Context: an optimization exercise on an open-source flow, tuned for small area. The choices shown serve that exercise and are no tape-out recipe. At most, simulation tests tie the RTL to the original design; equivalence was not proved. Not every run is shown, and edits may drop behaviour that the tests do not exercise. Function not checked in runs 2 and 7 to 10: the RTL went through the layout flow alone. No activity file was given, so power comes from the tool's default toggle rates.

Fig. 1: run 1, congestion heat map
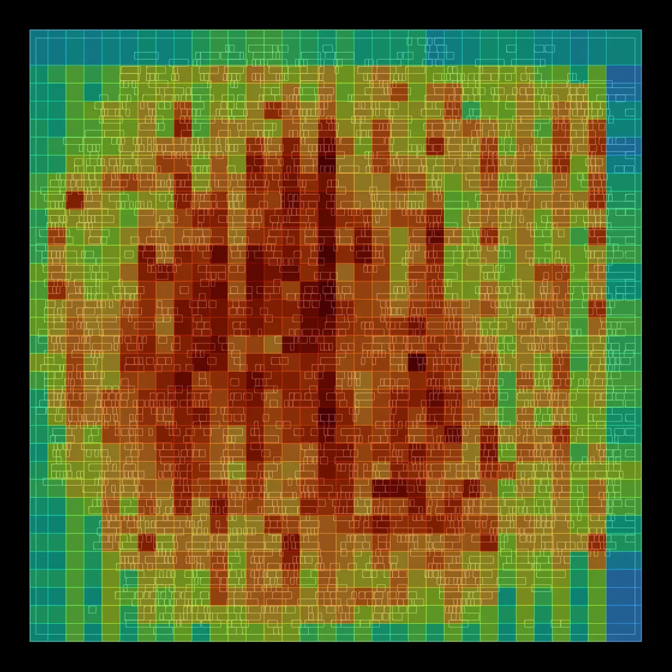
Fig. 2: run 1, layout detail
Region (156, 39) to (196, 79) µm. Cells in gray, sequential cells in the stronger gray; small squares are vias.
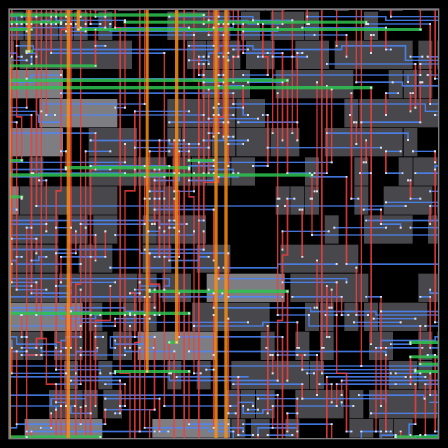
Fig. 3: run 1, selected gate families
The bar under the picture is 50 µm long.
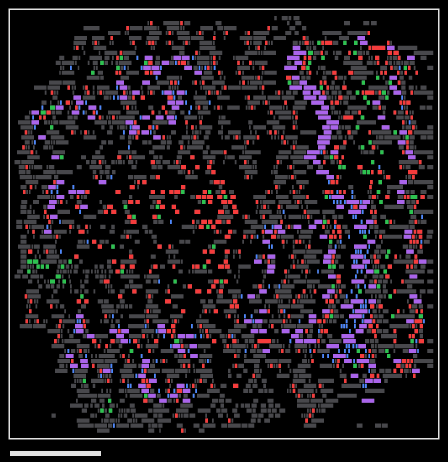
### config.mk
export PLATFORM = sky130hd
export DESIGN_NAME = crt
export DESIGN_NICKNAME = crt
export VERILOG_FILES = /design/flow/design.v
export SDC_FILE = /design/flow/constraint.sdc
export NUM_CORES = 4
export LEC_CHECK = 0
export CAP_MARGIN = 20
export CORE_MARGIN = 2
export CORE_UTILIZATION = 40
export SLEW_MARGIN = 20
### constraint.sdc
create_clock -name core_clock -period 7.5 [get_ports {clk}]
set_input_delay 1.5000 -clock core_clock [delete_from_list [all_inputs] [get_ports {clk}]]
set_output_delay 1.5000 -clock core_clock [all_outputs]
set_load 0.01 [all_outputs]
### design.v
module crt_address_decoder(addr, cs, q);
localparam WIDTH = 4;
localparam OUTPUT_WIDTH = {1'b1, {WIDTH{1'b0}}};
input [WIDTH-1:0] addr;
input cs;
output [OUTPUT_WIDTH-1:0] q;
reg [OUTPUT_WIDTH-1:0] m;
assign q = m & {OUTPUT_WIDTH{cs}};
always @(addr)
begin
	case(addr)
	default: m = 16'b0;
	4'h0: m = 16'b0000000000000001;
	4'h1: m = 16'b0000000000000010;
	4'h2: m = 16'b0000000000000100;
	4'h3: m = 16'b0000000000001000;
	4'h4: m = 16'b0000000000010000;
	4'h5: m = 16'b0000000000100000;
	4'h6: m = 16'b0000000001000000;
	4'h7: m = 16'b0000000010000000;
	4'h8: m = 16'b0000000100000000;
	4'h9: m = 16'b0000001000000000;
	4'hA: m = 16'b0000010000000000;
	4'hB: m = 16'b0000100000000000;
	4'hC: m = 16'b0001000000000000;
	4'hD: m = 16'b0010000000000000;
	4'hE: m = 16'b0100000000000000;
	4'hF: m = 16'b1000000000000000;
	endcase
end
endmodule
module crt_register(clk, reset, resetvalue, cs, we, value, data);
parameter WIDTH = 16;
input wire clk;
input wire reset;
input wire [WIDTH-1:0] resetvalue;
input wire cs;
input wire we;
output reg [WIDTH-1:0] value;
input wire [WIDTH-1:0] data;
wire cs_wr = cs & we;
wire [WIDTH-1:0] write_mux = cs_wr ? data : value;
wire [WIDTH-1:0] value_mux = reset ? resetvalue : write_mux;
always @(posedge clk)
begin	
	value <= value_mux;
end
endmodule
module crt(
	input clk,
	input reset,
	input cs,
	input we,
	input [3:0] addr,
	input [15:0] data_in,
	output [15:0] data_out,
	output irq,
	output vs,
	output hs,
	output ven,
	output [2:0] clksel,
	output [31:0] pixaddr
);
wire addr_cr, addr_ia, addr_ir, addr_ic;
wire addr_sh, addr_sl, addr_fh, addr_fl; 
wire addr_ve, addr_vf, addr_vv, addr_vb;
wire addr_he, addr_hf, addr_hv, addr_hb;
localparam [15:0] T_HS = 16'd44;		 
localparam [15:0] T_HB = 16'd148;		 
localparam [15:0] T_HV = 16'd1920;	 
localparam [15:0] T_HF = 16'd88;		 
localparam [15:0] T_VS = 16'd5;		 
localparam [15:0] T_VB = 16'd36;		 
localparam [15:0] T_VV = 16'd540;	 
localparam [15:0] T_VF = 16'd4;		 
localparam [15:0] INIT_HB = (T_HS);
localparam [15:0] INIT_HV = (T_HS + T_HB);
localparam [15:0] INIT_HF = (T_HS + T_HB + T_HV);
localparam [15:0] INIT_HE = (T_HS + T_HB + T_HV + T_HF - 16'd1);
localparam [15:0] INIT_VB = (T_VS);
localparam [15:0] INIT_VV = (T_VS + T_VB);
localparam [15:0] INIT_VF = (T_VS + T_VB + T_VV);
localparam [15:0] INIT_VE = (T_VS + T_VB + T_VV + T_VF - 16'd1);
localparam [15:0] INIT_IC = 16'd0;
localparam [15:0] INIT_IR = 16'd0;
localparam [15:0] INIT_CR = 16'h0002;
localparam [15:0] INIT_SL = 16'h0080;
localparam [15:0] INIT_SH = 16'h0000;
localparam [15:0] INIT_FL = 16'h0000;
localparam [15:0] INIT_FH = 16'h0001;
localparam [15:0] INIT_IRQ = 16'h0000;
wire [15:0] address_decode;
crt_address_decoder addr_decode(
	.addr(addr),
	.cs(cs),
	.q(address_decode)
);
assign {
	addr_cr, addr_ia, addr_ir, addr_ic,
	addr_sh, addr_sl, addr_fh, addr_fl,
	addr_ve, addr_vf, addr_vv, addr_vb,
	addr_he, addr_hf, addr_hv, addr_hb
} = address_decode;
wire irq_set;
wire [15:0] irqout;
wire [15:0] irq_set_data;
wire video_interlaced;
reg [15:0] currentrow;
reg [15:0] currentcol;
reg [31:0] currentaddr;
reg currentfield;
wire [15:0] hbporch, hvideo, hfporch, hend;
wire [15:0] vbporch, vvideo, vfporch, vend;
wire [15:0] irqc, irqr;
wire [15:0] control;
wire [31:0] startaddr;
wire [31:0] stride;
wire [31:0] row2row = (hend - hvideo) + stride;
wire [31:0] startaddr2 = startaddr + row2row;
wire [31:0] nextstartaddr = currentfield ? startaddr2 : startaddr;
wire [15:0] hend2 = {1'b0, hend[15:1]};
wire [15:0] hendv = video_interlaced ? hend2 : hend;
crt_register #(.WIDTH(16)) reg_hb(
	.clk(clk),
	.reset(reset),
	.resetvalue(INIT_HB),
	.cs(addr_hb),
	.we(we),
	.value(hbporch),
	.data(data_in)
);
crt_register #(.WIDTH(16)) reg_hv(
	.clk(clk),
	.reset(reset),
	.resetvalue(INIT_HV),
	.cs(addr_hv),
	.we(we),
	.value(hvideo),
	.data(data_in)
);
crt_register #(.WIDTH(16)) reg_hf(
	.clk(clk),
	.reset(reset),
	.resetvalue(INIT_HF),
	.cs(addr_hf),
	.we(we),
	.value(hfporch),
	.data(data_in)
);
crt_register #(.WIDTH(16)) reg_he(
	.clk(clk),
	.reset(reset),
	.resetvalue(INIT_HE),
	.cs(addr_he),
	.we(we),
	.value(hend),
	.data(data_in)
);
crt_register #(.WIDTH(16)) reg_vb(
	.clk(clk),
	.reset(reset),
	.resetvalue(INIT_VB),
	.cs(addr_vb),
	.we(we),
	.value(vbporch),
	.data(data_in)
);
crt_register #(.WIDTH(16)) reg_vv(
	.clk(clk),
	.reset(reset),
	.resetvalue(INIT_VV),
	.cs(addr_vv),
	.we(we),
	.value(vvideo),
	.data(data_in)
);
crt_register #(.WIDTH(16)) reg_vf(
	.clk(clk),
	.reset(reset),
	.resetvalue(INIT_VF),
	.cs(addr_vf),
	.we(we),
	.value(vfporch),
	.data(data_in)
);
crt_register #(.WIDTH(16)) reg_ve(
	.clk(clk),
	.reset(reset),
	.resetvalue(INIT_VE),
	.cs(addr_ve),
	.we(we),
	.value(vend),
	.data(data_in)
);
crt_register #(.WIDTH(16)) reg_ic(
	.clk(clk),
	.reset(reset),
	.resetvalue(INIT_IC),
	.cs(addr_ic),
	.we(we),
	.value(irqc),
	.data(data_in)
);
crt_register #(.WIDTH(16)) reg_ir(
	.clk(clk),
	.reset(reset),
	.resetvalue(INIT_IR),
	.cs(addr_ir),
	.we(we),
	.value(irqr),
	.data(data_in)
);
crt_register #(.WIDTH(16)) reg_cr(
	.clk(clk),
	.reset(reset),
	.resetvalue(INIT_CR),
	.cs(addr_cr),
	.we(we),
	.value(control),
	.data(data_in)
);
crt_register #(.WIDTH(16)) reg_sl(
	.clk(clk),
	.reset(reset),
	.resetvalue(INIT_SL),
	.cs(addr_sl),
	.we(we),
	.value(stride[15:0]),
	.data(data_in)
);
crt_register #(.WIDTH(16)) reg_sh(
	.clk(clk),
	.reset(reset),
	.resetvalue(INIT_SH),
	.cs(addr_sh),
	.we(we),
	.value(stride[31:16]),
	.data(data_in)
);
crt_register #(.WIDTH(16)) reg_fl(
	.clk(clk),
	.reset(reset),
	.resetvalue(INIT_FL),
	.cs(addr_fl),
	.we(we),
	.value(startaddr[15:0]),
	.data(data_in)
);
crt_register #(.WIDTH(16)) reg_fh(
	.clk(clk),
	.reset(reset),
	.resetvalue(INIT_FH),
	.cs(addr_fh),
	.we(we),
	.value(startaddr[31:16]),
	.data(data_in)
);
crt_register #(.WIDTH(16)) reg_ia(
	.clk(clk),
	.reset(reset | (we & addr_ia)),
	.resetvalue(INIT_IRQ),
	.cs(irq_set),
	.we(irq_set),
	.value(irqout),
	.data(irq_set_data)
);
wire irq_enabled = control[15];
wire hsync_invert = control[14];
wire vsync_invert = control[13];
assign video_interlaced = control[1];
wire video_enabled = ~control[0];
wire [2:0] clk_select = control[7:5];
wire is_currentcol_0 = (currentcol == 1'b0);
wire is_currentcol_ge_hvideo = (currentcol >= hvideo);
wire is_currentcol_lt_hbporch = (currentcol < hbporch);
wire is_currentcol_lt_hfporch = (currentcol < hfporch);
wire is_currentcol_hfporch = (currentcol == hfporch);
wire is_currentcol_hendv = (currentcol == hendv);
wire is_currentcol_hend = (currentcol == hend);
wire is_currentrow_0 = (currentrow == 1'b0);
wire is_currentrow_ge_vvideo = (currentrow >= vvideo);
wire is_currentrow_lt_vbporch = (currentrow < vbporch);
wire is_currentrow_lt_vfporch = (currentrow < vfporch);
wire is_currentrow_vfporch = (currentrow == vfporch);
wire is_currentrow_vend = (currentrow == vend);
wire in_start = is_currentrow_0 & is_currentcol_0;
wire in_end = is_currentrow_vfporch & is_currentcol_hfporch;
wire in_restart_addr = (in_start | in_end);
wire in_hsync = is_currentcol_lt_hbporch;
wire in_hvideo = is_currentcol_ge_hvideo & is_currentcol_lt_hfporch;
wire in_hend = (video_interlaced & is_currentrow_vend &
	is_currentcol_hendv) | is_currentcol_hend;
wire in_vsync = is_currentrow_lt_vbporch;
wire in_vvideo = is_currentrow_ge_vvideo && is_currentrow_lt_vfporch;
wire in_vend = is_currentcol_hendv & is_currentrow_vend;
wire irq_rowmatch = (currentrow == irqr);
wire irq_colmatch = (currentcol == irqc);
wire irq_match = irq_rowmatch & irq_colmatch;
assign irq_set = irq_match & irq_enabled;
assign irq_set_data = 16'b1;
wire in_video = in_hvideo & in_vvideo;
wire [15:0] nextcol = currentcol + 1'b1;
wire [15:0] nextrow = currentrow + 1'b1;
wire [31:0] nextpixeladdr = currentaddr + 1'b1;
wire [31:0] nextrowaddr = currentaddr + stride;
assign hs = in_hsync ^ hsync_invert;
assign vs = in_vsync ^ vsync_invert;
assign ven = in_video & video_enabled;
assign clksel = clk_select;
assign pixaddr = currentaddr;
assign irq = irqout[0];
wire rd = ~we;
assign data_out =
	({16{addr_cr & rd}} & control) |
	({16{addr_ir & rd}} & irqr) |
	({16{addr_ic & rd}} & irqc) |
	({16{addr_sh & rd}} & stride[31:16]) |
	({16{addr_sl & rd}} & stride[15:0]) |
	({16{addr_fh & rd}} & startaddr[31:16]) |
	({16{addr_fl & rd}} & startaddr[15:0]) |
	({16{addr_ve & rd}} & vend) |
	({16{addr_vf & rd}} & vfporch) |
	({16{addr_vv & rd}} & vvideo) |
	({16{addr_vb & rd}} & vbporch) |
	({16{addr_he & rd}} & hend) |
	({16{addr_hf & rd}} & hfporch) |
	({16{addr_hv & rd}} & hvideo) |
	({16{addr_hb & rd}} & hbporch);
always @(posedge clk)
begin
	currentfield <= (reset | ~in_vend) ? (currentfield & ~reset)
		: ((currentfield & video_interlaced) ^ video_interlaced);
	currentaddr <= (reset | in_restart_addr) ? nextstartaddr :
		(in_hend & in_vvideo) ? nextrowaddr :
		in_video ? nextpixeladdr :
		currentaddr;
	currentrow <= (reset | in_vend) ? 1'b0 : 
		in_hend ? nextrow :
		currentrow;
	currentcol <= (reset | in_hend) ? 1'b0 :
		nextcol;
end
endmodule
### run.sh
#!/bin/bash
# synth_recipe.tcl (not shown) runs the flow's synth.tcl, then flattens the netlist and writes it again
# the make line also repeats each setting of config.mk as NAME=value (left out here)
make -C /OpenROAD-flow-scripts/flow DESIGN_CONFIG=/design/flow/config.mk WORK_HOME=/design/flow/orfs CLKGATE_MAP_FILE= SYNTH_SCRIPT=/design/flow/synth_recipe.tcl finish
==> run notes, run 1 <==
Critical-path top delay cell nor4_2; combinational power 492 µW; Critical Path End Type flip-flop; Clock Skew 0.0173 ns; most common cell in the synthesized netlist nand2_1; WL final approximately 95 mm; layout cell share with drive strength beyond 1 5.34%; most common cell after layout, fill and taps aside nand2_1; CTS clk-pin slew, worst paths 0.06 ns; synth top area cells dfxtp_1, ha_1, nand2_1; area of the multi-input gates between 0.01 and 0.015 mm²; distinct cell type count after synthesis 84; worst slew pin tran 1.17 ns; Critical Path AT 6.98 ns; Num CTS Buffers 39; Largest Register currentaddr; H-tree Lvls 2; Hold Path Stages 2; Seq area share 26.9%; DIE WIDTH 234 µm; Clock Tree Root clkbuf_16; CP Depth 19; path type of the worst min-delay path flip-flop to flip-flop; commonest non-fill, non-tap cells in the layout nand2_1, a21oi_1, dfxtp_1; vias in the first global route slightly below 20k; Post-Synthesis Net Count 2,943; CP startpoint reg_cr.value[1]$_SDFFE_PP1P_; Initial Util between 40% and 50%; Adder-Cell Fraction of Synth Area 13.6%; max reg flops 32; R2R setup slack ~0.96 ns; setup violators final 0; # port buffers 78; cell taking the most area after synthesis dfxtp_1; wl on met1 38.9 mm; Non-Filler Instances 3,445; Placement Setup Slack 1.12 ns; status complete, no violations; final antenna-violating net count 0; most frequent cells after synthesis nand2_1, a21oi_1, dfxtp_1; Switching Power 1.14 mW; Placed Cells 3,373; cts repair resizes 0; Period Utilization, post-route around 87%; Fillers between 5k and 6k; DRC viols 0; post-synthesis simple-gate area fraction roughly a fifth; hpwl dp 70.3 mm; Yosys reg bits 306; DRT iter0 DRCs 2,593; Yosys warning total 3; sequential cell power 1.75 mW; CLK BUF 60; first-pass GRT wire length 137 mm; multiplexer share of the synthesized area 1.66%; drt wl/cell 27.6 µm; Hold WS around 0.46 ns; # Max-Cap Violations 0; dpl cell area 0.0226 mm²; register area share after synthesis 30.4%; Post-synth EDFFs 32; number of sequential cells between 300 and 400; Fin. Hold Viols 0; Comb power frac 11.6%; worst-path maximum fanout 33; initial antenna violation count 2; fin area 0.0240 mm²; Clk pwr share 47.4%; Top pwr grp clock; total grt overflow 0; die area 0.0549 mm²; Int Pwr 3.11 mW; # Taps just under 700; Non-CTS inverters 191; CP max stage delay 0.81 ns; CP top delay family compound AO/OA/AOI/OAI gates; DR vias 20.9k; post-synthesis compound-gate area fraction approximately 20%; Seq pwr share approximately two fifths; Power Total 4.25 mW; top_reg_cell synth dfxtp_1; Leakage around 9.4 nW; asr flop ratio synth 0%; reg2reg start reg_cr.value[1]$_SDFFE_PP1P_; Yosys top cell area share 25.9%; Core Rows 84; top routing layer in use met5; CTS tree done; GP Congestion 1.07; xor-xnor portion of the synthesized cell area approximately 7%; Final WS setup 0.960 ns; multi-input gates around 2.1k; Top Ports 79; reg2reg path depth 19; Hold Crit Start reg_cr.value[3]$_SDFFE_PP0P_; Peak VDD IR 0.157 mV; Die Y 234 µm; Vias/cell ~6; final core utilization between 40% and 50%; Final TNS setup 0 ns; met2 wire length between 40 and 50 mm; clk sinks just over 300; Slew headroom between 20% and 30%; worst path buffer plus inverter count 2; hold worst-path end reg_cr.value[3]$_SDFFE_PP0P_; Skew-Pair Late Insertion Delay 0.57 ns; hold_buf cts 0; clock network power 2.01 mW; multi-input combinational area share 56.3%
## Picture notes: Fig. 1
Global Route Usage Sum: 34.7%
M3 GR Usage: 6.69%
gr busiest metal: met2

## Picture notes: Fig. 2
| color | layer |
|---|---|
| blue | metal 1 |
| red | metal 2 |
| green | metal 3 |
| orange | metal 4 |
most frequent: inv_1 (32), nand2_1 (21), ha_1 (11)
cells with their middle in the window: 128
sequential cells in the window: 8
netlist names of flops here include: reg_sl.value (3), reg_fl.value (2), reg_hv.value (2)

## Picture notes: Fig. 3
| color | family | cells | most used | where |
|---|---|---|---|---|
| red | inverting AOI/OAI gates | 555 | a21oi_1 | spread over the die |
| purple | adder and majority cells | 210 | ha_1 | spread over the die |
| blue | inverters | 191 | inv_1 | spread over the die |
| green | AND and OR gates | 103 | and2_1 | spread over the die |

Fig. 4: run 1, cells by drive strength
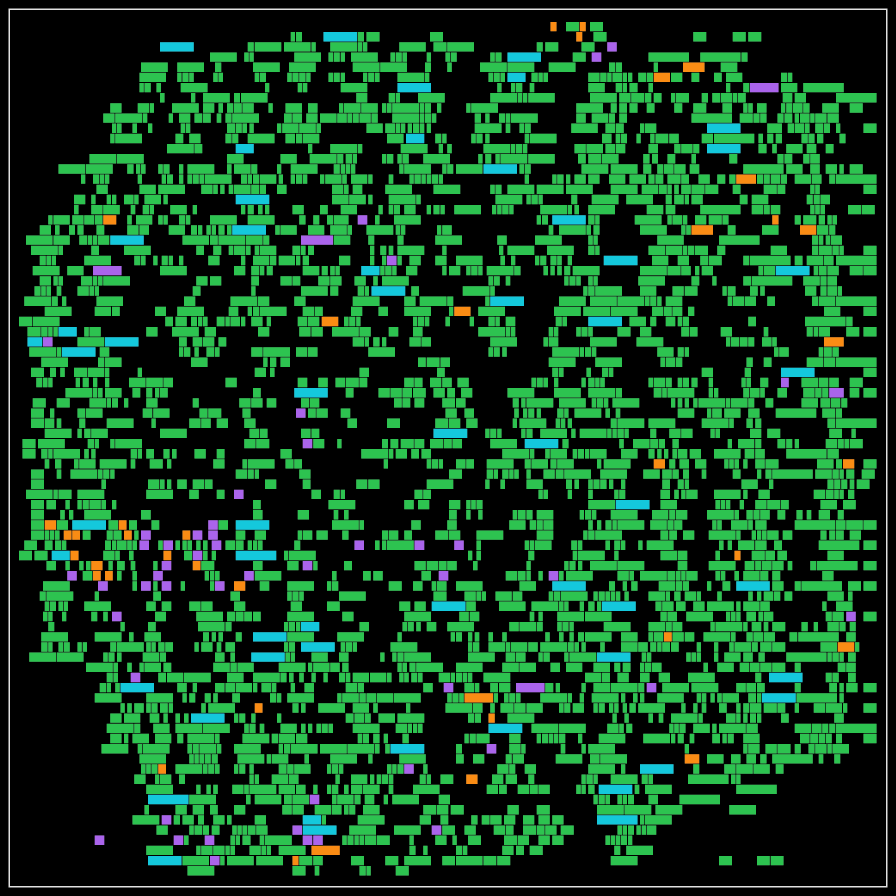

==> run 2, diff against run 1 <==
==> design.v (replaced) <==
module crt(
	input clk,
	input reset,
	input cs,
	input we,
	input [3:0] addr,
	input [15:0] data_in,
	output [15:0] data_out,
	output irq,
	output vs,
	output hs,
	output ven,
	output [2:0] clksel,
	output [31:0] pixaddr
);
reg [15:0] hb, hv, hf, he, vb, vv, vf, ve;
reg [15:0] fl, fh, sl, sh, ic, ir, cr;
reg [15:0] col, row;
reg [31:0] pa;
reg field;
reg irq_r;
wire wr = cs & we;
wire [15:0] d0 = data_in & {16{~reset}};	 
wire [15:0] d1 = data_in | {16{reset}};		 
function [15:0] pick;
	input [15:0] rv;
	begin
		pick = (d1 & rv) | (d0 & ~rv);
	end
endfunction
wire [15:0] wsel;
genvar k;
generate for (k = 0; k < 16; k = k + 1) begin : dec
	assign wsel[k] = reset | (wr & (addr == k));
end endgenerate
always @(posedge clk) begin
	if (wsel[4'h0]) hb <= pick(16'd44);
	if (wsel[4'h1]) hv <= pick(16'd192);
	if (wsel[4'h2]) hf <= pick(16'd2112);
	if (wsel[4'h3]) he <= pick(16'd2199);
	if (wsel[4'h4]) vb <= pick(16'd5);
	if (wsel[4'h5]) vv <= pick(16'd41);
	if (wsel[4'h6]) vf <= pick(16'd581);
	if (wsel[4'h7]) ve <= pick(16'd584);
	if (wsel[4'h8]) fl <= pick(16'h0000);
	if (wsel[4'h9]) fh <= pick(16'h0001);
	if (wsel[4'hA]) sl <= pick(16'h0080);
	if (wsel[4'hB]) sh <= pick(16'h0000);
	if (wsel[4'hC]) ic <= pick(16'd0);
	if (wsel[4'hD]) ir <= pick(16'd0);
	if (wsel[4'hF]) cr <= pick(16'h0002);
end
reg [15:0] rd;
always @(*) begin
	case (addr)
	4'h0: rd = hb;
	4'h1: rd = hv;
	4'h2: rd = hf;
	4'h3: rd = he;
	4'h4: rd = vb;
	4'h5: rd = vv;
	4'h6: rd = vf;
	4'h7: rd = ve;
	4'h8: rd = fl;
	4'h9: rd = fh;
	4'hA: rd = sl;
	4'hB: rd = sh;
	4'hC: rd = ic;
	4'hD: rd = ir;
	4'hE: rd = 16'h0000;
	default: rd = cr;
	endcase
end
assign data_out = rd;
wire interlaced = cr[1];
function lt16;	 
	input [15:0] a, b;
	integer i;
	reg c;
	begin
		c = 1'b0;
		for (i = 0; i < 16; i = i + 1)
			c = (~a[i] & b[i]) | (~(a[i] ^ b[i]) & c);
		lt16 = c;
	end
endfunction
wire col_lt_hb = lt16(col, hb);
wire col_lt_hv = lt16(col, hv);
wire col_lt_hf = lt16(col, hf);
wire row_lt_vb = lt16(row, vb);
wire row_lt_vv = lt16(row, vv);
wire row_lt_vf = lt16(row, vf);
wire col_0 = ~|col;
wire row_0 = ~|row;
wire col_hf = (col == hf);
wire col_he = (col == he);
wire col_he2 = (col == {1'b0, he[15:1]});
wire col_ic = (col == ic);
wire row_vf = (row == vf);
wire row_ve = (row == ve);
wire row_ir = (row == ir);
wire in_hvideo = ~col_lt_hv & col_lt_hf;
wire in_vvideo = ~row_lt_vv & row_lt_vf;
wire in_video = in_hvideo & in_vvideo;
wire in_hend = col_he | (interlaced & row_ve & col_he2);
wire in_vend = row_ve & (interlaced ? col_he2 : col_he);
wire restart = (row_0 & col_0) | (row_vf & col_hf);
wire ld = reset | restart;
wire sf = ld & field;
wire rowinc = in_hend & in_vvideo;
wire [31:0] xa = ld ? {fh, fl} : pa;
wire [31:0] ya = (ld ? field : rowinc) ? {sh, sl} : 32'd0;
wire [31:0] za = sf ? ({16'd0, he} + {16'hffff, ~hv}) : 32'd0;
wire ci = sf | (~ld & ~rowinc & in_video);
wire [31:0] pa_next = xa + ya + za + {31'd0, ci};
always @(posedge clk) begin
	pa <= pa_next;
	field <= reset ? 1'b0 : in_vend ? (interlaced & ~field) : field;
	row <= (reset | in_vend) ? 16'd0 : row + {15'd0, in_hend};
	col <= (reset | in_hend) ? 16'd0 : col + 16'd1;
	irq_r <= ~reset & ~(wr & (addr == 4'hE)) & (irq_r | (cr[15] & row_ir & col_ic));
end
assign hs = col_lt_hb ^ cr[14];
assign vs = row_lt_vb ^ cr[13];
assign ven = in_video & ~cr[0];
assign clksel = cr[7:5];
assign pixaddr = pa;
assign irq = irq_r;
endmodule
Fig. 5: run 2, cells by drive strength
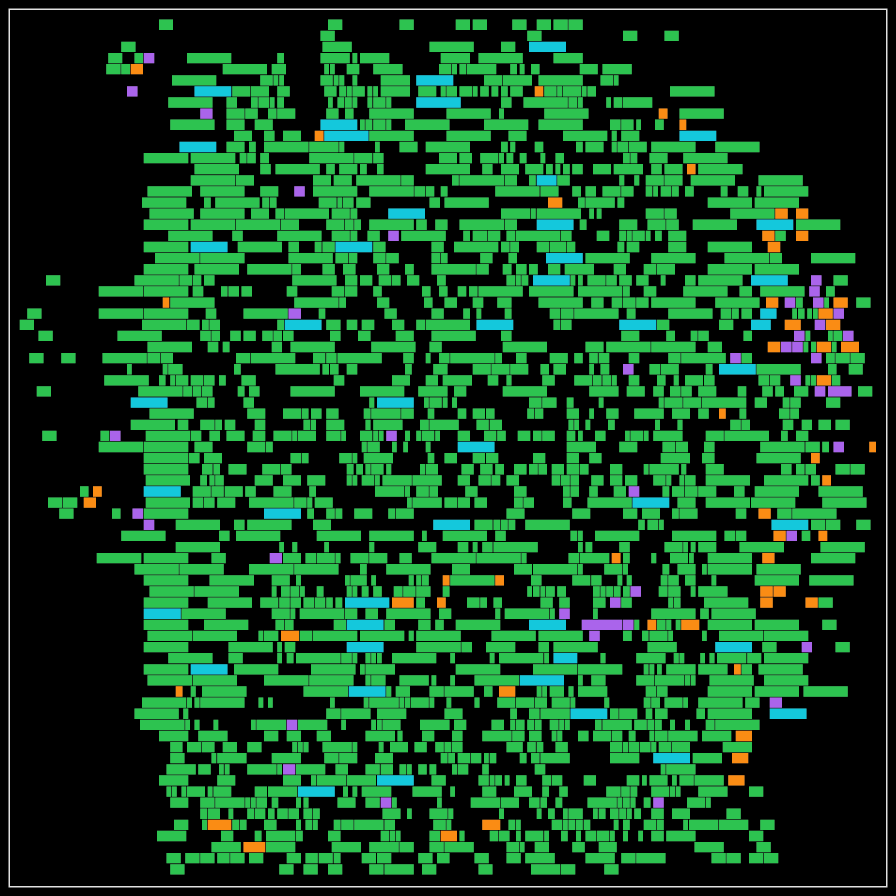
| color | size | cells |
|---|---|---|
| purple | _3 and _4 cells | 42 |
| orange | _2 cells | 54 |
| green | _0 and _1 cells | 1,530 |
| cyan | _6 and larger | 46 |

Fig. 6: run 2, layout detail
Region (141, 34) to (181, 74) µm. Cells in gray, sequential cells in the stronger gray; small squares are vias.
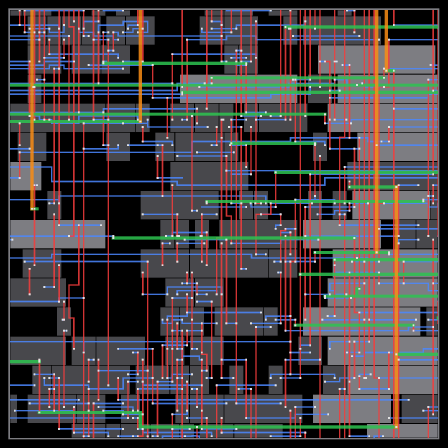
| color | layer |
|---|---|
| red | metal 2 |
| orange | metal 4 |
| green | metal 3 |
| blue | metal 1 |
most frequent: inv_1 (12), edfxtp_1 (11), nand2_1 (10)
netlist names of flops here include: pa (4), fh (3), fl (3)
cells with their middle in the window: 101
sequential cells in the window: 15

==> run 2 against run 1 <==
  * Setup slack improved by 0.34 ns
  * Via count fell by 36%
  * First-iteration DRC count fell by 43%
  * Hold slack improved by 0.097 ns
  * Critical path type unchanged
  * Critical endpoint is now pa[31]$_DFF_P_
  * Largest cell class is now registers
==> run notes, run 2 <==
fin area 0.0205 mm²; hpwl dp 47.8 mm; path type of the worst min-delay path flip-flop to flip-flop; Switching Power 1.33 mW; Top pwr grp registers; GP Congestion 0.956; Critical Path End Type flip-flop; total grt overflow 0; number of sequential cells approximately 310; Largest Register pa; DRC viols 0; status complete, no violations; layout cell share with drive strength beyond 1 8.49%; Placed Cells 2,198; Post-synth EDFFs 240; Hold Path Stages 2; initial antenna violation count 1; Leakage just under 8 nW; asr flop ratio synth 0%; worst-path maximum fanout 36; Fillers 4,037; Hold Crit Start irq_r$_DFF_P_; gr busiest metal met2; Critical-path top delay cell dfxtp_1; Seq pwr share a little under half; clk sinks 306; register area share after synthesis 48.2%; CP Depth 21; multi-input gates 1,076; area of the multi-input gates 0.00850 mm²; DRT iter0 DRCs between 1k and 1.5k; reg2reg path depth 21; Peak VDD IR 0.115 mV; DIE WIDTH about 210 µm; hold_buf cts 0; wl on met1 about 26 mm; combinational power 739 µW; Fin. Hold Viols 0; distinct cell type count after synthesis 65; CTS clk-pin slew, worst paths 0.07 ns; CP max stage delay roughly 0.63 ns; die area 0.0460 mm²; Adder-Cell Fraction of Synth Area 13.8%; # port buffers 78; H-tree Lvls 2; Die Y 214 µm; hold worst-path end irq_r$_DFF_P_; Clock Tree Root clkbuf_16; CP startpoint col[11]$_SDFF_PP0_; worst path buffer plus inverter count 3; Post-Synthesis Net Count between 1.5k and 2k; DR vias 13.5k; Clock Skew between 0.02 and 0.025 ns; drt wl/cell 27.4 µm; multi-input combinational area share 41.5%; Vias/cell 5.95; most common cell in the synthesized netlist edfxtp_1; Hold WS 0.557 ns
Fig. 7: run 2, nets reached from selected ports
The bar under the picture is 50 µm long.
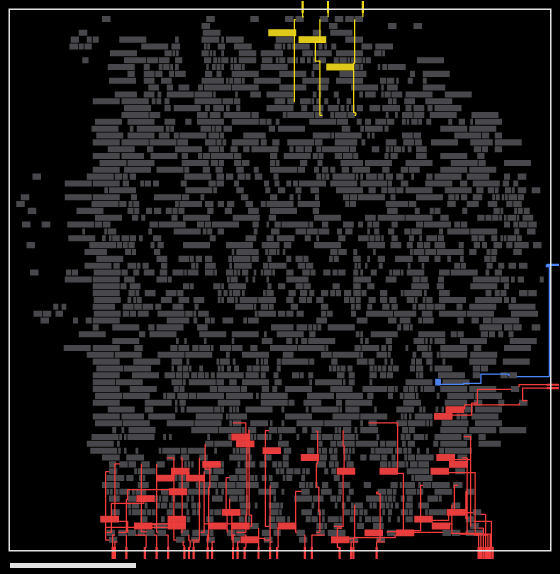

==> run 3, diff against run 2 <==
--- a/design.v
+++ b/design.v
@@ -111,6 +111,36 @@
 wire [31:0] xa = ld ? {fh, fl} : pa;
-wire [31:0] ya = (ld ? field : rowinc) ? {sh, sl} : 32'd0;
-wire [31:0] za = sf ? ({16'd0, he} + {16'hffff, ~hv}) : 32'd0;
+wire ysel = ld ? field : rowinc;
+wire [31:0] ya = {32{ysel}} & {sh, sl};
+wire [31:0] wa = {{16{sf}}, {16{sf}} & he};
+wire [15:0] na = {16{sf}} & ~hv;
 wire ci = sf | (~ld & ~rowinc & in_video);
-wire [31:0] pa_next = xa + ya + za + {31'd0, ci};
+wire [31:0] s1 = xa ^ ya ^ wa;
+wire [32:0] c1 = {(xa & ya) | (xa & wa) | (ya & wa), ci};
+wire [31:0] n2 = {16'd0, na};
+wire [31:0] s2 = s1 ^ c1[31:0] ^ n2;
+wire [32:0] c2 = {(s1 & c1[31:0]) | (s1 & n2) | (c1[31:0] & n2), 1'b0};
+function [31:0] bk_add;
+	input [31:0] a, b;
+	reg [31:0] g, p, G, P;
+	reg [31:0] gn, pn;
+	integer i, d;
+	begin
+		g = a & b;
+		p = a ^ b;
+		G = g;
+		P = p;
+		for (d = 1; d < 32; d = d * 2)
+			for (i = 2 * d - 1; i < 32; i = i + 2 * d) begin
+				G[i] = G[i] | (P[i] & G[i - d]);
+				P[i] = P[i] & P[i - d];
+			end
+		for (d = 8; d >= 1; d = d / 2)
+			for (i = 3 * d - 1; i < 32; i = i + 2 * d) begin
+				G[i] = G[i] | (P[i] & G[i - d]);
+				P[i] = P[i] & P[i - d];
+			end
+		bk_add = p ^ {G[30:0], 1'b0};
+	end
+endfunction
+wire [31:0] pa_next = bk_add(s2, c2[31:0]);
 always @(posedge clk) begin
--- a/config.mk
+++ b/config.mk
@@ -10,2 +10,4 @@
 export CORE_UTILIZATION = 40
+export CTS_BUF_LIST = sky130_fd_sc_hd__clkbuf_4
+export CTS_CLUSTER_SIZE = 20
 export SLEW_MARGIN = 20
Fig. 8: run 3, nets reached from selected ports
The bar under the picture is 50 µm long.
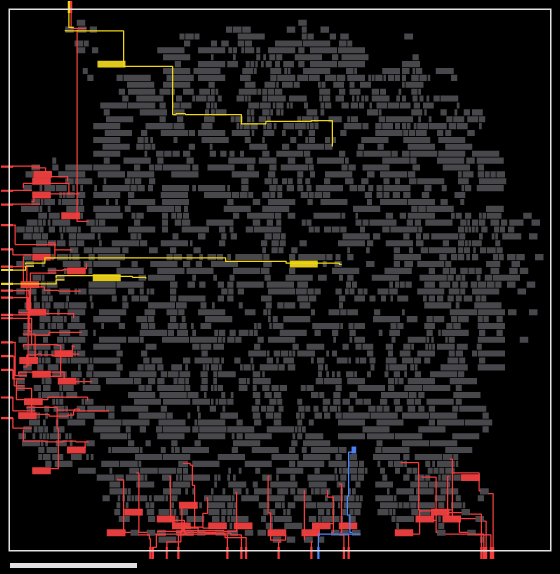
| color | port | bits | direction | end cells | wire |
|---|---|---|---|---|---|
| red | pixaddr | 32 | output | 32 | 1,570 µm |
| yellow | clksel | 3 | output | 3 | 364 µm |
| blue | ven | 1 | output | 1 | 57.8 µm |

==> run 3 against run 2 <==
  * Synthesized area fell by 1.2%
  * Final cell count rose by 1.0%
  * Non-clock buffer count rose by 20
  * Maximum frequency fell by 11%
  * Highest routed layer is now met4
  * Largest power group unchanged
  * Via count fell by 0.98%
  * Synthesized cell count fell by 5.5%
==> run notes, run 3 <==
status complete, no violations; Non-CTS inverters 132; Final WS setup 0.523 ns; worst slew pin tran 1.15 ns; Critical Path End Type flip-flop; final antenna-violating net count 0; first-pass GRT wire length 92.7 mm; combinational power 661 µW; cts repair resizes 0; met2 wire length roughly 29 mm; Critical Path AT approximately 7.6 ns; # Taps 585; Critical-path top delay cell fa_1; clk sinks 306; Clk pwr share 36.0%; die area 0.0454 mm²; Switching Power 1.30 mW; Worst setup endpoint pa[31]$_DFF_P_; Clock Skew roughly 0.053 ns; top routing layer in use met4; Yosys reg bits 306; Yosys top cell area share 41.2%; dpl cell area ~0.019 mm²; worst-path maximum fanout 7; initial antenna violation count 1; reg2reg start row[5]$_SDFF_PP0_; GP Congestion 1.00; Hold Path Stages 2; Die Y 213 µm; R2R setup slack 0.52 ns; xor-xnor portion of the synthesized cell area 6.31%; synth top area cells edfxtp_1, ha_1, dfxtp_1; layout cell share with drive strength beyond 1 14.7%; CP startpoint row[5]$_SDFF_PP0_; Adder-Cell Fraction of Synth Area 17.1%; most common cell after layout, fill and taps aside edfxtp_1; cell taking the most area after synthesis edfxtp_1; hold worst-path end irq_r$_DFF_P_; Hold WS around 0.5 ns; # port buffers 78; DRT iter0 DRCs 1,576; Top pwr grp registers; hold_buf cts 0; Skew-Pair Late Insertion Delay 0.79 ns; worst path buffer plus inverter count 2; number of sequential cells 306; Core Rows 76; multiplexer share of the synthesized area roughly 1.9%; Non-Filler Instances between 2k and 2.5k; Leakage 7.92 nW; max reg flops 32; Largest Register pa; CP max stage delay 0.49 ns; Final TNS setup 0 ns; # Max-Cap Violations 0; Placement Setup Slack 0.247 ns; DIE WIDTH 213 µm; WL final 64.9 mm; H-tree Lvls 3; post-synthesis compound-gate area fraction 11.4%; post-CTS setup buffer count 0; Seq area share 42.0%; Vias/cell about 5.8; Peak VDD IR 0.121 mV; CLK BUF ~140; total grt overflow 0; Top Ports 79; asr flop ratio synth 0%; multi-input combinational area share 40.7%; Fillers 3,935; Slew headroom 23.1%; register area share after synthesis 48.8%; DR vias 13.4k; DRC viols 0; most frequent cells after synthesis edfxtp_1, ha_1, inv_1; final core utilization 47.1%; hpwl dp 49.7 mm; commonest non-fill, non-tap cells in the layout edfxtp_1, ha_1, clkbuf_4; path type of the worst min-delay path flip-flop to flip-flop; sequential cell power between 2 and 2.5 mW; Clock Tree Root clkbuf_4; Comb power frac 15.0%; clock network power 1.58 mW; distinct cell type count after synthesis 57; top_reg_cell synth edfxtp_1; Power Total 4.40 mW; Fin. Hold Viols 0; Hold Crit Start irq_r$_DFF_P_; M3 GR Usage around 7%; CTS clk-pin slew, worst paths 0.06 ns; most common cell in the synthesized netlist edfxtp_1; setup violators final 0; gr busiest metal met2; multi-input gates between 900 and 1k; Seq pwr share ~50%; Period Utilization, post-route between 90% and 100%; vias in the first global route 13.6k; Post-Synthesis Net Count 1,706
Fig. 9: run 3, congestion heat map
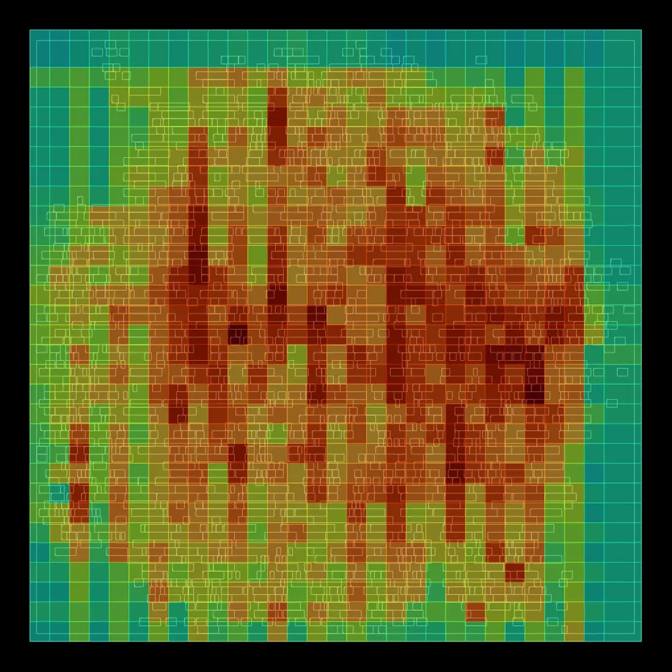
drt wl/cell: 28.3 µm
met2 GRT Util: 45.3%
met1 Usage GRT: 37.2%

Fig. 10: run 3, selected gate families
The bar under the picture is 50 µm long.
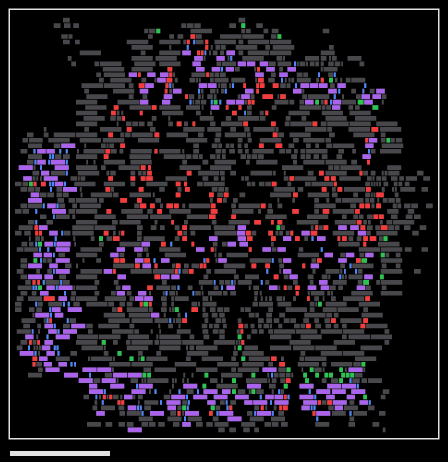

==> run 4, diff against run 3 <==
--- a/config.mk
+++ b/config.mk
@@ -9,4 +9,5 @@
 export CORE_MARGIN = 2
-export CORE_UTILIZATION = 40
-export CTS_BUF_LIST = sky130_fd_sc_hd__clkbuf_4
+export CORE_UTILIZATION = 50
+export CTS_BUF_LIST = sky130_fd_sc_hd__clkbuf_8
+export CTS_CLUSTER_DIAMETER = 50
 export CTS_CLUSTER_SIZE = 20
Fig. 11: run 4, selected gate families
The bar under the picture is 50 µm long.
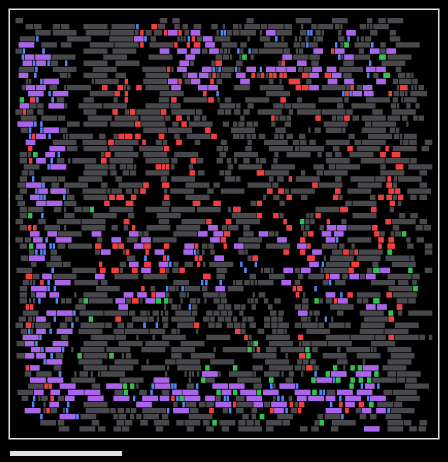
| color | family | cells | most used |
|---|---|---|---|
| purple | adder and majority cells | 202 | ha_1 |
| red | inverting AOI/OAI gates | 203 | a22oi_1 |
| blue | inverters | 132 | inv_1 |
| green | AND and OR gates | 55 | and3_1 |

Fig. 12: run 4, congestion heat map
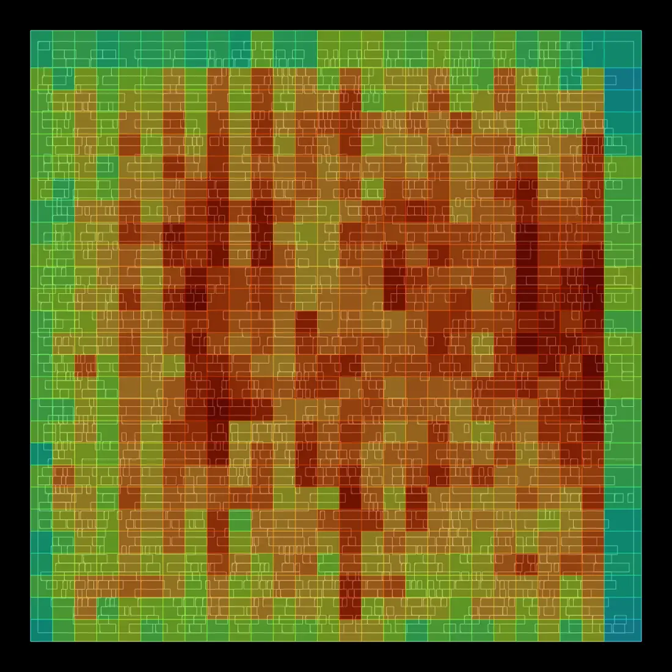
Global Route Usage Sum: 36.3%
met1 Usage GRT: 48.2%

==> run 4 against run 3 <==
  * Register-to-register slack worse by 0.06 ns
  * Largest power group unchanged
  * Critical endpoint unchanged
  * Critical path type unchanged
  * Sequential power barely moved
  * Still clean
  * Maximum frequency fell by 0.91%
  * Sequential share of layout area grew 0.77 points
  * Hold slack improved by 0.091 ns
  * Die area decreased by 20%
  * Utilization rose by 11 points
  * Count of clock-buffer cells in the layout fell by 94
  * Routed wire length fell by 0.60%
  * Total power fell by 3.3%
  * Highest routed layer is now met5
==> run notes, run 4 <==
status complete, no violations; Placed Cells 1,997; post-CTS setup buffer count 0; distinct cell type count after synthesis 57; DR vias 13.1k; Comb power frac 15.4%; hold_buf cts 0; GP Congestion 0.985; commonest non-fill, non-tap cells in the layout edfxtp_1, ha_1, inv_1; die area 0.0365 mm²; R2R setup slack 0.46 ns; met2 wire length 29.5 mm; most common cell in the synthesized netlist edfxtp_1; post-synthesis simple-gate area fraction 10.0%; clk sinks roughly 310; hold worst-path end irq_r$_DFF_P_; Hold WS 0.595 ns; CP top delay family compound AO/OA/AOI/OAI gates; combinational power ~660 µW; hpwl dp between 40 and 50 mm; Final WS setup 0.459 ns; Peak VDD IR 0.114 mV; area of the multi-input gates 0.00827 mm²; Core Rows between 60 and 70; # Max-Cap Violations 0; worst slew pin tran 1.16 ns; worst path buffer plus inverter count 3; max reg flops 32; CLK BUF 42; reg2reg start row[8]$_SDFF_PP0_; multi-input gates between 900 and 1k; # port buffers 78; clock network power 1.45 mW; Initial Util 50.8%; Non-Filler Instances 2,069; gr busiest metal met2; Yosys reg bits 306; # Taps 455; register area share after synthesis 48.8%; final antenna-violating net count 0; cts repair resizes 0; synth top area cells edfxtp_1, ha_1, dfxtp_1; layout cell share with drive strength beyond 1 11.3%; sequential cell power 2.15 mW; number of sequential cells 306; fin area 0.0199 mm²; drt wl/cell roughly 31 µm; reg2reg path depth 26; setup violators final 0
Fig. 13: run 4, cells by drive strength
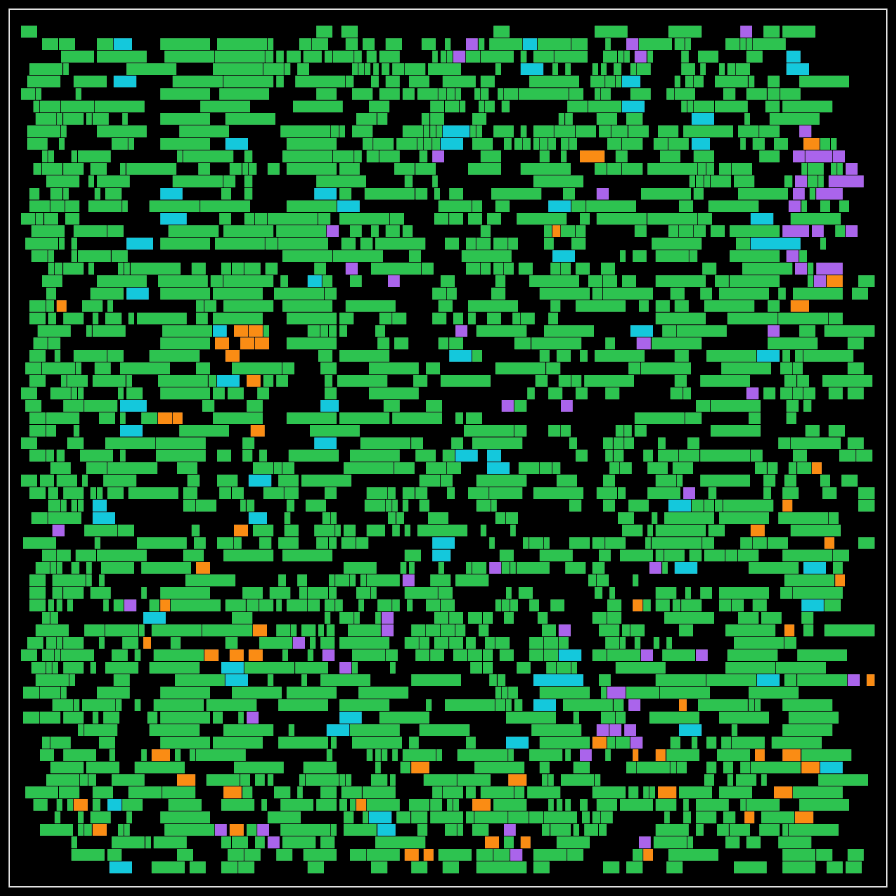

==> run 5, diff against run 4 <==
--- a/config.mk
+++ b/config.mk
@@ -10,5 +10,5 @@
 export CORE_UTILIZATION = 50
-export CTS_BUF_LIST = sky130_fd_sc_hd__clkbuf_8
-export CTS_CLUSTER_DIAMETER = 50
-export CTS_CLUSTER_SIZE = 20
+export CTS_BUF_LIST = sky130_fd_sc_hd__clkbuf_16
+export CTS_CLUSTER_DIAMETER = 80
+export CTS_CLUSTER_SIZE = 40
 export SLEW_MARGIN = 20
Fig. 14: run 5, cells by drive strength
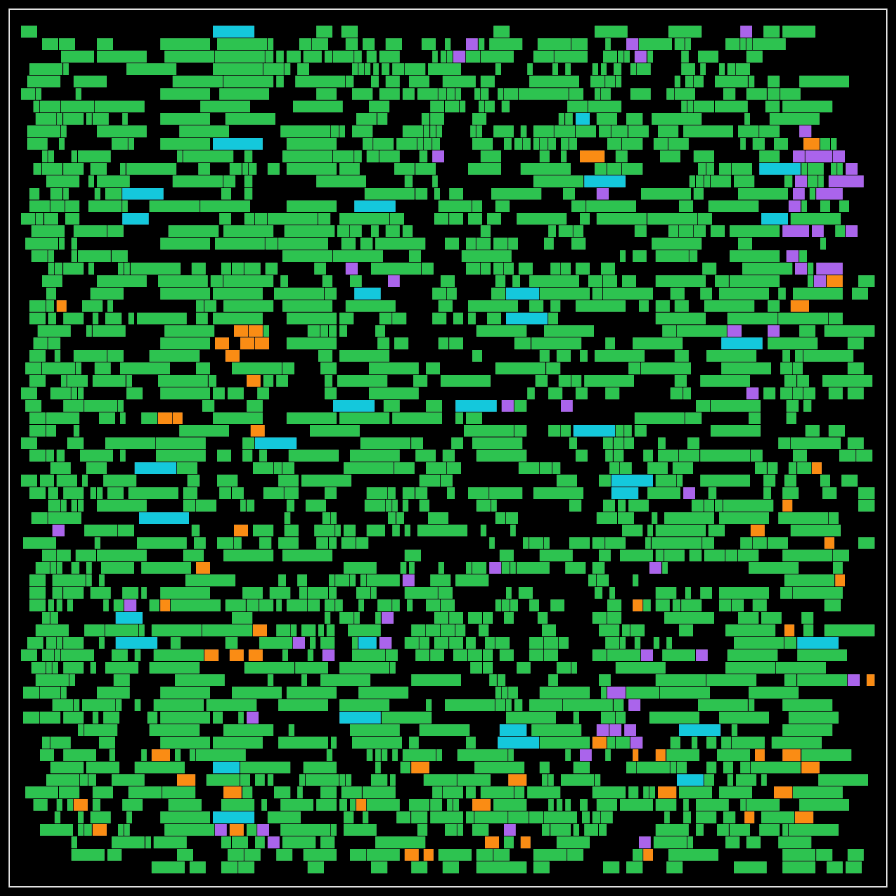
| color | size | cells |
|---|---|---|
| cyan | _6 and larger | 32 |
| purple | _3 and _4 cells | 57 |
| orange | _2 cells | 55 |
| green | _0 and _1 cells | 1,431 |

Fig. 15: run 5, congestion heat map
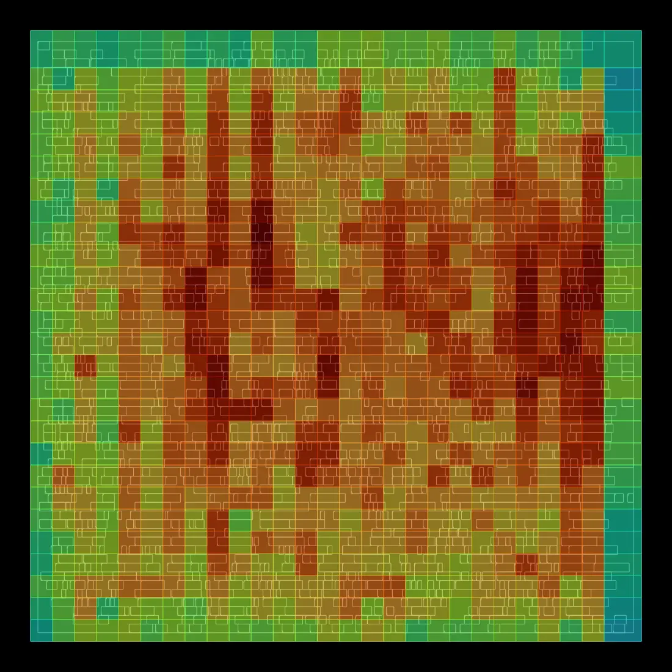
drt wl/cell: 31.5 µm
met2 GRT Util: 57.0%
Global Route Usage Sum: 35.9%
M3 GR Usage: 6.83%

==> run 5 against run 4 <==
  * Synthesized area unchanged
  * Global-route usage shrank 0.46 points
  * Final cell count fell by 1.9%
  * Maximum frequency rose by 0.28%
  * Synthesized cell count is the same
  * Hold slack better by 0.0071 ns
  * Non-clock buffer count did not move
  * Critical path depth is the same
  * Combinational power barely moved
==> run notes, run 5 <==
Adder-Cell Fraction of Synth Area 17.1%; setup violators final 0; wl on met1 25.2 mm; reg2reg path depth 26; Top Ports 79; asr flop ratio synth 0%; Clock Tree Root clkbuf_16; Final TNS setup 0 ns; reg2reg start row[14]$_SDFF_PP0_; gr busiest metal met2; DRC viols 0; layout cell share with drive strength beyond 1 9.14%; total grt overflow 0; DIE WIDTH 191 µm; CP top delay family compound AO/OA/AOI/OAI gates; Slew headroom 22.7%; first-pass GRT wire length 91.8 mm; Leakage 7.59 nW; most common cell in the synthesized netlist edfxtp_1; synth top area cells edfxtp_1, ha_1, dfxtp_1; Yosys warning total 1; number of sequential cells 306; Post-Synthesis Net Count 1,706; cts repair resizes 0; status complete, no violations; clk sinks 306; multi-input combinational area share 41.9%; # Taps between 400 and 500; Int Pwr 2.84 mW; final core utilization between 50% and 60%; distinct cell type count after synthesis 57; multiplexer share of the synthesized area between 1.5 and 2%; Initial Util 50.8%; hpwl dp just under 50 mm; Largest Register pa; Seq pwr share between 50 and 60%; most common cell after layout, fill and taps aside edfxtp_1; Top pwr grp registers; CTS tree done; Period Utilization, post-route between 90% and 100%; hold_buf cts 0; register area share after synthesis 48.8%; top routing layer in use met5; Fin. Hold Viols 0; Non-Filler Instances 2,030; die area 0.0365 mm²; Final WS setup 0.479 ns; initial antenna violation count 3; Yosys top cell area share 41.2%; dpl cell area 0.0190 mm²; met1 Usage GRT 47.7%; Peak VDD IR approximately 0.20 mV; DR vias about 13k; CP max stage delay 0.50 ns; sequential cell power between 2 and 2.5 mW; top_reg_cell synth edfxtp_1; post-synthesis simple-gate area fraction 10.0%; CTS clk-pin slew, worst paths 0.11 ns; Core Rows 68; Non-CTS inverters 132; Hold Path Stages 2; post-CTS setup buffer count 0; multi-input gates a little under 1k; combinational power 655 µW; clock network power 1.26 mW; path type of the worst min-delay path flip-flop to flip-flop; Hold WS 0.602 ns
Fig. 16: run 5, nets reached from selected ports
The bar under the picture is 50 µm long.
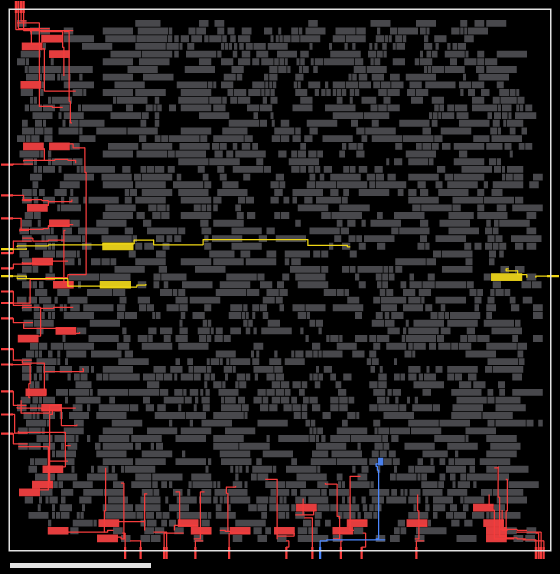

==> run 6, diff against run 5 <==
==> flow/run.sh (new file) <==
#!/bin/bash
# Standard ORFS layout (standard.sh, unchanged synthesis) with three changes:
#  - ports are buffered with the smallest buffer (buf_1) instead of the default choice
#  - clock tree built without dummy loads
#  - clock tree buffers and clustering set below
set -euo pipefail
CTS="-sink_clustering_enable -repair_clock_nets -dont_use_dummy_load -sink_clustering_size 20 -sink_clustering_max_diameter 50 -buf_list sky130_fd_sc_hd__clkbuf_8"
bash standard.sh \
  "BUFFER_PORTS_ARGS=-buffer_cell sky130_fd_sc_hd__buf_1" \
  "CTS_ARGS=$CTS" \
  finish > flow_standard.log 2>&1
==> standard.sh (new file) <==
#!/bin/bash
# synth_recipe.tcl (not shown) runs the flow's synth.tcl, then flattens the netlist and writes it again
# the make line also repeats each setting of config.mk as NAME=value (left out here)
make -C /OpenROAD-flow-scripts/flow DESIGN_CONFIG=/design/flow/config.mk WORK_HOME=/design/flow/orfs CLKGATE_MAP_FILE= SYNTH_SCRIPT=/design/flow/synth_recipe.tcl "${@:-finish}"
--- a/config.mk
+++ b/config.mk
@@ -10,5 +10,2 @@
 export CORE_UTILIZATION = 50
-export CTS_BUF_LIST = sky130_fd_sc_hd__clkbuf_16
-export CTS_CLUSTER_DIAMETER = 80
-export CTS_CLUSTER_SIZE = 40
 export SLEW_MARGIN = 20
removed: run.sh
Fig. 17: run 6, nets reached from selected ports
The bar under the picture is 50 µm long.
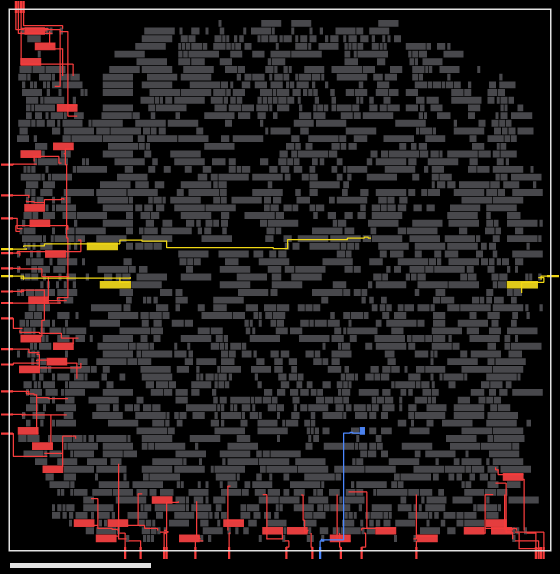
| color | port | bits | direction | end cells | wire |
|---|---|---|---|---|---|
| red | pixaddr | 32 | output | 32 | 1,120 µm |
| yellow | clksel | 3 | output | 3 | 207 µm |
| blue | ven | 1 | output | 1 | 56.8 µm |

==> run 6 against run 5 <==
  * Still clean on timing, DRC and antenna
  * Total power is 6.8% lower
  * Final cell count is 0.25% higher
  * Global-route usage is 0.49 points lower
  * Critical path depth stayed put
  * Critical path type unchanged
==> run notes, run 6 <==
Global Route Usage Sum 35.4%; hpwl dp 48.2 mm; multi-input gates 976; worst path buffer plus inverter count 3; Yosys top cell area share 41.2%; Post-synth EDFFs 240; Worst setup endpoint pa[31]$_DFF_P_; CP startpoint row[6]$_SDFF_PP0_; post-CTS setup buffer count 0; xor-xnor portion of the synthesized cell area 6.31%; Period Utilization, post-route ~90%; Clock Tree Root clkbuf_8; Clk pwr share 27.6%; Non-Filler Instances 2,035; Placement Setup Slack 0.412 ns; hold_buf cts 0; Top Ports 79; DRC viols 0; DRT iter0 DRCs 1,792; top routing layer in use met5; gr busiest metal met2; Non-CTS inverters 132; Comb power frac 15.7%; Top pwr grp registers; met2 wire length 28.6 mm; CP Depth 26; Yosys reg bits roughly 310; Hold Crit Start col[9]$_SDFF_PP0_; Critical Path End Type flip-flop; GP Congestion 0.996; most common cell in the synthesized netlist edfxtp_1; Vias/cell 6.41; top_reg_cell synth edfxtp_1; asr flop ratio synth 0%; path type of the worst min-delay path flip-flop to flip-flop; Critical Path AT 7.39 ns; area of the multi-input gates 0.00828 mm²; Yosys warning total 1; reg2reg start row[6]$_SDFF_PP0_; DR vias 13.0k; clock network power 1.05 mW; Post-Synthesis Net Count 1,706; Skew-Pair Late Insertion Delay 0.60 ns; worst-path maximum fanout 6; layout cell share with drive strength beyond 1 9.62%; sequential cell power 2.15 mW; met1 Usage GRT between 40% and 50%; # port buffers 78; Initial Util about half; final antenna-violating net count 0; drt wl/cell 31.1 µm; setup violators final 0; post-synthesis compound-gate area fraction 11.4%; status complete, no violations; reg2reg path depth 26; multiplexer share of the synthesized area 1.91%; Int Pwr 2.66 mW; Fillers 3,030; # Taps 455; Adder-Cell Fraction of Synth Area between 10% and 20%; total grt overflow 0; clk sinks about 310; # Max-Cap Violations 0; synth top area cells edfxtp_1, ha_1, dfxtp_1; number of sequential cells 306; Largest Register pa; distinct cell type count after synthesis 57; DIE WIDTH 191 µm; CTS tree done; M3 GR Usage ~6.2%; register area share after synthesis 48.8%; WL final 63.3 mm; CLK BUF 38; multi-input combinational area share a little over two fifths; Num CTS Buffers 38; Core Rows 68; combinational power 594 µW; CTS clk-pin slew, worst paths 0.09 ns; dpl cell area 0.0185 mm²; max reg flops 32; first-pass GRT wire length 90.8 mm; Clock Skew 0.0617 ns; Seq pwr share a little under three fifths; Final TNS setup 0 ns; Power Total between 3 and 4 mW; Die Y 191 µm; Slew headroom 16.1%; commonest non-fill, non-tap cells in the layout edfxtp_1, ha_1, inv_1; cts repair resizes 0; Switching Power roughly 1.1 mW; wl on met1 25.2 mm
Fig. 18: run 6, layout detail
Region (123, 28) to (163, 68) µm. Cells in gray, sequential cells in the stronger gray; small squares are vias.
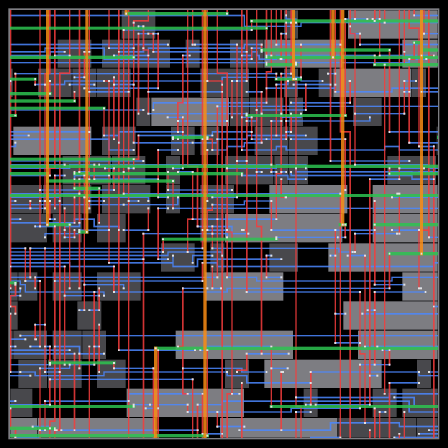
| color | layer |
|---|---|
| blue | metal 1 |
| orange | metal 4 |
| red | metal 2 |
| green | metal 3 |
cells with their middle in the window: 81
netlist names of flops here include: col (6), sh (4), sl (4)
most frequent: edfxtp_1 (12), xor2_1 (9), nor2_1 (9)
sequential cells in the window: 18

Fig. 19: run 6, selected gate families
The bar under the picture is 50 µm long.
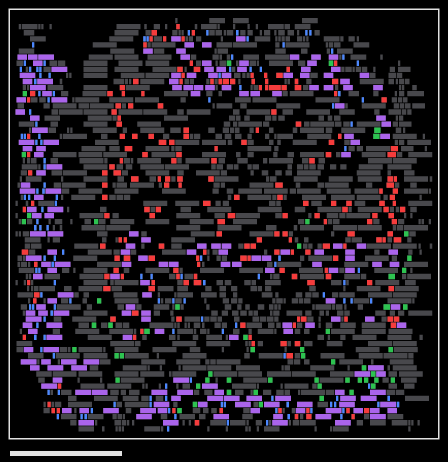

==> run 7, diff against run 6 <==
--- a/design.v
+++ b/design.v
@@ -82,4 +82,19 @@
 		for (i = 0; i < 16; i = i + 1)
-			c = (~a[i] & b[i]) | (~(a[i] ^ b[i]) & c);
+			c = (~a[i] & b[i]) | (~a[i] & c) | (b[i] & c);
 		lt16 = c;
+	end
+endfunction
+function [1:0] lteq16;
+	input [15:0] a, b;
+	reg [15:0] l, e;
+	integer i, w;
+	begin
+		l = ~a & b;
+		e = ~(a ^ b);
+		for (w = 1; w < 16; w = w * 2)
+			for (i = 0; i < 16; i = i + 2 * w) begin
+				l[i] = l[i + w] | (e[i + w] & l[i]);
+				e[i] = e[i + w] & e[i];
+			end
+		lteq16 = {l[0], e[0]};
 	end
@@ -88,9 +103,8 @@
 wire col_lt_hv = lt16(col, hv);
-wire col_lt_hf = lt16(col, hf);
 wire row_lt_vb = lt16(row, vb);
 wire row_lt_vv = lt16(row, vv);
-wire row_lt_vf = lt16(row, vf);
 wire col_0 = ~|col;
 wire row_0 = ~|row;
-wire col_hf = (col == hf);
+wire col_lt_hf, col_hf;
+assign {col_lt_hf, col_hf} = lteq16(col, hf);
 wire col_he = (col == he);
@@ -98,3 +112,4 @@
 wire col_ic = (col == ic);
-wire row_vf = (row == vf);
+wire row_lt_vf, row_vf;
+assign {row_lt_vf, row_vf} = lteq16(row, vf);
 wire row_ve = (row == ve);
Fig. 20: run 7, selected gate families
The bar under the picture is 50 µm long.
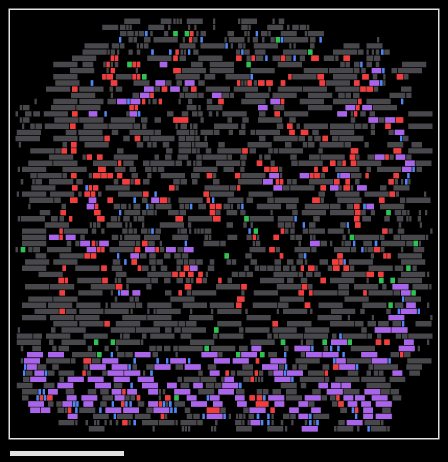
| color | family | cells | where |
|---|---|---|---|
| purple | adder and majority cells | 155 | spread over the die |
| green | AND and OR gates | 30 | spread over the die |
| blue | inverters | 110 | spread over the die |
| red | inverting AOI/OAI gates | 216 | spread over the die |

==> run 7 against run 6 <==
  * Final cell count decreased by 2.3%
  * Utilization rose by 0.30 points
  * Count of clock-buffer cells in the layout increased by 1
  * Via count is 4.5% lower
  * Highest routed layer is now met4
==> run notes, run 7 <==
Num CTS Buffers 39; CP startpoint row[1]$_SDFF_PP0_; most common cell in the synthesized netlist edfxtp_1; clk sinks 306; H-tree Lvls 2; Clock Tree Root clkbuf_8; reg2reg start row[1]$_SDFF_PP0_; multiplexer share of the synthesized area 2.01%; M3 GR Usage 5.68%; Top Ports 79; final antenna-violating net count 0; synth top area cells edfxtp_1, dfxtp_1, fa_1; Die Y approximately 190 µm; worst path buffer plus inverter count 6; Int Pwr 2.65 mW; Hold WS 0.526 ns; Yosys warning total 1; setup violators final 0; DRT iter0 DRCs 1,708; met2 GRT Util between 50% and 60%; Non-Filler Instances about 2.0k; Worst setup endpoint pa[31]$_DFF_P_; distinct cell type count after synthesis 63; Top pwr grp registers; Initial Util between 50 and 60%; Placed Cells between 1.5k and 2k; multi-input gates 952; initial antenna violation count 0; cell taking the most area after synthesis edfxtp_1; combinational power 529 µW; top routing layer in use met4; Core Rows 67; CTS clk-pin slew, worst paths 0.06 ns; clock network power 1.06 mW; CLK BUF 39; CTS tree done; gr busiest metal met2; # Max-Cap Violations 0; path type of the worst min-delay path flip-flop to flip-flop; Largest Register pa; # port buffers 78; met1 Usage GRT between 40% and 50%; CP top delay family compound AO/OA/AOI/OAI gates; Switching Power 1.06 mW; DR vias 12.5k; CP max stage delay 0.51 ns; fin area 0.0187 mm²; Peak VDD IR 0.125 mV; dpl cell area 0.0181 mm²; asr flop ratio synth 0%; Yosys reg bits 306; Yosys top cell area share 42.3%; status complete, no violations; Fillers just under 3k; Global Route Usage Sum 32.0%; final core utilization 55.7%; Seq pwr share around 57%; area of the multi-input gates approximately 0.008 mm²; post-synthesis compound-gate area fraction around an eighth; commonest non-fill, non-tap cells in the layout edfxtp_1, inv_1, a22oi_1; post-synthesis simple-gate area fraction about 11%; max reg flops 32; Fin. Hold Viols 0; Power Total 3.71 mW; DRC viols 0; vias in the first global route 12.5k; Hold Path Stages 2; worst-path maximum fanout 28
Fig. 21: run 7, nets reached from selected ports
The bar under the picture is 50 µm long.
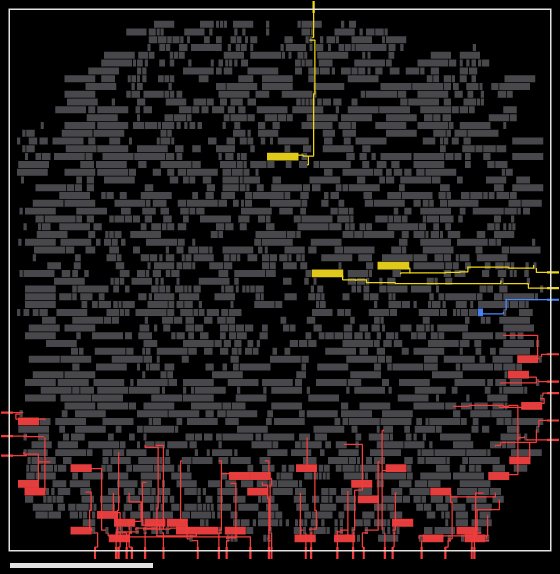
| color | port | bits | direction | end cells | wire |
|---|---|---|---|---|---|
| red | pixaddr | 32 | output | 32 | 1,160 µm |
| blue | ven | 1 | output | 1 | 27.4 µm |
| yellow | clksel | 3 | output | 3 | 198 µm |

Fig. 22: run 7, cells by drive strength
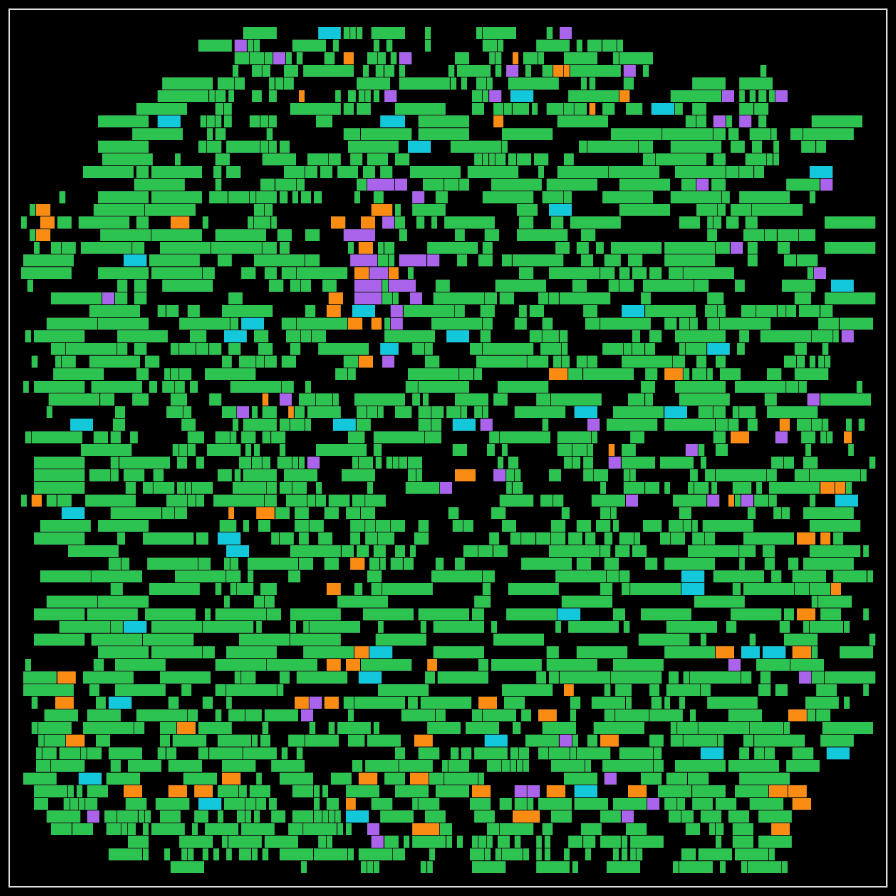

==> run 8, diff against run 7 <==
--- a/config.mk
+++ b/config.mk
@@ -9,3 +9,3 @@
 export CORE_MARGIN = 2
-export CORE_UTILIZATION = 50
+export CORE_UTILIZATION = 70
 export SLEW_MARGIN = 20
Fig. 23: run 8, cells by drive strength
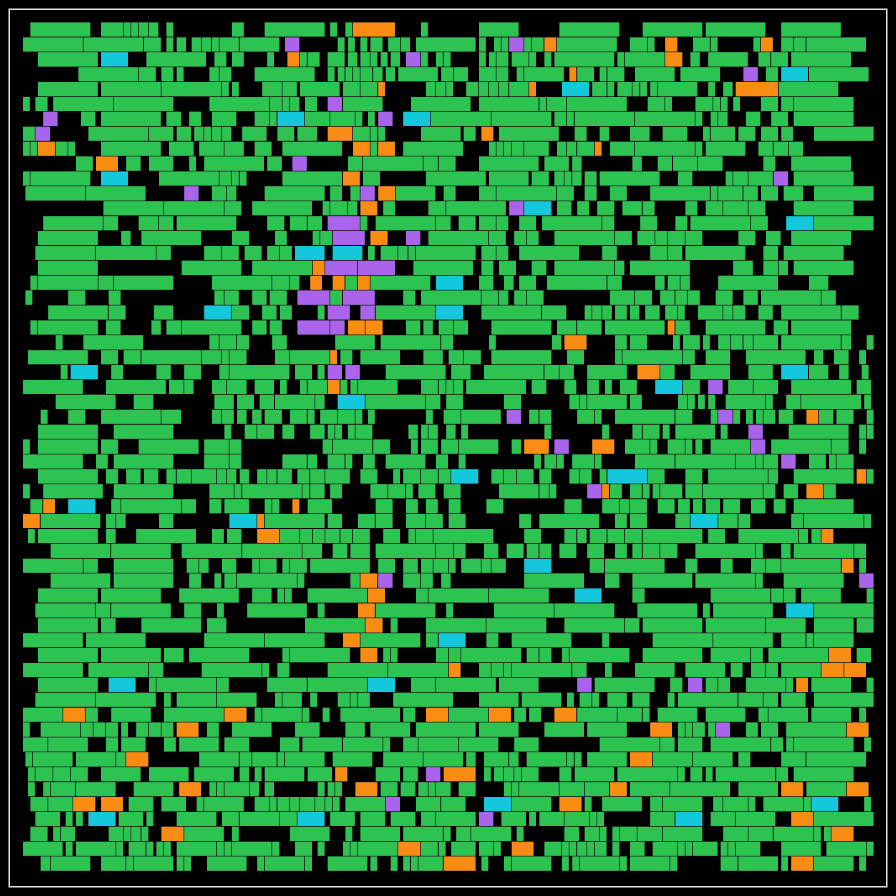
| color | size | cells |
|---|---|---|
| cyan | _6 and larger | 33 |
| green | _0 and _1 cells | 1,355 |
| orange | _2 cells | 83 |
| purple | _3 and _4 cells | 42 |

Fig. 24: run 8, congestion heat map
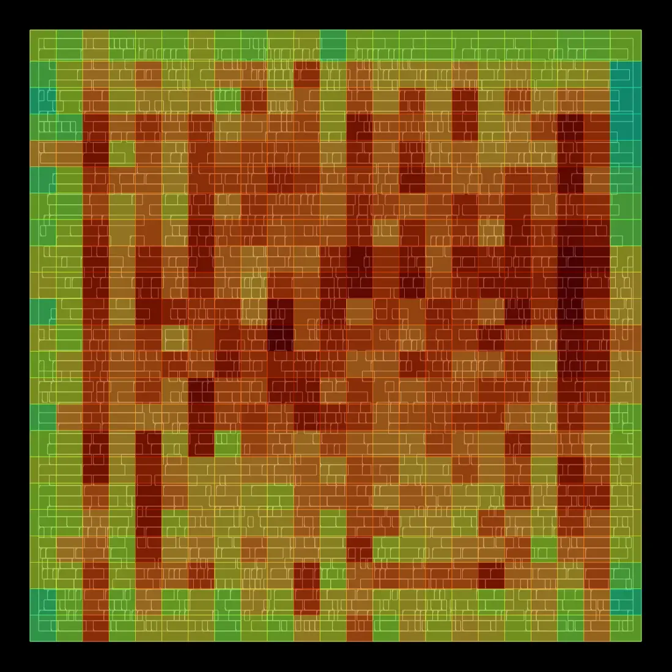
M3 GR Usage: 8.99%
met2 GRT Util: 66.6%
Global Route Usage Sum: 42.4%
met1 Usage GRT: 56.8%

==> run 8 against run 7 <==
  * Total power fell by 4.2%
  * Count of clock-buffer cells in the layout fell by 9
  * Routed wire length fell by 5.2%
  * Critical path depth fell by 5
  * Non-clock buffer count fell by 19
  * Global-route usage rose by 10 points
  * Setup slack got worse by 0.050 ns
  * Synthesized area did not move
  * Utilization rose by 20 points
  * Sequential share of layout area rose by 1.0 points
  * Final cell count fell by 7.5%
  * Largest power group unchanged
==> run notes, run 8 <==
Critical-path top delay cell nor4_1; Clock Skew 0.0590 ns; initial antenna violation count 2; Clock Tree Root clkbuf_8; WL final 54.1 mm; Clk pwr share 25.1%; Final WS setup about 0.36 ns; Yosys warning total 1; Hold WS 0.550 ns; hold_buf cts 0; CLK BUF 30; Initial Util 70.6%; Post-Synthesis Net Count roughly 1.6k; Seq area share 46.7%; Post-synth EDFFs 240; CP top delay family compound AO/OA/AOI/OAI gates; Core Rows 57; Placement Setup Slack 0.255 ns; layout cell share with drive strength beyond 1 10.4%; reg2reg start col[6]$_SDFF_PP0_; Vias/cell 7.00; DIE WIDTH 160 µm; DR vias 12.9k; wl on met1 19.4 mm; CTS clk-pin slew, worst paths 0.08 ns; Yosys top cell area share 42.3%; drt wl/cell just under 30 µm; worst path buffer plus inverter count 4; Switching Power 1.01 mW; Adder-Cell Fraction of Synth Area 13.9%; Comb power frac 15.1%; post-synthesis simple-gate area fraction 11.1%; Hold Crit Start irq_r$_DFF_P_; # Max-Cap Violations 0; final antenna-violating net count 0; DRT iter0 DRCs 2,262; multi-input combinational area share 43.3%; worst-path maximum fanout 45; Period Utilization, post-route 95.2%; Placed Cells 1,806; Non-Filler Instances 1,839; Peak VDD IR 0.194 mV; GP Congestion 0.987; hold worst-path end irq_r$_DFF_P_; gr busiest metal met2; combinational power about 540 µW; path type of the worst min-delay path flip-flop to flip-flop; H-tree Lvls 1; cts repair resizes 0; CP Depth 28; Num CTS Buffers 30; vias in the first global route approximately 13k; fin area 0.0183 mm²; most frequent cells after synthesis edfxtp_1, inv_1, a22oi_1; dpl cell area 0.0178 mm²; CP startpoint col[6]$_SDFF_PP0_; commonest non-fill, non-tap cells in the layout edfxtp_1, inv_1, a22oi_1; CP max stage delay 0.52 ns; Fillers 1,639; Int Pwr 2.55 mW; Hold Path Stages 2; # port buffers 78; Yosys reg bits 306; Leakage 6.79 nW; die area between 0.02 and 0.03 mm²; Top Ports 79; multi-input gates 952; Fin. Hold Viols 0; Non-CTS inverters 110; worst slew pin tran 1.12 ns; top_reg_cell synth edfxtp_1; Final TNS setup 0 ns; Seq pwr share 59.8%; met2 wire length approximately 24 mm; area of the multi-input gates 0.00790 mm²; Largest Register pa; multiplexer share of the synthesized area under 10%; final core utilization 75.8%; Slew headroom 25.0%; cell taking the most area after synthesis edfxtp_1; Die Y 160 µm; status complete, no violations; R2R setup slack 0.36 ns; CTS tree done; sequential cell power 2.13 mW; distinct cell type count after synthesis 63; # Taps 324; asr flop ratio synth 0%; Skew-Pair Late Insertion Delay around 0.63 ns; register area share after synthesis between 50 and 60%; top routing layer in use met4
Fig. 25: run 8, nets reached from selected ports
The bar under the picture is 50 µm long.
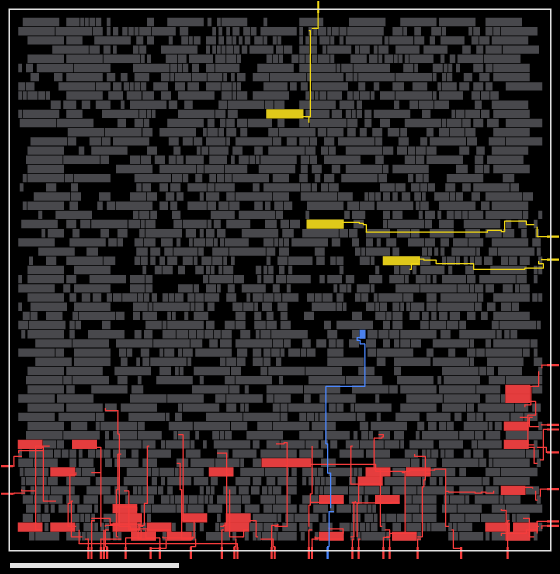

==> run 9, diff against run 8 <==
--- a/config.mk
+++ b/config.mk
@@ -7,5 +7,5 @@
 export LEC_CHECK = 0
-export CAP_MARGIN = 20
+export CAP_MARGIN = 0
 export CORE_MARGIN = 2
-export CORE_UTILIZATION = 70
-export SLEW_MARGIN = 20
+export CORE_UTILIZATION = 60
+export SLEW_MARGIN = 0
Fig. 26: run 9, nets reached from selected ports
The bar under the picture is 50 µm long.
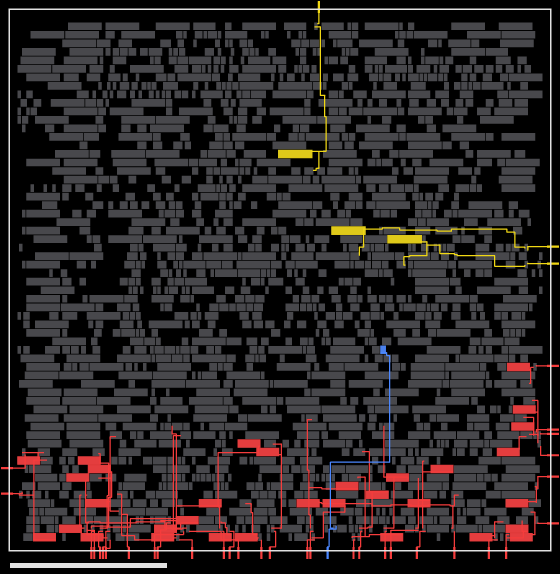
| color | port | bits | direction | end cells | wire |
|---|---|---|---|---|---|
| blue | ven | 1 | output | 1 | 88.7 µm |
| yellow | clksel | 3 | output | 3 | 201 µm |
| red | pixaddr | 32 | output | 32 | 1,090 µm |

==> run 9 against run 8 <==
  * Synthesized cell count stayed put
  * Total power is 2.7% higher
  * Setup slack better by 0.037 ns
  * Non-clock buffer count grew 9
  * Global-route usage fell by 4.8 points
  * Via count fell by 2.0%
  * Register-to-register slack better by 0.04 ns
  * Utilization down 9.6 points
==> run notes, run 9 <==
multiplexer share of the synthesized area about 2.0%; total grt overflow 0; initial antenna violation count 3; combinational power 530 µW; # Max-Cap Violations 0; Die Y between 150 and 200 µm; asr flop ratio synth 0%; multi-input gates 952; post-CTS setup buffer count 0; M3 GR Usage between 7 and 8%; hpwl dp 41.1 mm; Clk pwr share 27.3%; Post-Synthesis Net Count 1,608; GP Congestion 0.967; path type of the worst min-delay path flip-flop to flip-flop; Critical Path AT roughly 7.6 ns; Global Route Usage Sum 37.6%; layout cell share with drive strength beyond 1 11.0%; top routing layer in use met5; top_reg_cell synth edfxtp_1; Placement Setup Slack between 0.3 and 0.4 ns; H-tree Lvls 2; Core Rows between 60 and 70; Non-Filler Instances around 1.9k; clk sinks 306; Post-synth EDFFs 240; Leakage 6.86 nW; dpl cell area 0.0179 mm²; Hold Path Stages 2; most frequent cells after synthesis edfxtp_1, inv_1, a22oi_1; commonest non-fill, non-tap cells in the layout edfxtp_1, inv_1, a22oi_1; clock network power 995 µW; Final WS setup 0.398 ns; Yosys reg bits 306; distinct cell type count after synthesis between 60 and 70; vias in the first global route about 12k; CTS clk-pin slew, worst paths 0.07 ns; Critical Path End Type flip-flop; Top Ports 79; post-synthesis simple-gate area fraction 11.1%; Critical-path top delay cell o41a_1; Adder-Cell Fraction of Synth Area 13.9%; Placed Cells 1,870; Power Total 3.65 mW; Final TNS setup 0 ns; Comb power frac 14.5%; # Taps 378; reg2reg start ve[14]$_DFFE_PP_; Clock Tree Root clkbuf_8; met2 wire length between 20 and 25 mm; cell taking the most area after synthesis edfxtp_1; CP startpoint ve[14]$_DFFE_PP_; Worst setup endpoint pa[31]$_DFF_P_; hold worst-path end irq_r$_DFF_P_; Int Pwr roughly 2.6 mW; Yosys warning total 1; Fillers ~2.3k; Largest Register pa; # port buffers 78; CTS tree done; DRC viols 0; DRT iter0 DRCs roughly 1.7k; worst path buffer plus inverter count 0; multi-input combinational area share approximately 43%; Skew-Pair Late Insertion Delay 0.57 ns; CP max stage delay ~0.52 ns; die area roughly 0.030 mm²; sequential cell power 2.13 mW; post-synthesis compound-gate area fraction between 10% and 20%; synth top area cells edfxtp_1, dfxtp_1, fa_1; status complete, no violations; most common cell in the synthesized netlist edfxtp_1; worst-path maximum fanout 7; number of sequential cells 306; Period Utilization, post-route between 90% and 100%; Slew headroom about a tenth; met2 GRT Util 57.5%; worst slew pin tran 1.35 ns; gr busiest metal met2; Switching Power 1.03 mW; Non-CTS inverters 110; Clock Skew 0.0622 ns; CP Depth 26; Fin. Hold Viols 0; register area share after synthesis 50.1%; cts repair resizes 0; Top pwr grp registers; Num CTS Buffers 36; Initial Util between 60% and 70%; DIE WIDTH 172 µm; Hold WS 0.530 ns
Fig. 27: run 9, congestion heat map
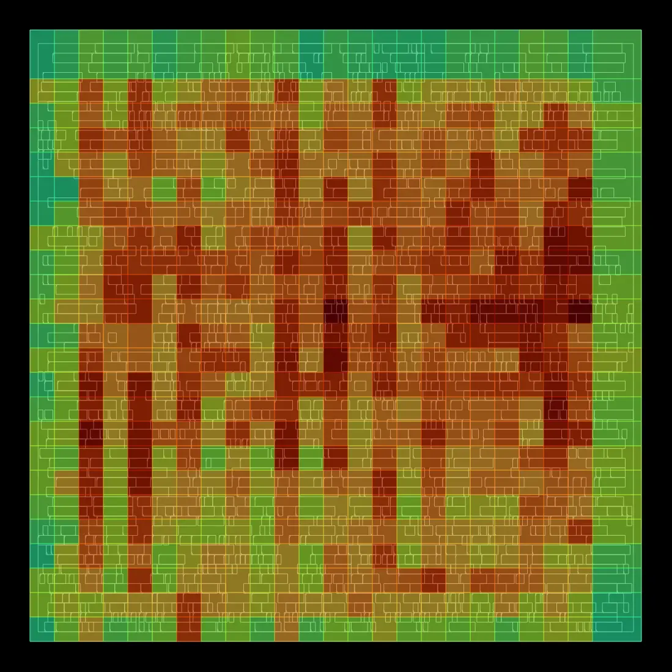
met1 Usage GRT: 51.0%
drt wl/cell: 28.8 µm

Fig. 28: run 9, selected gate families
The bar under the picture is 50 µm long.
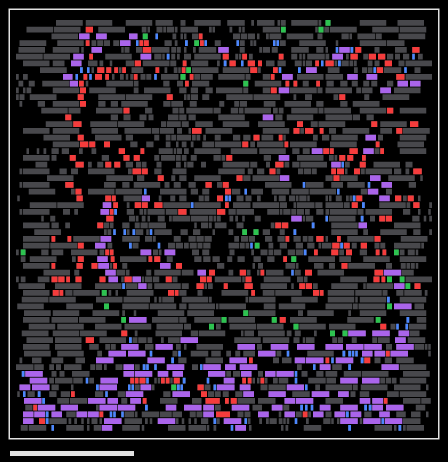

==> run 10, diff against run 9 <==
--- a/flow/run.sh
+++ b/flow/run.sh
@@ -6,3 +6,3 @@
 set -euo pipefail
-CTS="-sink_clustering_enable -repair_clock_nets -dont_use_dummy_load -sink_clustering_size 20 -sink_clustering_max_diameter 50 -buf_list sky130_fd_sc_hd__clkbuf_8"
+CTS="-sink_clustering_enable -repair_clock_nets -dont_use_dummy_load -sink_clustering_size 30 -sink_clustering_max_diameter 60 -buf_list sky130_fd_sc_hd__clkbuf_16"
 bash standard.sh \
--- a/config.mk
+++ b/config.mk
@@ -7,5 +7,5 @@
 export LEC_CHECK = 0
-export CAP_MARGIN = 0
+export CAP_MARGIN = 20
 export CORE_MARGIN = 2
-export CORE_UTILIZATION = 60
-export SLEW_MARGIN = 0
+export CORE_UTILIZATION = 70
+export SLEW_MARGIN = 20
Fig. 29: run 10, selected gate families
The bar under the picture is 50 µm long.
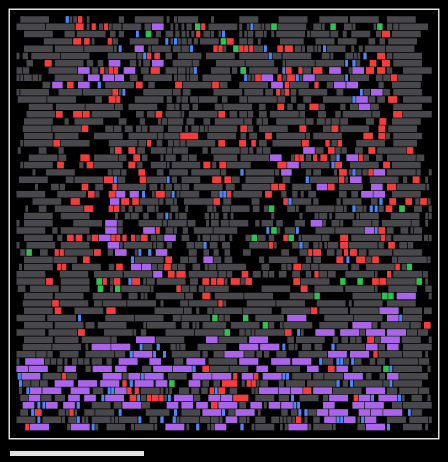
| color | family | cells | where |
|---|---|---|---|
| blue | inverters | 110 | spread over the die |
| red | inverting AOI/OAI gates | 216 | spread over the die |
| purple | adder and majority cells | 155 | spread over the die |
| green | AND and OR gates | 30 | spread over the die |

Fig. 30: run 10, congestion heat map
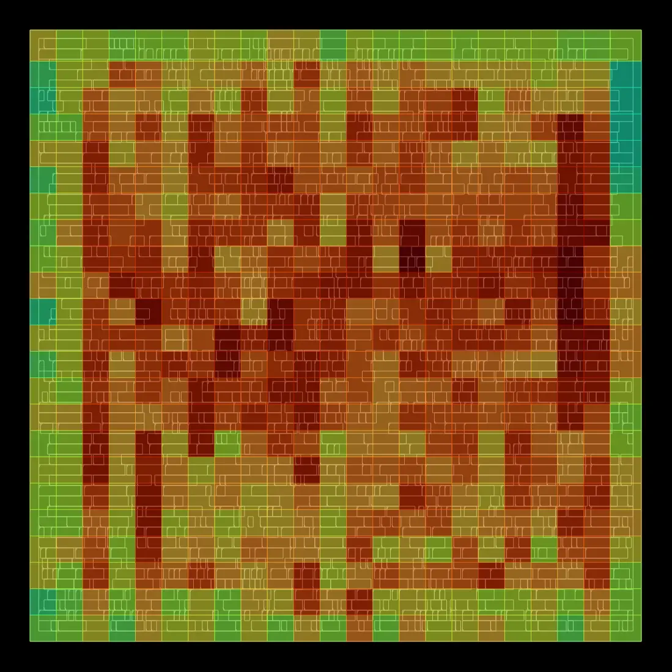
met2 GRT Util: 67.1%
final core utilization: 76.5%
M3 GR Usage: 8.21%

==> run 10 against run 9 <==
  * Sequential cell count unchanged
  * Synthesized area unchanged
  * Sequential power hardly changed
  * Total power rose by 2.7%
  * Count of clock-buffer cells in the layout is 13 lower
  * Register-to-register slack worse by 0.03 ns
  * Non-clock buffer count decreased by 9
  * Largest power group unchanged
  * Highest routed layer is now met4
==> run notes, run 10 <==
Global Route Usage Sum 42.5%; H-tree Lvls 1; Hold Path Stages 2; worst path buffer plus inverter count 4; largest family of logic cells by synthesized area adder cells; Clock Tree Root clkbuf_16; Seq pwr share 56.7%; DRT iter0 DRCs 2,064; Power Total between 3 and 4 mW; combinational power 534 µW; Die Y 160 µm; distinct cell type count after synthesis 63; met2 wire length 24.8 mm; final antenna-violating net count 0; asr flop ratio synth 0%; Slew headroom 25.1%; post-CTS setup buffer count 0; reg2reg start col[6]$_SDFF_PP0_; worst-path maximum fanout 45; CP top delay family compound AO/OA/AOI/OAI gates; Leakage 6.86 nW; first-pass GRT wire length 79.8 mm; layout cell share with drive strength beyond 1 10.0%; top_reg_cell synth edfxtp_1; Skew-Pair Late Insertion Delay 0.54 ns; dpl cell area 0.0178 mm²; Hold Crit Start irq_r$_DFF_P_; CTS tree done; Critical Path AT 7.58 ns; CLK BUF 23; Post-Synthesis Net Count 1,608; Placed Cells 1,806; Period Utilization, post-route 95.1%; fin area about 0.018 mm²; Peak VDD IR between 0.2 and 0.25 mV; Fin. Hold Viols 0; hpwl dp 40.2 mm; Top pwr grp registers; Yosys top cell area share 42.3%; Top Ports 79; status complete, no violations; commonest non-fill, non-tap cells in the layout edfxtp_1, inv_1, a22oi_1; number of sequential cells 306; DRC viols 0; DR vias between 10k and 15k; most frequent cells after synthesis edfxtp_1, inv_1, a22oi_1; Final WS setup about 0.37 ns; multi-input gates 952; vias in the first global route about 13k; CP required 7.95 ns; register area share after synthesis 50.1%; # Max-Cap Violations 0; CTS clk-pin slew, worst paths roughly 0.10 ns; Adder-Cell Fraction of Synth Area between 10% and 20%; # Taps roughly 320; CP Depth 28; Fillers between 1.5k and 2k; Worst setup endpoint pa[31]$_DFF_P_; sequential cell power about 2.1 mW; Hold WS 0.543 ns; top routing layer in use met4; xor-xnor portion of the synthesized cell area 6.48%; area of the multi-input gates about 0.0079 mm²; Final TNS setup 0 ns; setup violators final 0; met1 Usage GRT 57.1%; Int Pwr 2.74 mW; hold_buf cts 0; initial antenna violation count 3; post-synthesis simple-gate area fraction 11.1%; Switching Power around 1.0 mW; Yosys warning total 1; post-synthesis compound-gate area fraction 12.1%; CP startpoint col[6]$_SDFF_PP0_; cts repair resizes 0; most common cell in the synthesized netlist edfxtp_1; # port buffers 78; cell taking the most area after synthesis edfxtp_1; DIE WIDTH 160 µm; Critical Path End Type flip-flop; clk sinks 306; Critical-path top delay cell dfxtp_1; path type of the worst min-delay path flip-flop to flip-flop; Vias/cell 6.99; wl on met1 19.1 mm; hold worst-path end irq_r$_DFF_P_; max reg flops 32; multi-input combinational area share 42.9%; Placement Setup Slack 0.255 ns; Core Rows 57; Non-CTS inverters between 100 and 150; Clk pwr share 29.1%; Comb power frac 14.2%; clock network power 1.09 mW; Yosys reg bits between 300 and 400; total grt overflow 0; Clock Skew roughly 0.058 ns; Post-synth EDFFs 240; Non-Filler Instances 1,834; Initial Util around 71%; synth top area cells edfxtp_1, dfxtp_1, fa_1
==> run 11, diff against run 10 <==
--- a/design.v
+++ b/design.v
@@ -131,5 +131,8 @@
 wire ci = sf | (~ld & ~rowinc & in_video);
-wire [31:0] s1 = xa ^ ya ^ wa;
-wire [32:0] c1 = {(xa & ya) | (xa & wa) | (ya & wa), ci};
-wire [31:0] n2 = {16'd0, na};
+wire [31:0] a1 = xa;
+wire [31:0] b1 = {ya[31:16], wa[15:0]};
+wire [31:0] e1 = {wa[31:16], 16'd0} | {16'd0, na};
+wire [31:0] s1 = a1 ^ b1 ^ e1;
+wire [32:0] c1 = {(a1 & b1) | (a1 & e1) | (b1 & e1), ci};
+wire [31:0] n2 = {16'd0, ya[15:0]};
 wire [31:0] s2 = s1 ^ c1[31:0] ^ n2;
--- a/flow/run.sh
+++ b/flow/run.sh
@@ -6,3 +6,3 @@
 set -euo pipefail
-CTS="-sink_clustering_enable -repair_clock_nets -dont_use_dummy_load -sink_clustering_size 30 -sink_clustering_max_diameter 60 -buf_list sky130_fd_sc_hd__clkbuf_16"
+CTS="-sink_clustering_enable -repair_clock_nets -dont_use_dummy_load -sink_clustering_size 20 -sink_clustering_max_diameter 50 -buf_list \"sky130_fd_sc_hd__clkbuf_4 sky130_fd_sc_hd__clkbuf_8\""
 bash standard.sh \
==> run 11 against run 10 <==
  * The run now fails in clock tree synthesis (4_1_cts)
  * Synthesized cell count increased by 1.1%
  * Synthesized area increased by 0.51%
==> run notes, run 11 <==
status stopped before the end; top_reg_cell synth edfxtp_1; Post-synth EDFFs 240; Yosys reg bits 306; most common cell in the synthesized netlist edfxtp_1; xor-xnor portion of the synthesized cell area around 6.4%; GP Congestion 1.01; # port buffers 78; post-synthesis simple-gate area fraction 11.1%; largest family of logic cells by synthesized area adder cells; cell taking the most area after synthesis edfxtp_1; hpwl dp about 40 mm; dpl cell area 0.0177 mm²; Core Rows 57; post-synthesis compound-gate area fraction 12.1%; Syn Area/Cell ~12 µm²; register area share after synthesis 49.8%; Yosys warning total 1; Initial Util between 70 and 80%; Halt Reason [ERROR STA-0564] clock_tree_synthesis positional arguments not supported.; Stop stage clock tree synthesis (4_1_cts); Yosys top cell area share 42.1%; multiplexer share of the synthesized area 2.04%; Die Y 160 µm; most frequent cells after synthesis edfxtp_1, inv_1, a22oi_1, ha_1, xnor2_1; synth top area cells edfxtp_1, dfxtp_1, fa_1; Placement Setup Slack 0.446 ns; Cells after Synth ~1.5k; mapped cell area 0.0171 mm²; distinct cell type count after synthesis 64; Post-Synthesis Net Count 1,624; Placed Cells between 1.5k and 2k; asr flop ratio synth 0%; Adder-Cell Fraction of Synth Area roughly 14%; DIE WIDTH around 160 µm; Top Ports 79
==> run 12, diff against run 11 <==
--- a/flow/run.sh
+++ b/flow/run.sh
@@ -6,3 +6,3 @@
 set -euo pipefail
-CTS="-sink_clustering_enable -repair_clock_nets -dont_use_dummy_load -sink_clustering_size 20 -sink_clustering_max_diameter 50 -buf_list \"sky130_fd_sc_hd__clkbuf_4 sky130_fd_sc_hd__clkbuf_8\""
+CTS="-sink_clustering_enable -repair_clock_nets -dont_use_dummy_load -sink_clustering_size 20 -sink_clustering_max_diameter 50 -buf_list {sky130_fd_sc_hd__clkbuf_4 sky130_fd_sc_hd__clkbuf_8}"
 bash standard.sh \
Fig. 31: run 12, selected gate families
The bar under the picture is 50 µm long.
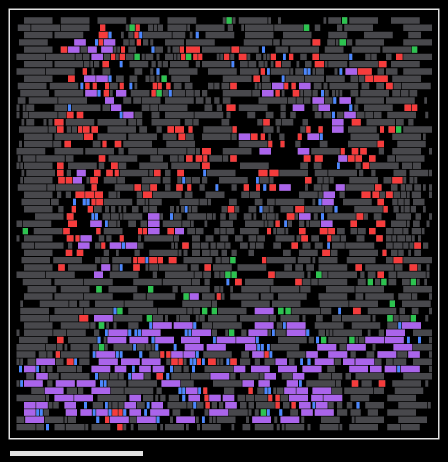
| color | family | cells | most used |
|---|---|---|---|
| blue | inverters | 129 | inv_1 |
| green | AND and OR gates | 37 | and3_1 |
| purple | adder and majority cells | 155 | ha_1 |
| red | inverting AOI/OAI gates | 211 | a22oi_1 |

Fig. 32: run 12, congestion heat map
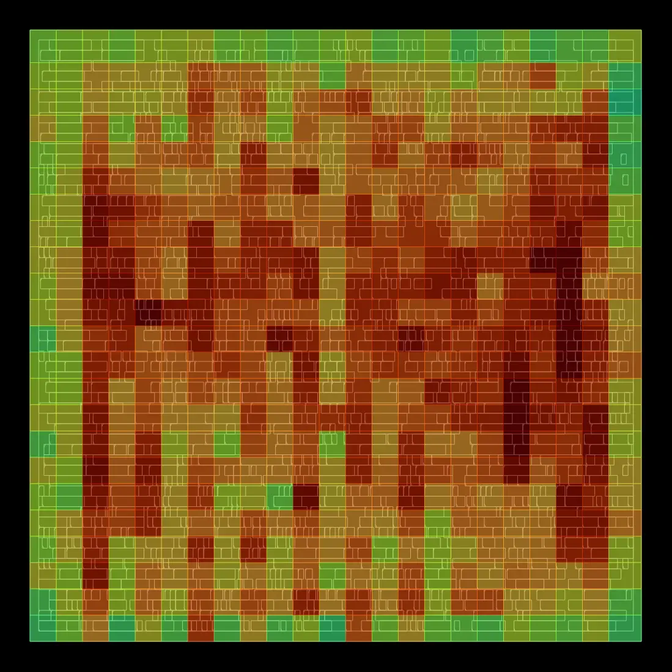
met1 Usage GRT: 58.5%
drt wl/cell: 29.8 µm

==> run 12 against run 11 <==
  * Now clean on timing, DRC and antenna
  * Synthesized cell count unchanged
  * Synthesized area unchanged
==> run notes, run 12 <==
status complete, no violations; register area share after synthesis about half; Slew headroom 21.9%; post-CTS setup buffer count 0; DR vias ~13k; Yosys warning total 1; post-synthesis simple-gate area fraction 11.1%; Yosys top cell area share 42.1%; # Max-Cap Violations 0; Int Pwr 2.56 mW; met2 wire length ~24 mm; total grt overflow 0; initial antenna violation count 0; layout cell share with drive strength beyond 1 just under 10%; cell taking the most area after synthesis edfxtp_1; Seq pwr share 59.7%; GP Congestion 1.01; WL final 54.9 mm; Post-Synthesis Net Count about 1.6k; Clock Skew about 0.095 ns; worst path buffer plus inverter count 1; setup violators final 0; Seq area share 46.8%; Cells after Synth 1,458; CP required 8.10 ns; multi-input gates about 950; mapped cell area 0.0171 mm²; Top pwr grp registers; Critical-path top delay cell dfxtp_1; most common cell in the synthesized netlist edfxtp_1; Vias/cell just over 7; clock network power 909 µW; DRC viols 0; most common cell after layout, fill and taps aside edfxtp_1; Fin. Hold Viols 0; DIE WIDTH 160 µm; CP top delay family compound AO/OA/AOI/OAI gates; Core Rows 57; Switching Power 1.02 mW; path type of the worst min-delay path flip-flop to flip-flop; Largest Register pa; most frequent cells after synthesis edfxtp_1, inv_1, a22oi_1, ha_1, xnor2_1; wl on met1 19.7 mm; Critical Path AT approximately 7.7 ns; multi-input combinational area share 43.4%; synth top area cells edfxtp_1, dfxtp_1, fa_1; Adder-Cell Fraction of Synth Area 13.9%; final core utilization 75.4%; Power Total 3.58 mW; Period Utilization, post-route 94.7%; Top Ports 79; Peak VDD IR around 0.21 mV; Non-CTS inverters ~130; CTS clk-pin slew, worst paths between 0.1 and 0.15 ns; sequential cell power 2.14 mW; R2R setup slack 0.40 ns; M3 GR Usage under 10%; die area 0.0257 mm²; Yosys reg bits slightly above 300; # port buffers 78; post-synthesis compound-gate area fraction 12.1%; Hold WS 0.502 ns; Global Route Usage Sum between 40% and 50%; Initial Util 70.8%; gr busiest metal met2; Worst setup endpoint pa[31]$_DFF_P_
Fig. 33: run 12, cells by drive strength
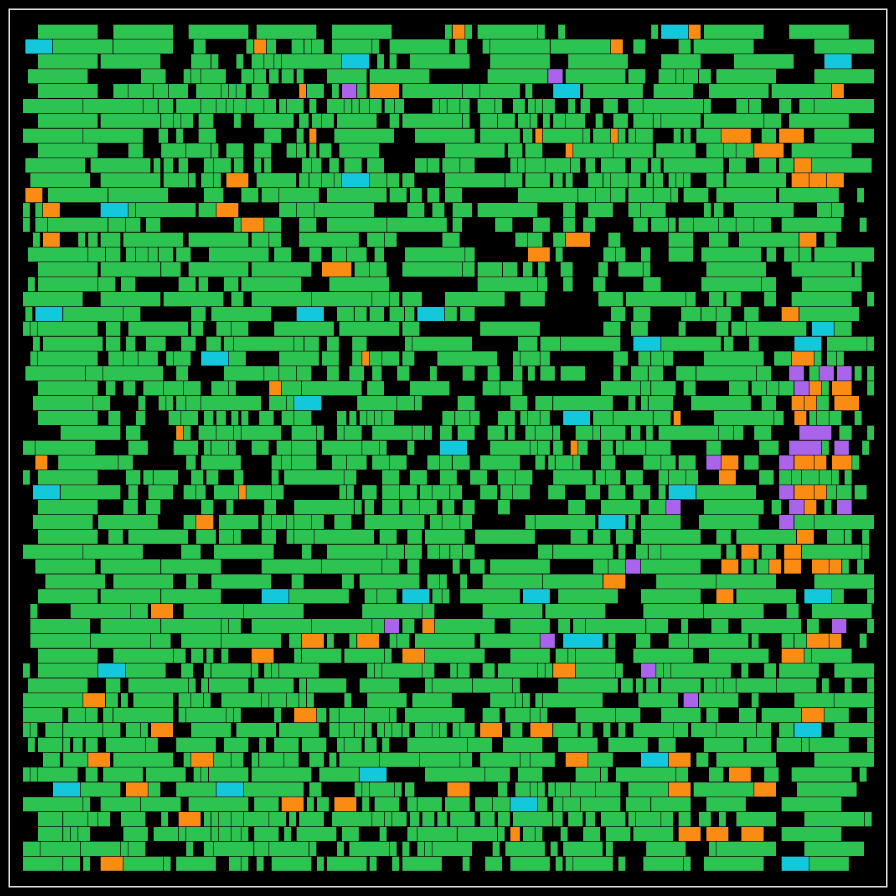

==> run 13, diff against run 12 <==
--- a/flow/run.sh
+++ b/flow/run.sh
@@ -6,3 +6,3 @@
 set -euo pipefail
-CTS="-sink_clustering_enable -repair_clock_nets -dont_use_dummy_load -sink_clustering_size 20 -sink_clustering_max_diameter 50 -buf_list {sky130_fd_sc_hd__clkbuf_4 sky130_fd_sc_hd__clkbuf_8}"
+CTS="-sink_clustering_enable -repair_clock_nets -dont_use_dummy_load -sink_clustering_size 20 -sink_clustering_max_diameter 50 -buf_list sky130_fd_sc_hd__clkbuf_8"
 bash standard.sh \
--- a/config.mk
+++ b/config.mk
@@ -9,3 +9,3 @@
 export CORE_MARGIN = 2
-export CORE_UTILIZATION = 70
+export CORE_UTILIZATION = 75
 export SLEW_MARGIN = 20
Fig. 34: run 13, cells by drive strength
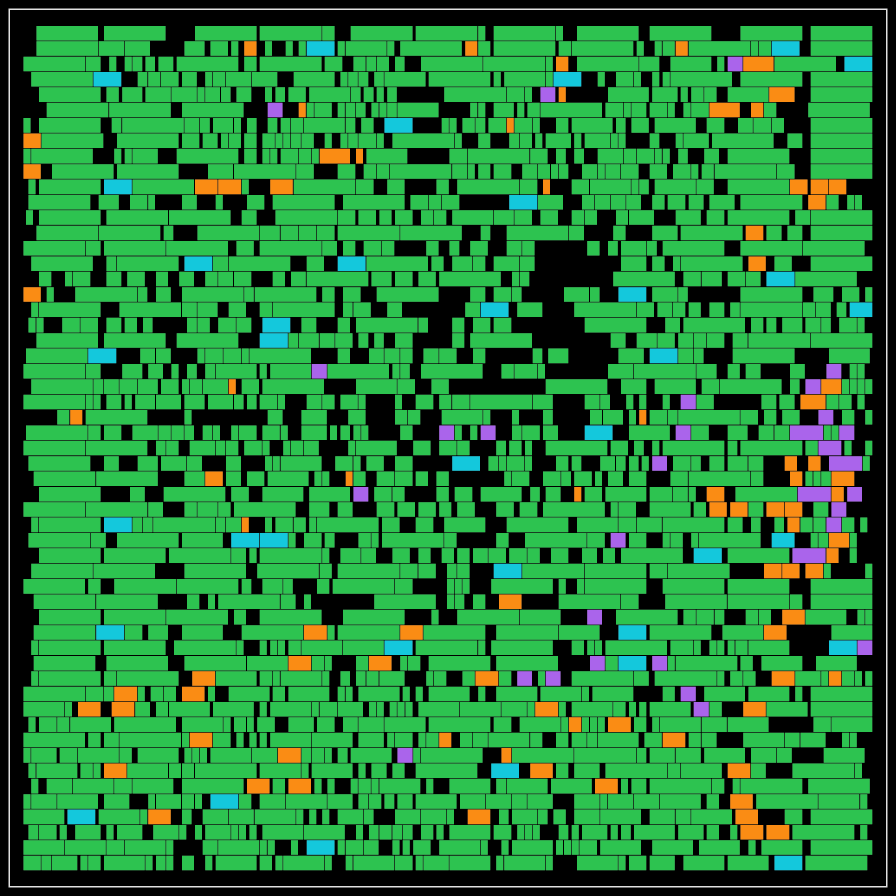
| color | size | cells |
|---|---|---|
| green | _0 and _1 cells | 1,369 |
| cyan | _6 and larger | 36 |
| orange | _2 cells | 87 |
| purple | _3 and _4 cells | 32 |

==> run 13 against run 12 <==
  * Critical path type unchanged
  * Final cell count shrank 1.6%
  * Total power up 1.5%
  * Via count up 1.8%
  * Clock skew shrank 0.043 ns
  * Critical path depth is 2 lower
  * Global-route usage is 4.0 points higher
  * Synthesized area stayed put
  * Maximum frequency rose by 0.20%
  * Sequential power is essentially flat
==> run notes, run 13 <==
most common cell in the synthesized netlist edfxtp_1; DR vias 13.2k; Largest Register pa; max reg flops 32; initial antenna violation count 1; commonest non-fill, non-tap cells in the layout edfxtp_1, inv_1, a22oi_1, xnor2_1, ha_1; Yosys top cell area share 42.1%; asr flop ratio synth 0%; most common cell after layout, fill and taps aside edfxtp_1; Hold WS 0.531 ns; Post-synth EDFFs between 200 and 250; distinct cell type count after synthesis 64; met1 Usage GRT between 60% and 70%; fin area 0.0182 mm²; Leakage slightly below 7 nW; Initial Util 76.1%; post-synthesis simple-gate area fraction 11.1%; Vias/cell 7.30; Final WS setup 0.411 ns; vias in the first global route 13.1k; Worst setup endpoint pa[31]$_DFF_P_; DIE WIDTH 155 µm; worst-path maximum fanout 30; Die Y ~160 µm; multi-input combinational area share 43.2%; Fin. Hold Viols 0; Cells after Synth 1,458; Non-Filler Instances roughly 1.8k; Switching Power 1.04 mW; Adder-Cell Fraction of Synth Area 13.9%; first-pass GRT wire length 80.8 mm; CTS clk-pin slew, worst paths 0.11 ns; reg2reg start col[5]$_SDFF_PP0_; Clock Tree Root clkbuf_8; Placement Setup Slack approximately 0.56 ns; cts repair resizes 0; status complete, no violations; CP required roughly 8.0 ns; final antenna-violating net count 0; number of sequential cells 306; Skew-Pair Late Insertion Delay 0.57 ns; DRT iter0 DRCs 2,460; multi-input gates ~950; path type of the worst min-delay path flip-flop to flip-flop; final core utilization around 81%; hold worst-path end irq_r$_DFF_P_; register area share after synthesis 49.8%; DRC viols 0; Core Rows 55; Critical Path AT 7.59 ns; # Taps 285; CP startpoint col[5]$_SDFF_PP0_; WL final 55.2 mm; H-tree Lvls 2; CP max stage delay 0.58 ns; Hold Crit Start irq_r$_DFF_P_; Comb power frac 14.6%; worst path buffer plus inverter count 4; CP Depth 24; clock network power 963 µW; mapped cell area 0.0171 mm²
Fig. 35: run 13, nets reached from selected ports
The bar under the picture is 50 µm long.
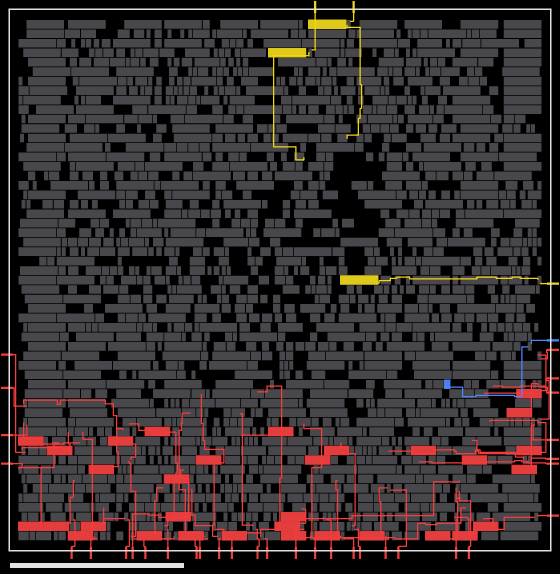
| color | port | bits | direction | end cells | wire |
|---|---|---|---|---|---|
| yellow | clksel | 3 | output | 3 | 161 µm |
| blue | ven | 1 | output | 1 | 47.4 µm |
| red | pixaddr | 32 | output | 32 | 1,300 µm |

Fig. 36: run 13, layout detail
Region (96, 19) to (136, 59) µm. Cells in gray, sequential cells in the stronger gray; small squares are vias.
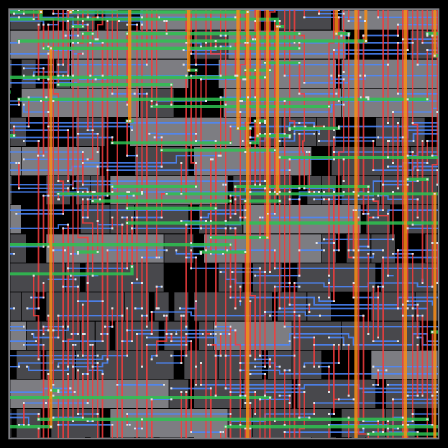

==> run 14, diff against run 13 <==
--- a/config.mk
+++ b/config.mk
@@ -9,3 +9,3 @@
 export CORE_MARGIN = 2
-export CORE_UTILIZATION = 75
+export CORE_UTILIZATION = 70
 export SLEW_MARGIN = 20
Fig. 37: run 14, layout detail
Region (100, 20) to (140, 60) µm. Cells in gray, sequential cells in the stronger gray; small squares are vias.
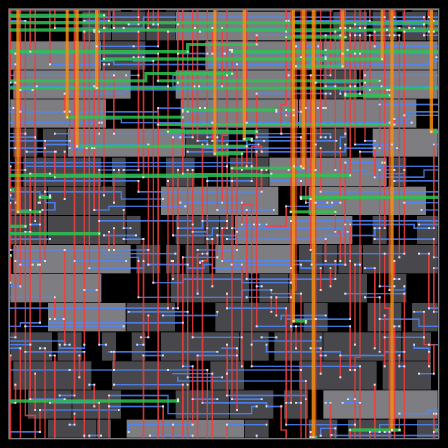
| color | layer |
|---|---|
| blue | metal 1 |
| orange | metal 4 |
| red | metal 2 |
| green | metal 3 |
sequential cells in the window: 22
cells with their middle in the window: 91
most frequent: edfxtp_1 (20), fa_1 (11)
netlist names of flops here include: hv (6), sl (5), fl (3)

==> run 14 against run 13 <==
  * Utilization fell by 5.7 points
  * Sequential share of layout area up 0.067 points
  * Combinational power hardly changed
  * Critical path type unchanged
  * Synthesized area is the same
  * Count of clock-buffer cells in the layout decreased by 3
  * Via count decreased by 1.8%
  * Still clean on timing, DRC and antenna
  * Clock power shrank 5.6%
  * Non-clock buffer count decreased by 7
  * Maximum frequency down 0.20%
  * Total power decreased by 1.5%
  * Hold slack worse by 0.028 ns
  * Largest power group unchanged
  * Final cell count increased by 1.6%
==> run notes, run 14 <==
status complete, no violations; Top Ports ~80; Worst setup endpoint pa[31]$_DFF_P_; Yosys top cell area share between 40% and 50%; asr flop ratio synth 0%; distinct cell type count after synthesis 64; reg2reg start col[3]$_SDFF_PP0_; CP startpoint col[3]$_SDFF_PP0_; most common cell in the synthesized netlist edfxtp_1; post-CTS setup buffer count 0; met1 Usage GRT 58.5%; Global Route Usage Sum 42.5%; commonest non-fill, non-tap cells in the layout edfxtp_1, inv_1, a22oi_1, xnor2_1, ha_1; top routing layer in use met4; xor-xnor portion of the synthesized cell area 6.40%; total grt overflow 0; Syn Area/Cell between 10 and 15 µm²; path type of the worst min-delay path flip-flop to flip-flop; Hold Crit Start irq_r$_DFF_P_; # Max-Cap Violations 0; Seq area share 46.8%; cts repair resizes 0; die area 0.0257 mm²; Fillers about 1.7k; Die Y 160 µm; worst path buffer plus inverter count 1; hold worst-path end irq_r$_DFF_P_; first-pass GRT wire length 80.1 mm; CP required ~8.1 ns; DR vias between 10k and 15k; most frequent cells after synthesis edfxtp_1, inv_1, a22oi_1, ha_1, xnor2_1; Switching Power slightly above 1 mW; CTS tree done; synth top area cells edfxtp_1, dfxtp_1, fa_1; cell taking the most area after synthesis edfxtp_1; CTS clk-pin slew, worst paths approximately 0.11 ns; clk sinks 306; Leakage slightly below 7 nW; CLK BUF 31; Period Utilization, post-route 94.7%; top_reg_cell synth edfxtp_1; Num CTS Buffers 31; Core Rows 57; CP max stage delay 0.61 ns; Critical Path End Type flip-flop; CP Depth 26; Hold Path Stages 2; worst-path maximum fanout 11; DRT iter0 DRCs 2,281; Clock Skew 0.0952 ns; vias in the first global route ~13k; DIE WIDTH between 150 and 200 µm; Critical-path top delay cell dfxtp_1; number of sequential cells 306; multi-input combinational area share 43.4%; Vias/cell 7.06; Seq pwr share 59.7%; Non-CTS inverters 129; register area share after synthesis between 40% and 50%; multi-input gates 949; final antenna-violating net count 0; DRC viols 0; Slew headroom 21.9%; max reg flops 32; sequential cell power 2.14 mW; Non-Filler Instances approximately 1.8k; largest family of logic cells by synthesized area adder cells; GP Congestion 1.01; most common cell after layout, fill and taps aside edfxtp_1; wl on met1 19.7 mm; Placed Cells 1,806; Skew-Pair Late Insertion Delay 0.67 ns; post-synthesis compound-gate area fraction 12.1%; R2R setup slack 0.40 ns; final core utilization 75.4%; multiplexer share of the synthesized area 2.04%; hpwl dp 40.0 mm; H-tree Lvls 1; dpl cell area roughly 0.018 mm²; Critical Path AT about 7.7 ns; Post-Synthesis Net Count 1,624; Final TNS setup 0 ns; fin area 0.0182 mm²; Cells after Synth 1,458; Placement Setup Slack roughly 0.45 ns; combinational power about 530 µW; Fin. Hold Viols 0; area of the multi-input gates 0.00790 mm²; Comb power frac 14.9%; Clk pwr share between 20% and 30%; reg2reg path depth 26
Fig. 38: run 14, nets reached from selected ports
The bar under the picture is 50 µm long.
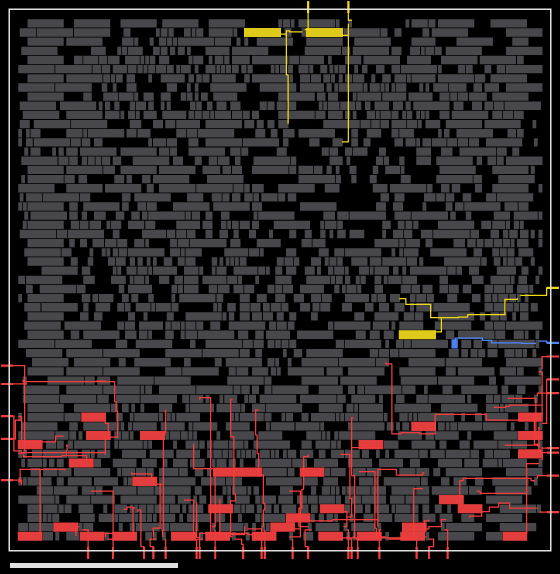
| color | port | bits | direction | end cells | wire |
|---|---|---|---|---|---|
| blue | ven | 1 | output | 1 | 30.3 µm |
| yellow | clksel | 3 | output | 3 | 147 µm |
| red | pixaddr | 32 | output | 32 | 1,250 µm |

==> run 15, diff against run 14 <==
--- a/config.mk
+++ b/config.mk
@@ -10,2 +10,3 @@
 export CORE_UTILIZATION = 70
+export PLACE_DENSITY = 0.9
 export SLEW_MARGIN = 20
Fig. 39: run 15, cells by drive strength
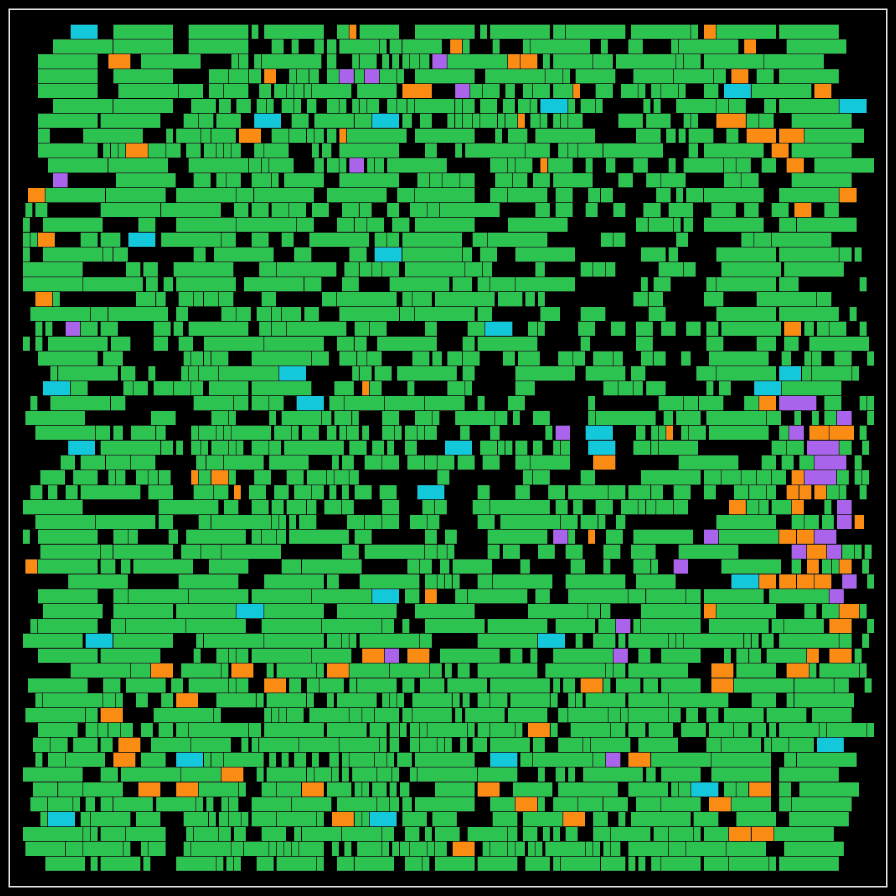
| color | size | cells |
|---|---|---|
| cyan | _6 and larger | 30 |
| orange | _2 cells | 90 |
| purple | _3 and _4 cells | 28 |
| green | _0 and _1 cells | 1,366 |

Fig. 40: run 15, congestion heat map
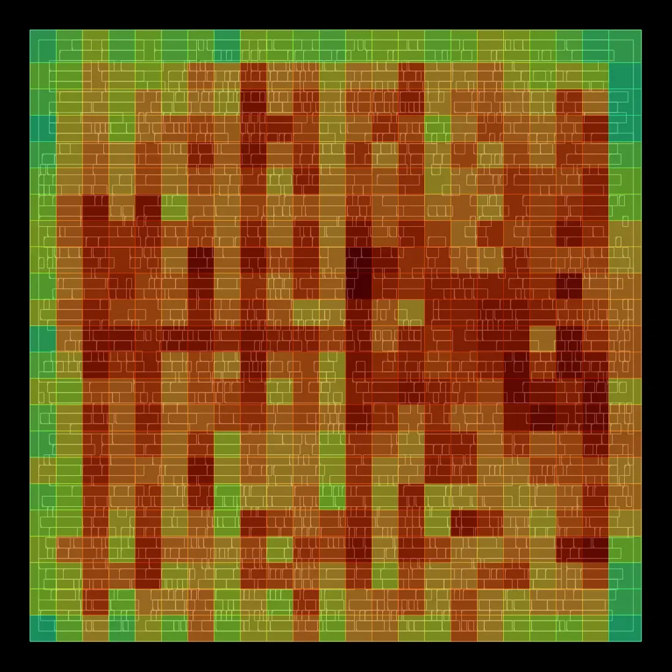
drt wl/cell: 30.1 µm
Global Route Usage Sum: 43.4%
met2 GRT Util: 68.2%
final core utilization: 75.2%

==> run 15 against run 14 <==
  * Still clean
  * Final cell count about the same
  * First-iteration DRC count fell by 2.5%
  * Sequential cell count is the same
  * Sequential power barely moved
  * Combinational power about the same
  * Die area unchanged
  * Utilization decreased by 0.12 points
  * Count of clock-buffer cells in the layout decreased by 2
  * Register-to-register slack better by 0.06 ns
  * Global-route usage rose by 0.94 points
  * Synthesized area did not move
  * Critical path type unchanged
  * Largest cell class unchanged
==> run notes, run 15 <==
Comb power frac 15.1%; status complete, no violations; Syn Area/Cell about 12 µm²; worst-path maximum fanout 40; top routing layer in use met5; max reg flops 32; CP startpoint col[0]$_SDFF_PP0_; Placed Cells about 1.8k; # Taps 324; Hold WS 0.500 ns; Non-CTS inverters between 100 and 150; Top pwr grp registers; largest family of logic cells by synthesized area adder cells; DR vias roughly 13k; met2 wire length approximately 25 mm; Largest Register pa; clk sinks roughly 300; wl on met1 about 20 mm; DRC viols 0; multi-input combinational area share 43.4%; number of sequential cells 306; Switching Power 1.02 mW; Cells after Synth between 1k and 1.5k; reg2reg start col[0]$_SDFF_PP0_; DIE WIDTH 160 µm; die area about 0.026 mm²; Die Y around 160 µm; most common cell in the synthesized netlist edfxtp_1; # port buffers just under 80; Post-synth EDFFs 240; Power Total 3.55 mW; CP Depth 27; Seq area share a little under half; Hold Path Stages 2; fin area 0.0182 mm²; Placement Setup Slack 0.668 ns; R2R setup slack 0.46 ns; Critical-path top delay cell nor4b_1; Skew-Pair Late Insertion Delay 0.67 ns; Slew headroom around 17%; Int Pwr between 2 and 3 mW; Initial Util 70.8%; GP Congestion 1.04; hpwl dp 41.2 mm; met1 Usage GRT 57.8%; post-CTS setup buffer count 0; final antenna-violating net count 0; total grt overflow 0; Yosys warning total 1; Yosys top cell area share 42.1%; CP required 8.11 ns; WL final between 50 and 60 mm; distinct cell type count after synthesis 64; Adder-Cell Fraction of Synth Area 13.9%; Fin. Hold Viols 0

==> gallery <==
Cells by drive strength.
shot_01.png
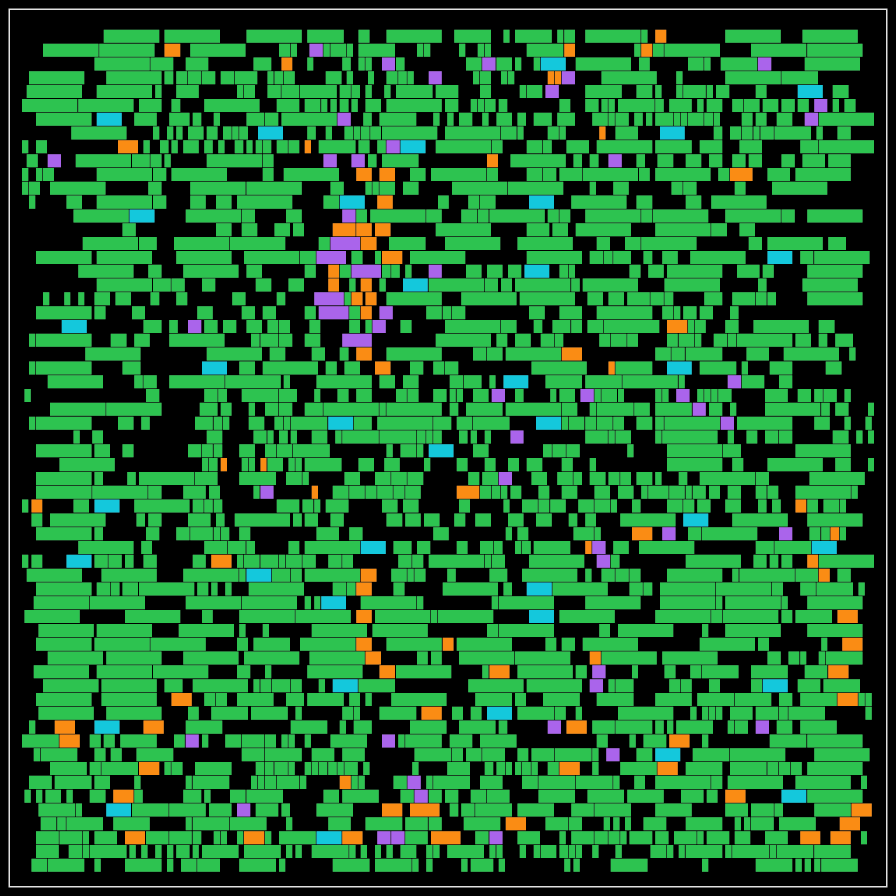
shot_02.png
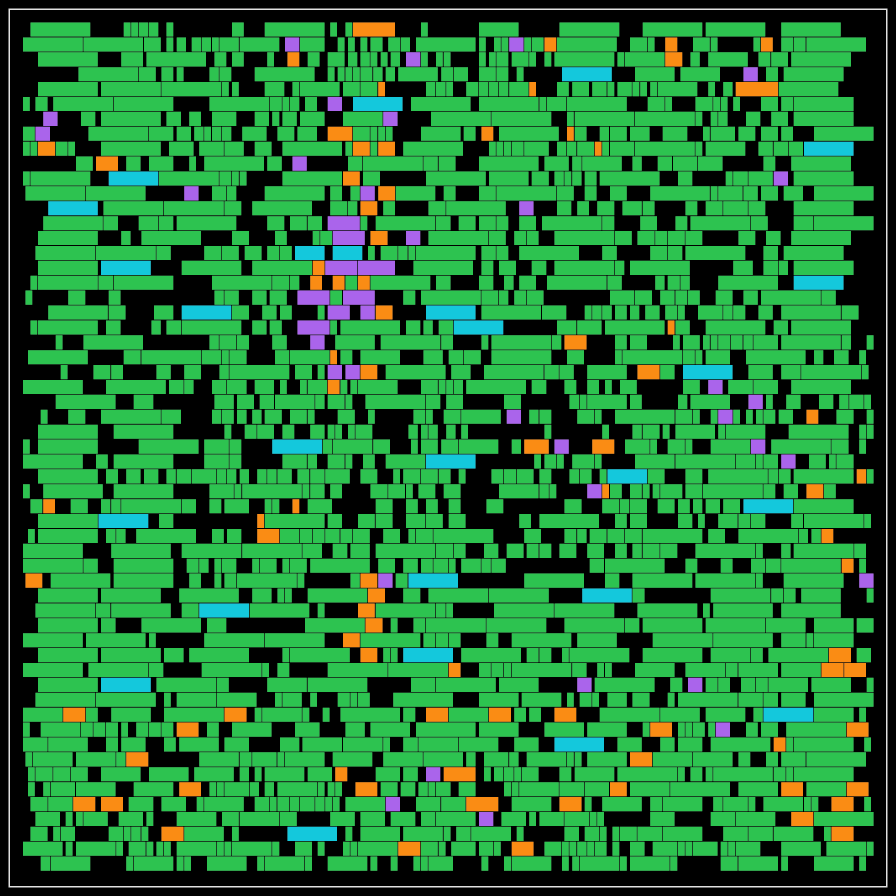
shot_03.png
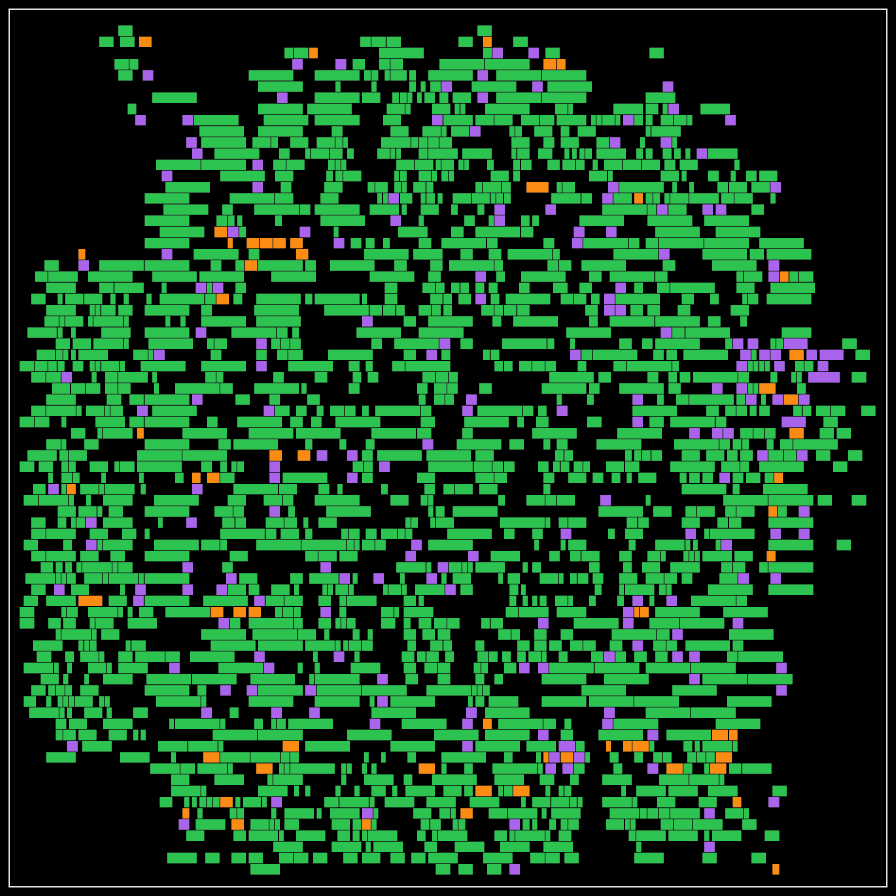
shot_04.png
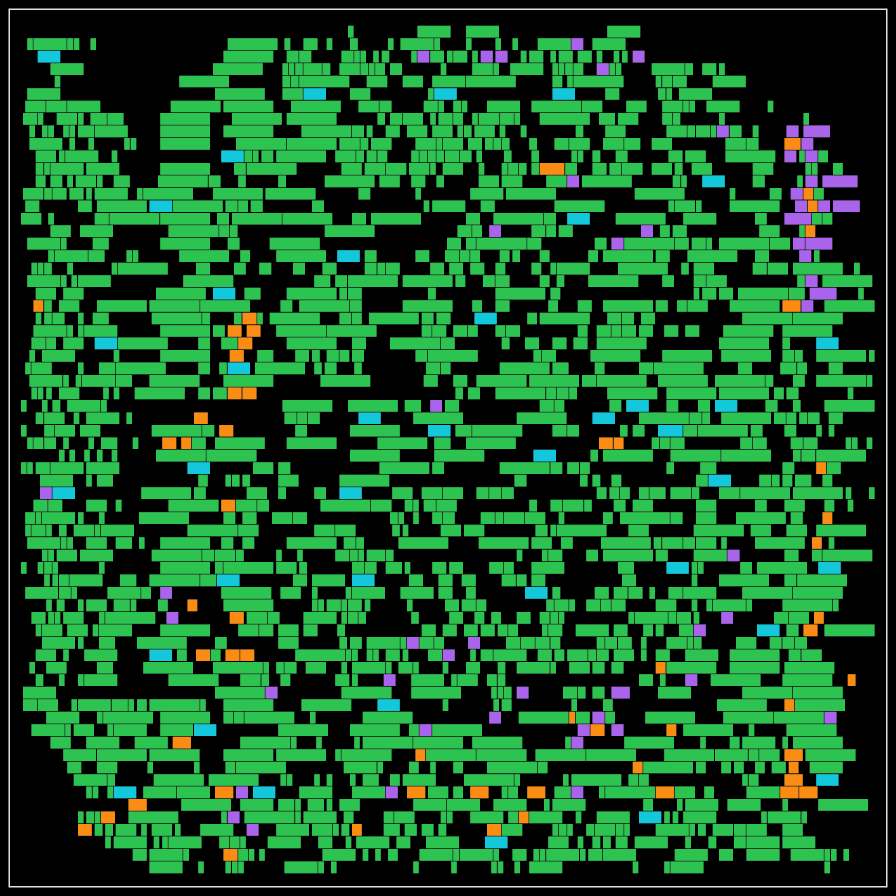
run 6: shot_04.png
run 9: shot_01.png
run 3: shot_03.png
run 10: shot_02.png


## Gallery

Layout detail.
Plate I
Region (121, 27) to (161, 67) µm. Cells in gray, sequential cells in the stronger gray; small squares are vias.
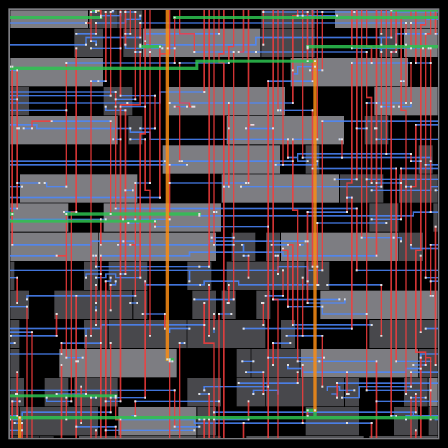
Plate II
Region (100, 20) to (140, 60) µm. Cells in gray, sequential cells in the stronger gray; small squares are vias.
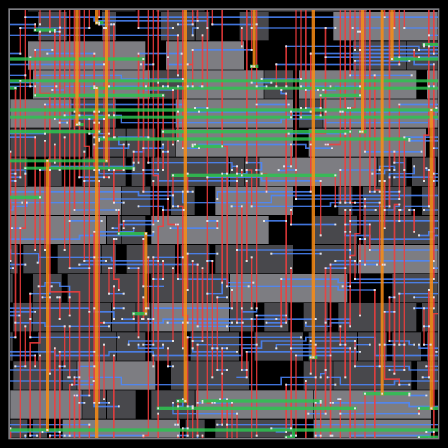
Plate III
Region (100, 20) to (140, 60) µm. Cells in gray, sequential cells in the stronger gray; small squares are vias.
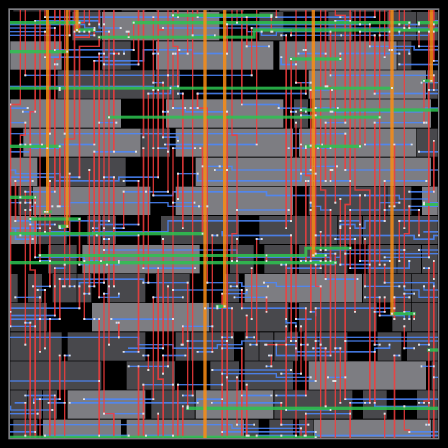
Plate IV
Region (100, 20) to (140, 60) µm. Cells in gray, sequential cells in the stronger gray; small squares are vias.
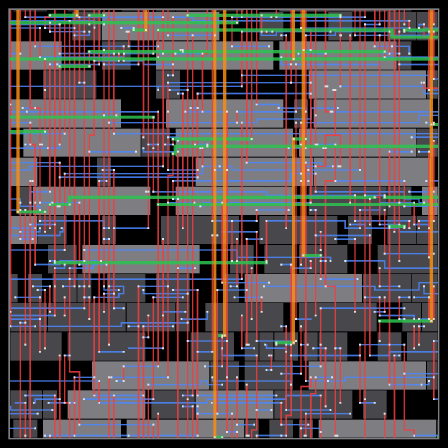
Plate V
Region (123, 28) to (163, 68) µm. Cells in gray, sequential cells in the stronger gray; small squares are vias.
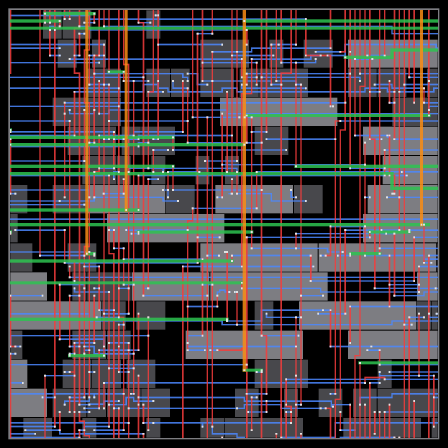
Plate VI
Region (109, 23) to (149, 63) µm. Cells in gray, sequential cells in the stronger gray; small squares are vias.
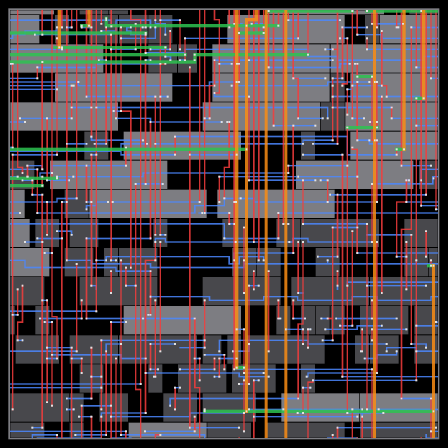
- run 10 = Plate III
- run 7 = Plate I
- run 8 = Plate IV
- run 4 = Plate V
- run 9 = Plate VI
- run 15 = Plate II

Key to Plate II:
| color | layer |
|---|---|
| red | metal 2 |
| orange | metal 4 |
| blue | metal 1 |
| green | metal 3 |
netlist names of flops here include: sl (6), hv (5), fh (3)
most frequent: edfxtp_1 (20), fa_1 (12), inv_1 (11)
cells with their middle in the window: 102
sequential cells in the window: 25

==> static timing again, ports no longer ideal <==
The results above use ideal ports. As a check the final layouts listed here were re-extracted and re-timed, cells and wires unchanged. Step 1 (the two cells are an assumption about what drives the block):
set clk [get_ports {clk}]
set_driving_cell -lib_cell sky130_fd_sc_hd__clkbuf_16 $clk
set_driving_cell -lib_cell sky130_fd_sc_hd__buf_2 [delete_from_list [all_inputs] $clk]
Step 2, shift: input delay + t, output delay - t, t = (earliest + latest rising clock arrival at the registers) / 2. This alone moves slack from input paths to output paths. Slacks: no drivers / after step 1 / after step 2; pairs: no drivers / after step 1.
| run | shift t [ns] | setup WS [ns] | slew at the worst register clock pin (ns) |
|---|---|---|---|
| run 1 | 0.619 | 0.960 / 0.960 / 0.960 | 0.06 / 0.06 |
| run 2 | 0.592 | 1.298 / 1.298 / 1.298 | 0.07 / 0.07 |
| run 3 | 0.805 | 0.523 / 0.523 / 0.372 | 0.08 / 0.08 |
| run 4 | 0.645 | 0.459 / 0.459 / 0.370 | 0.11 / 0.11 |
| run 5 | 0.587 | 0.479 / 0.479 / 0.380 | 0.12 / 0.12 |
| run 6 | 0.615 | 0.563 / 0.563 / 0.408 | 0.11 / 0.11 |
| run 7 | 0.607 | 0.411 / 0.411 / 0.304 | 0.11 / 0.11 |
| run 8 | 0.645 | 0.361 / 0.361 / 0.361 | 0.11 / 0.11 |
| run 9 | 0.592 | 0.398 / 0.398 / 0.398 | 0.10 / 0.10 |
| run 10 | 0.570 | 0.369 / 0.369 / 0.369 | 0.10 / 0.10 |
| run 12 | 0.668 | 0.397 / 0.397 / 0.397 | 0.12 / 0.12 |
| run 13 | 0.591 | 0.411 / 0.411 / 0.411 | 0.11 / 0.11 |
| run 14 | 0.668 | 0.397 / 0.397 / 0.397 | 0.12 / 0.12 |
| run 15 | 0.659 | 0.459 / 0.459 / 0.459 | 0.11 / 0.11 |
After both steps every run listed still meets setup and hold. For run 6, which loses most, drivers alone change the setup slack by 0.000 ns; drivers and shift together by -0.155 ns.
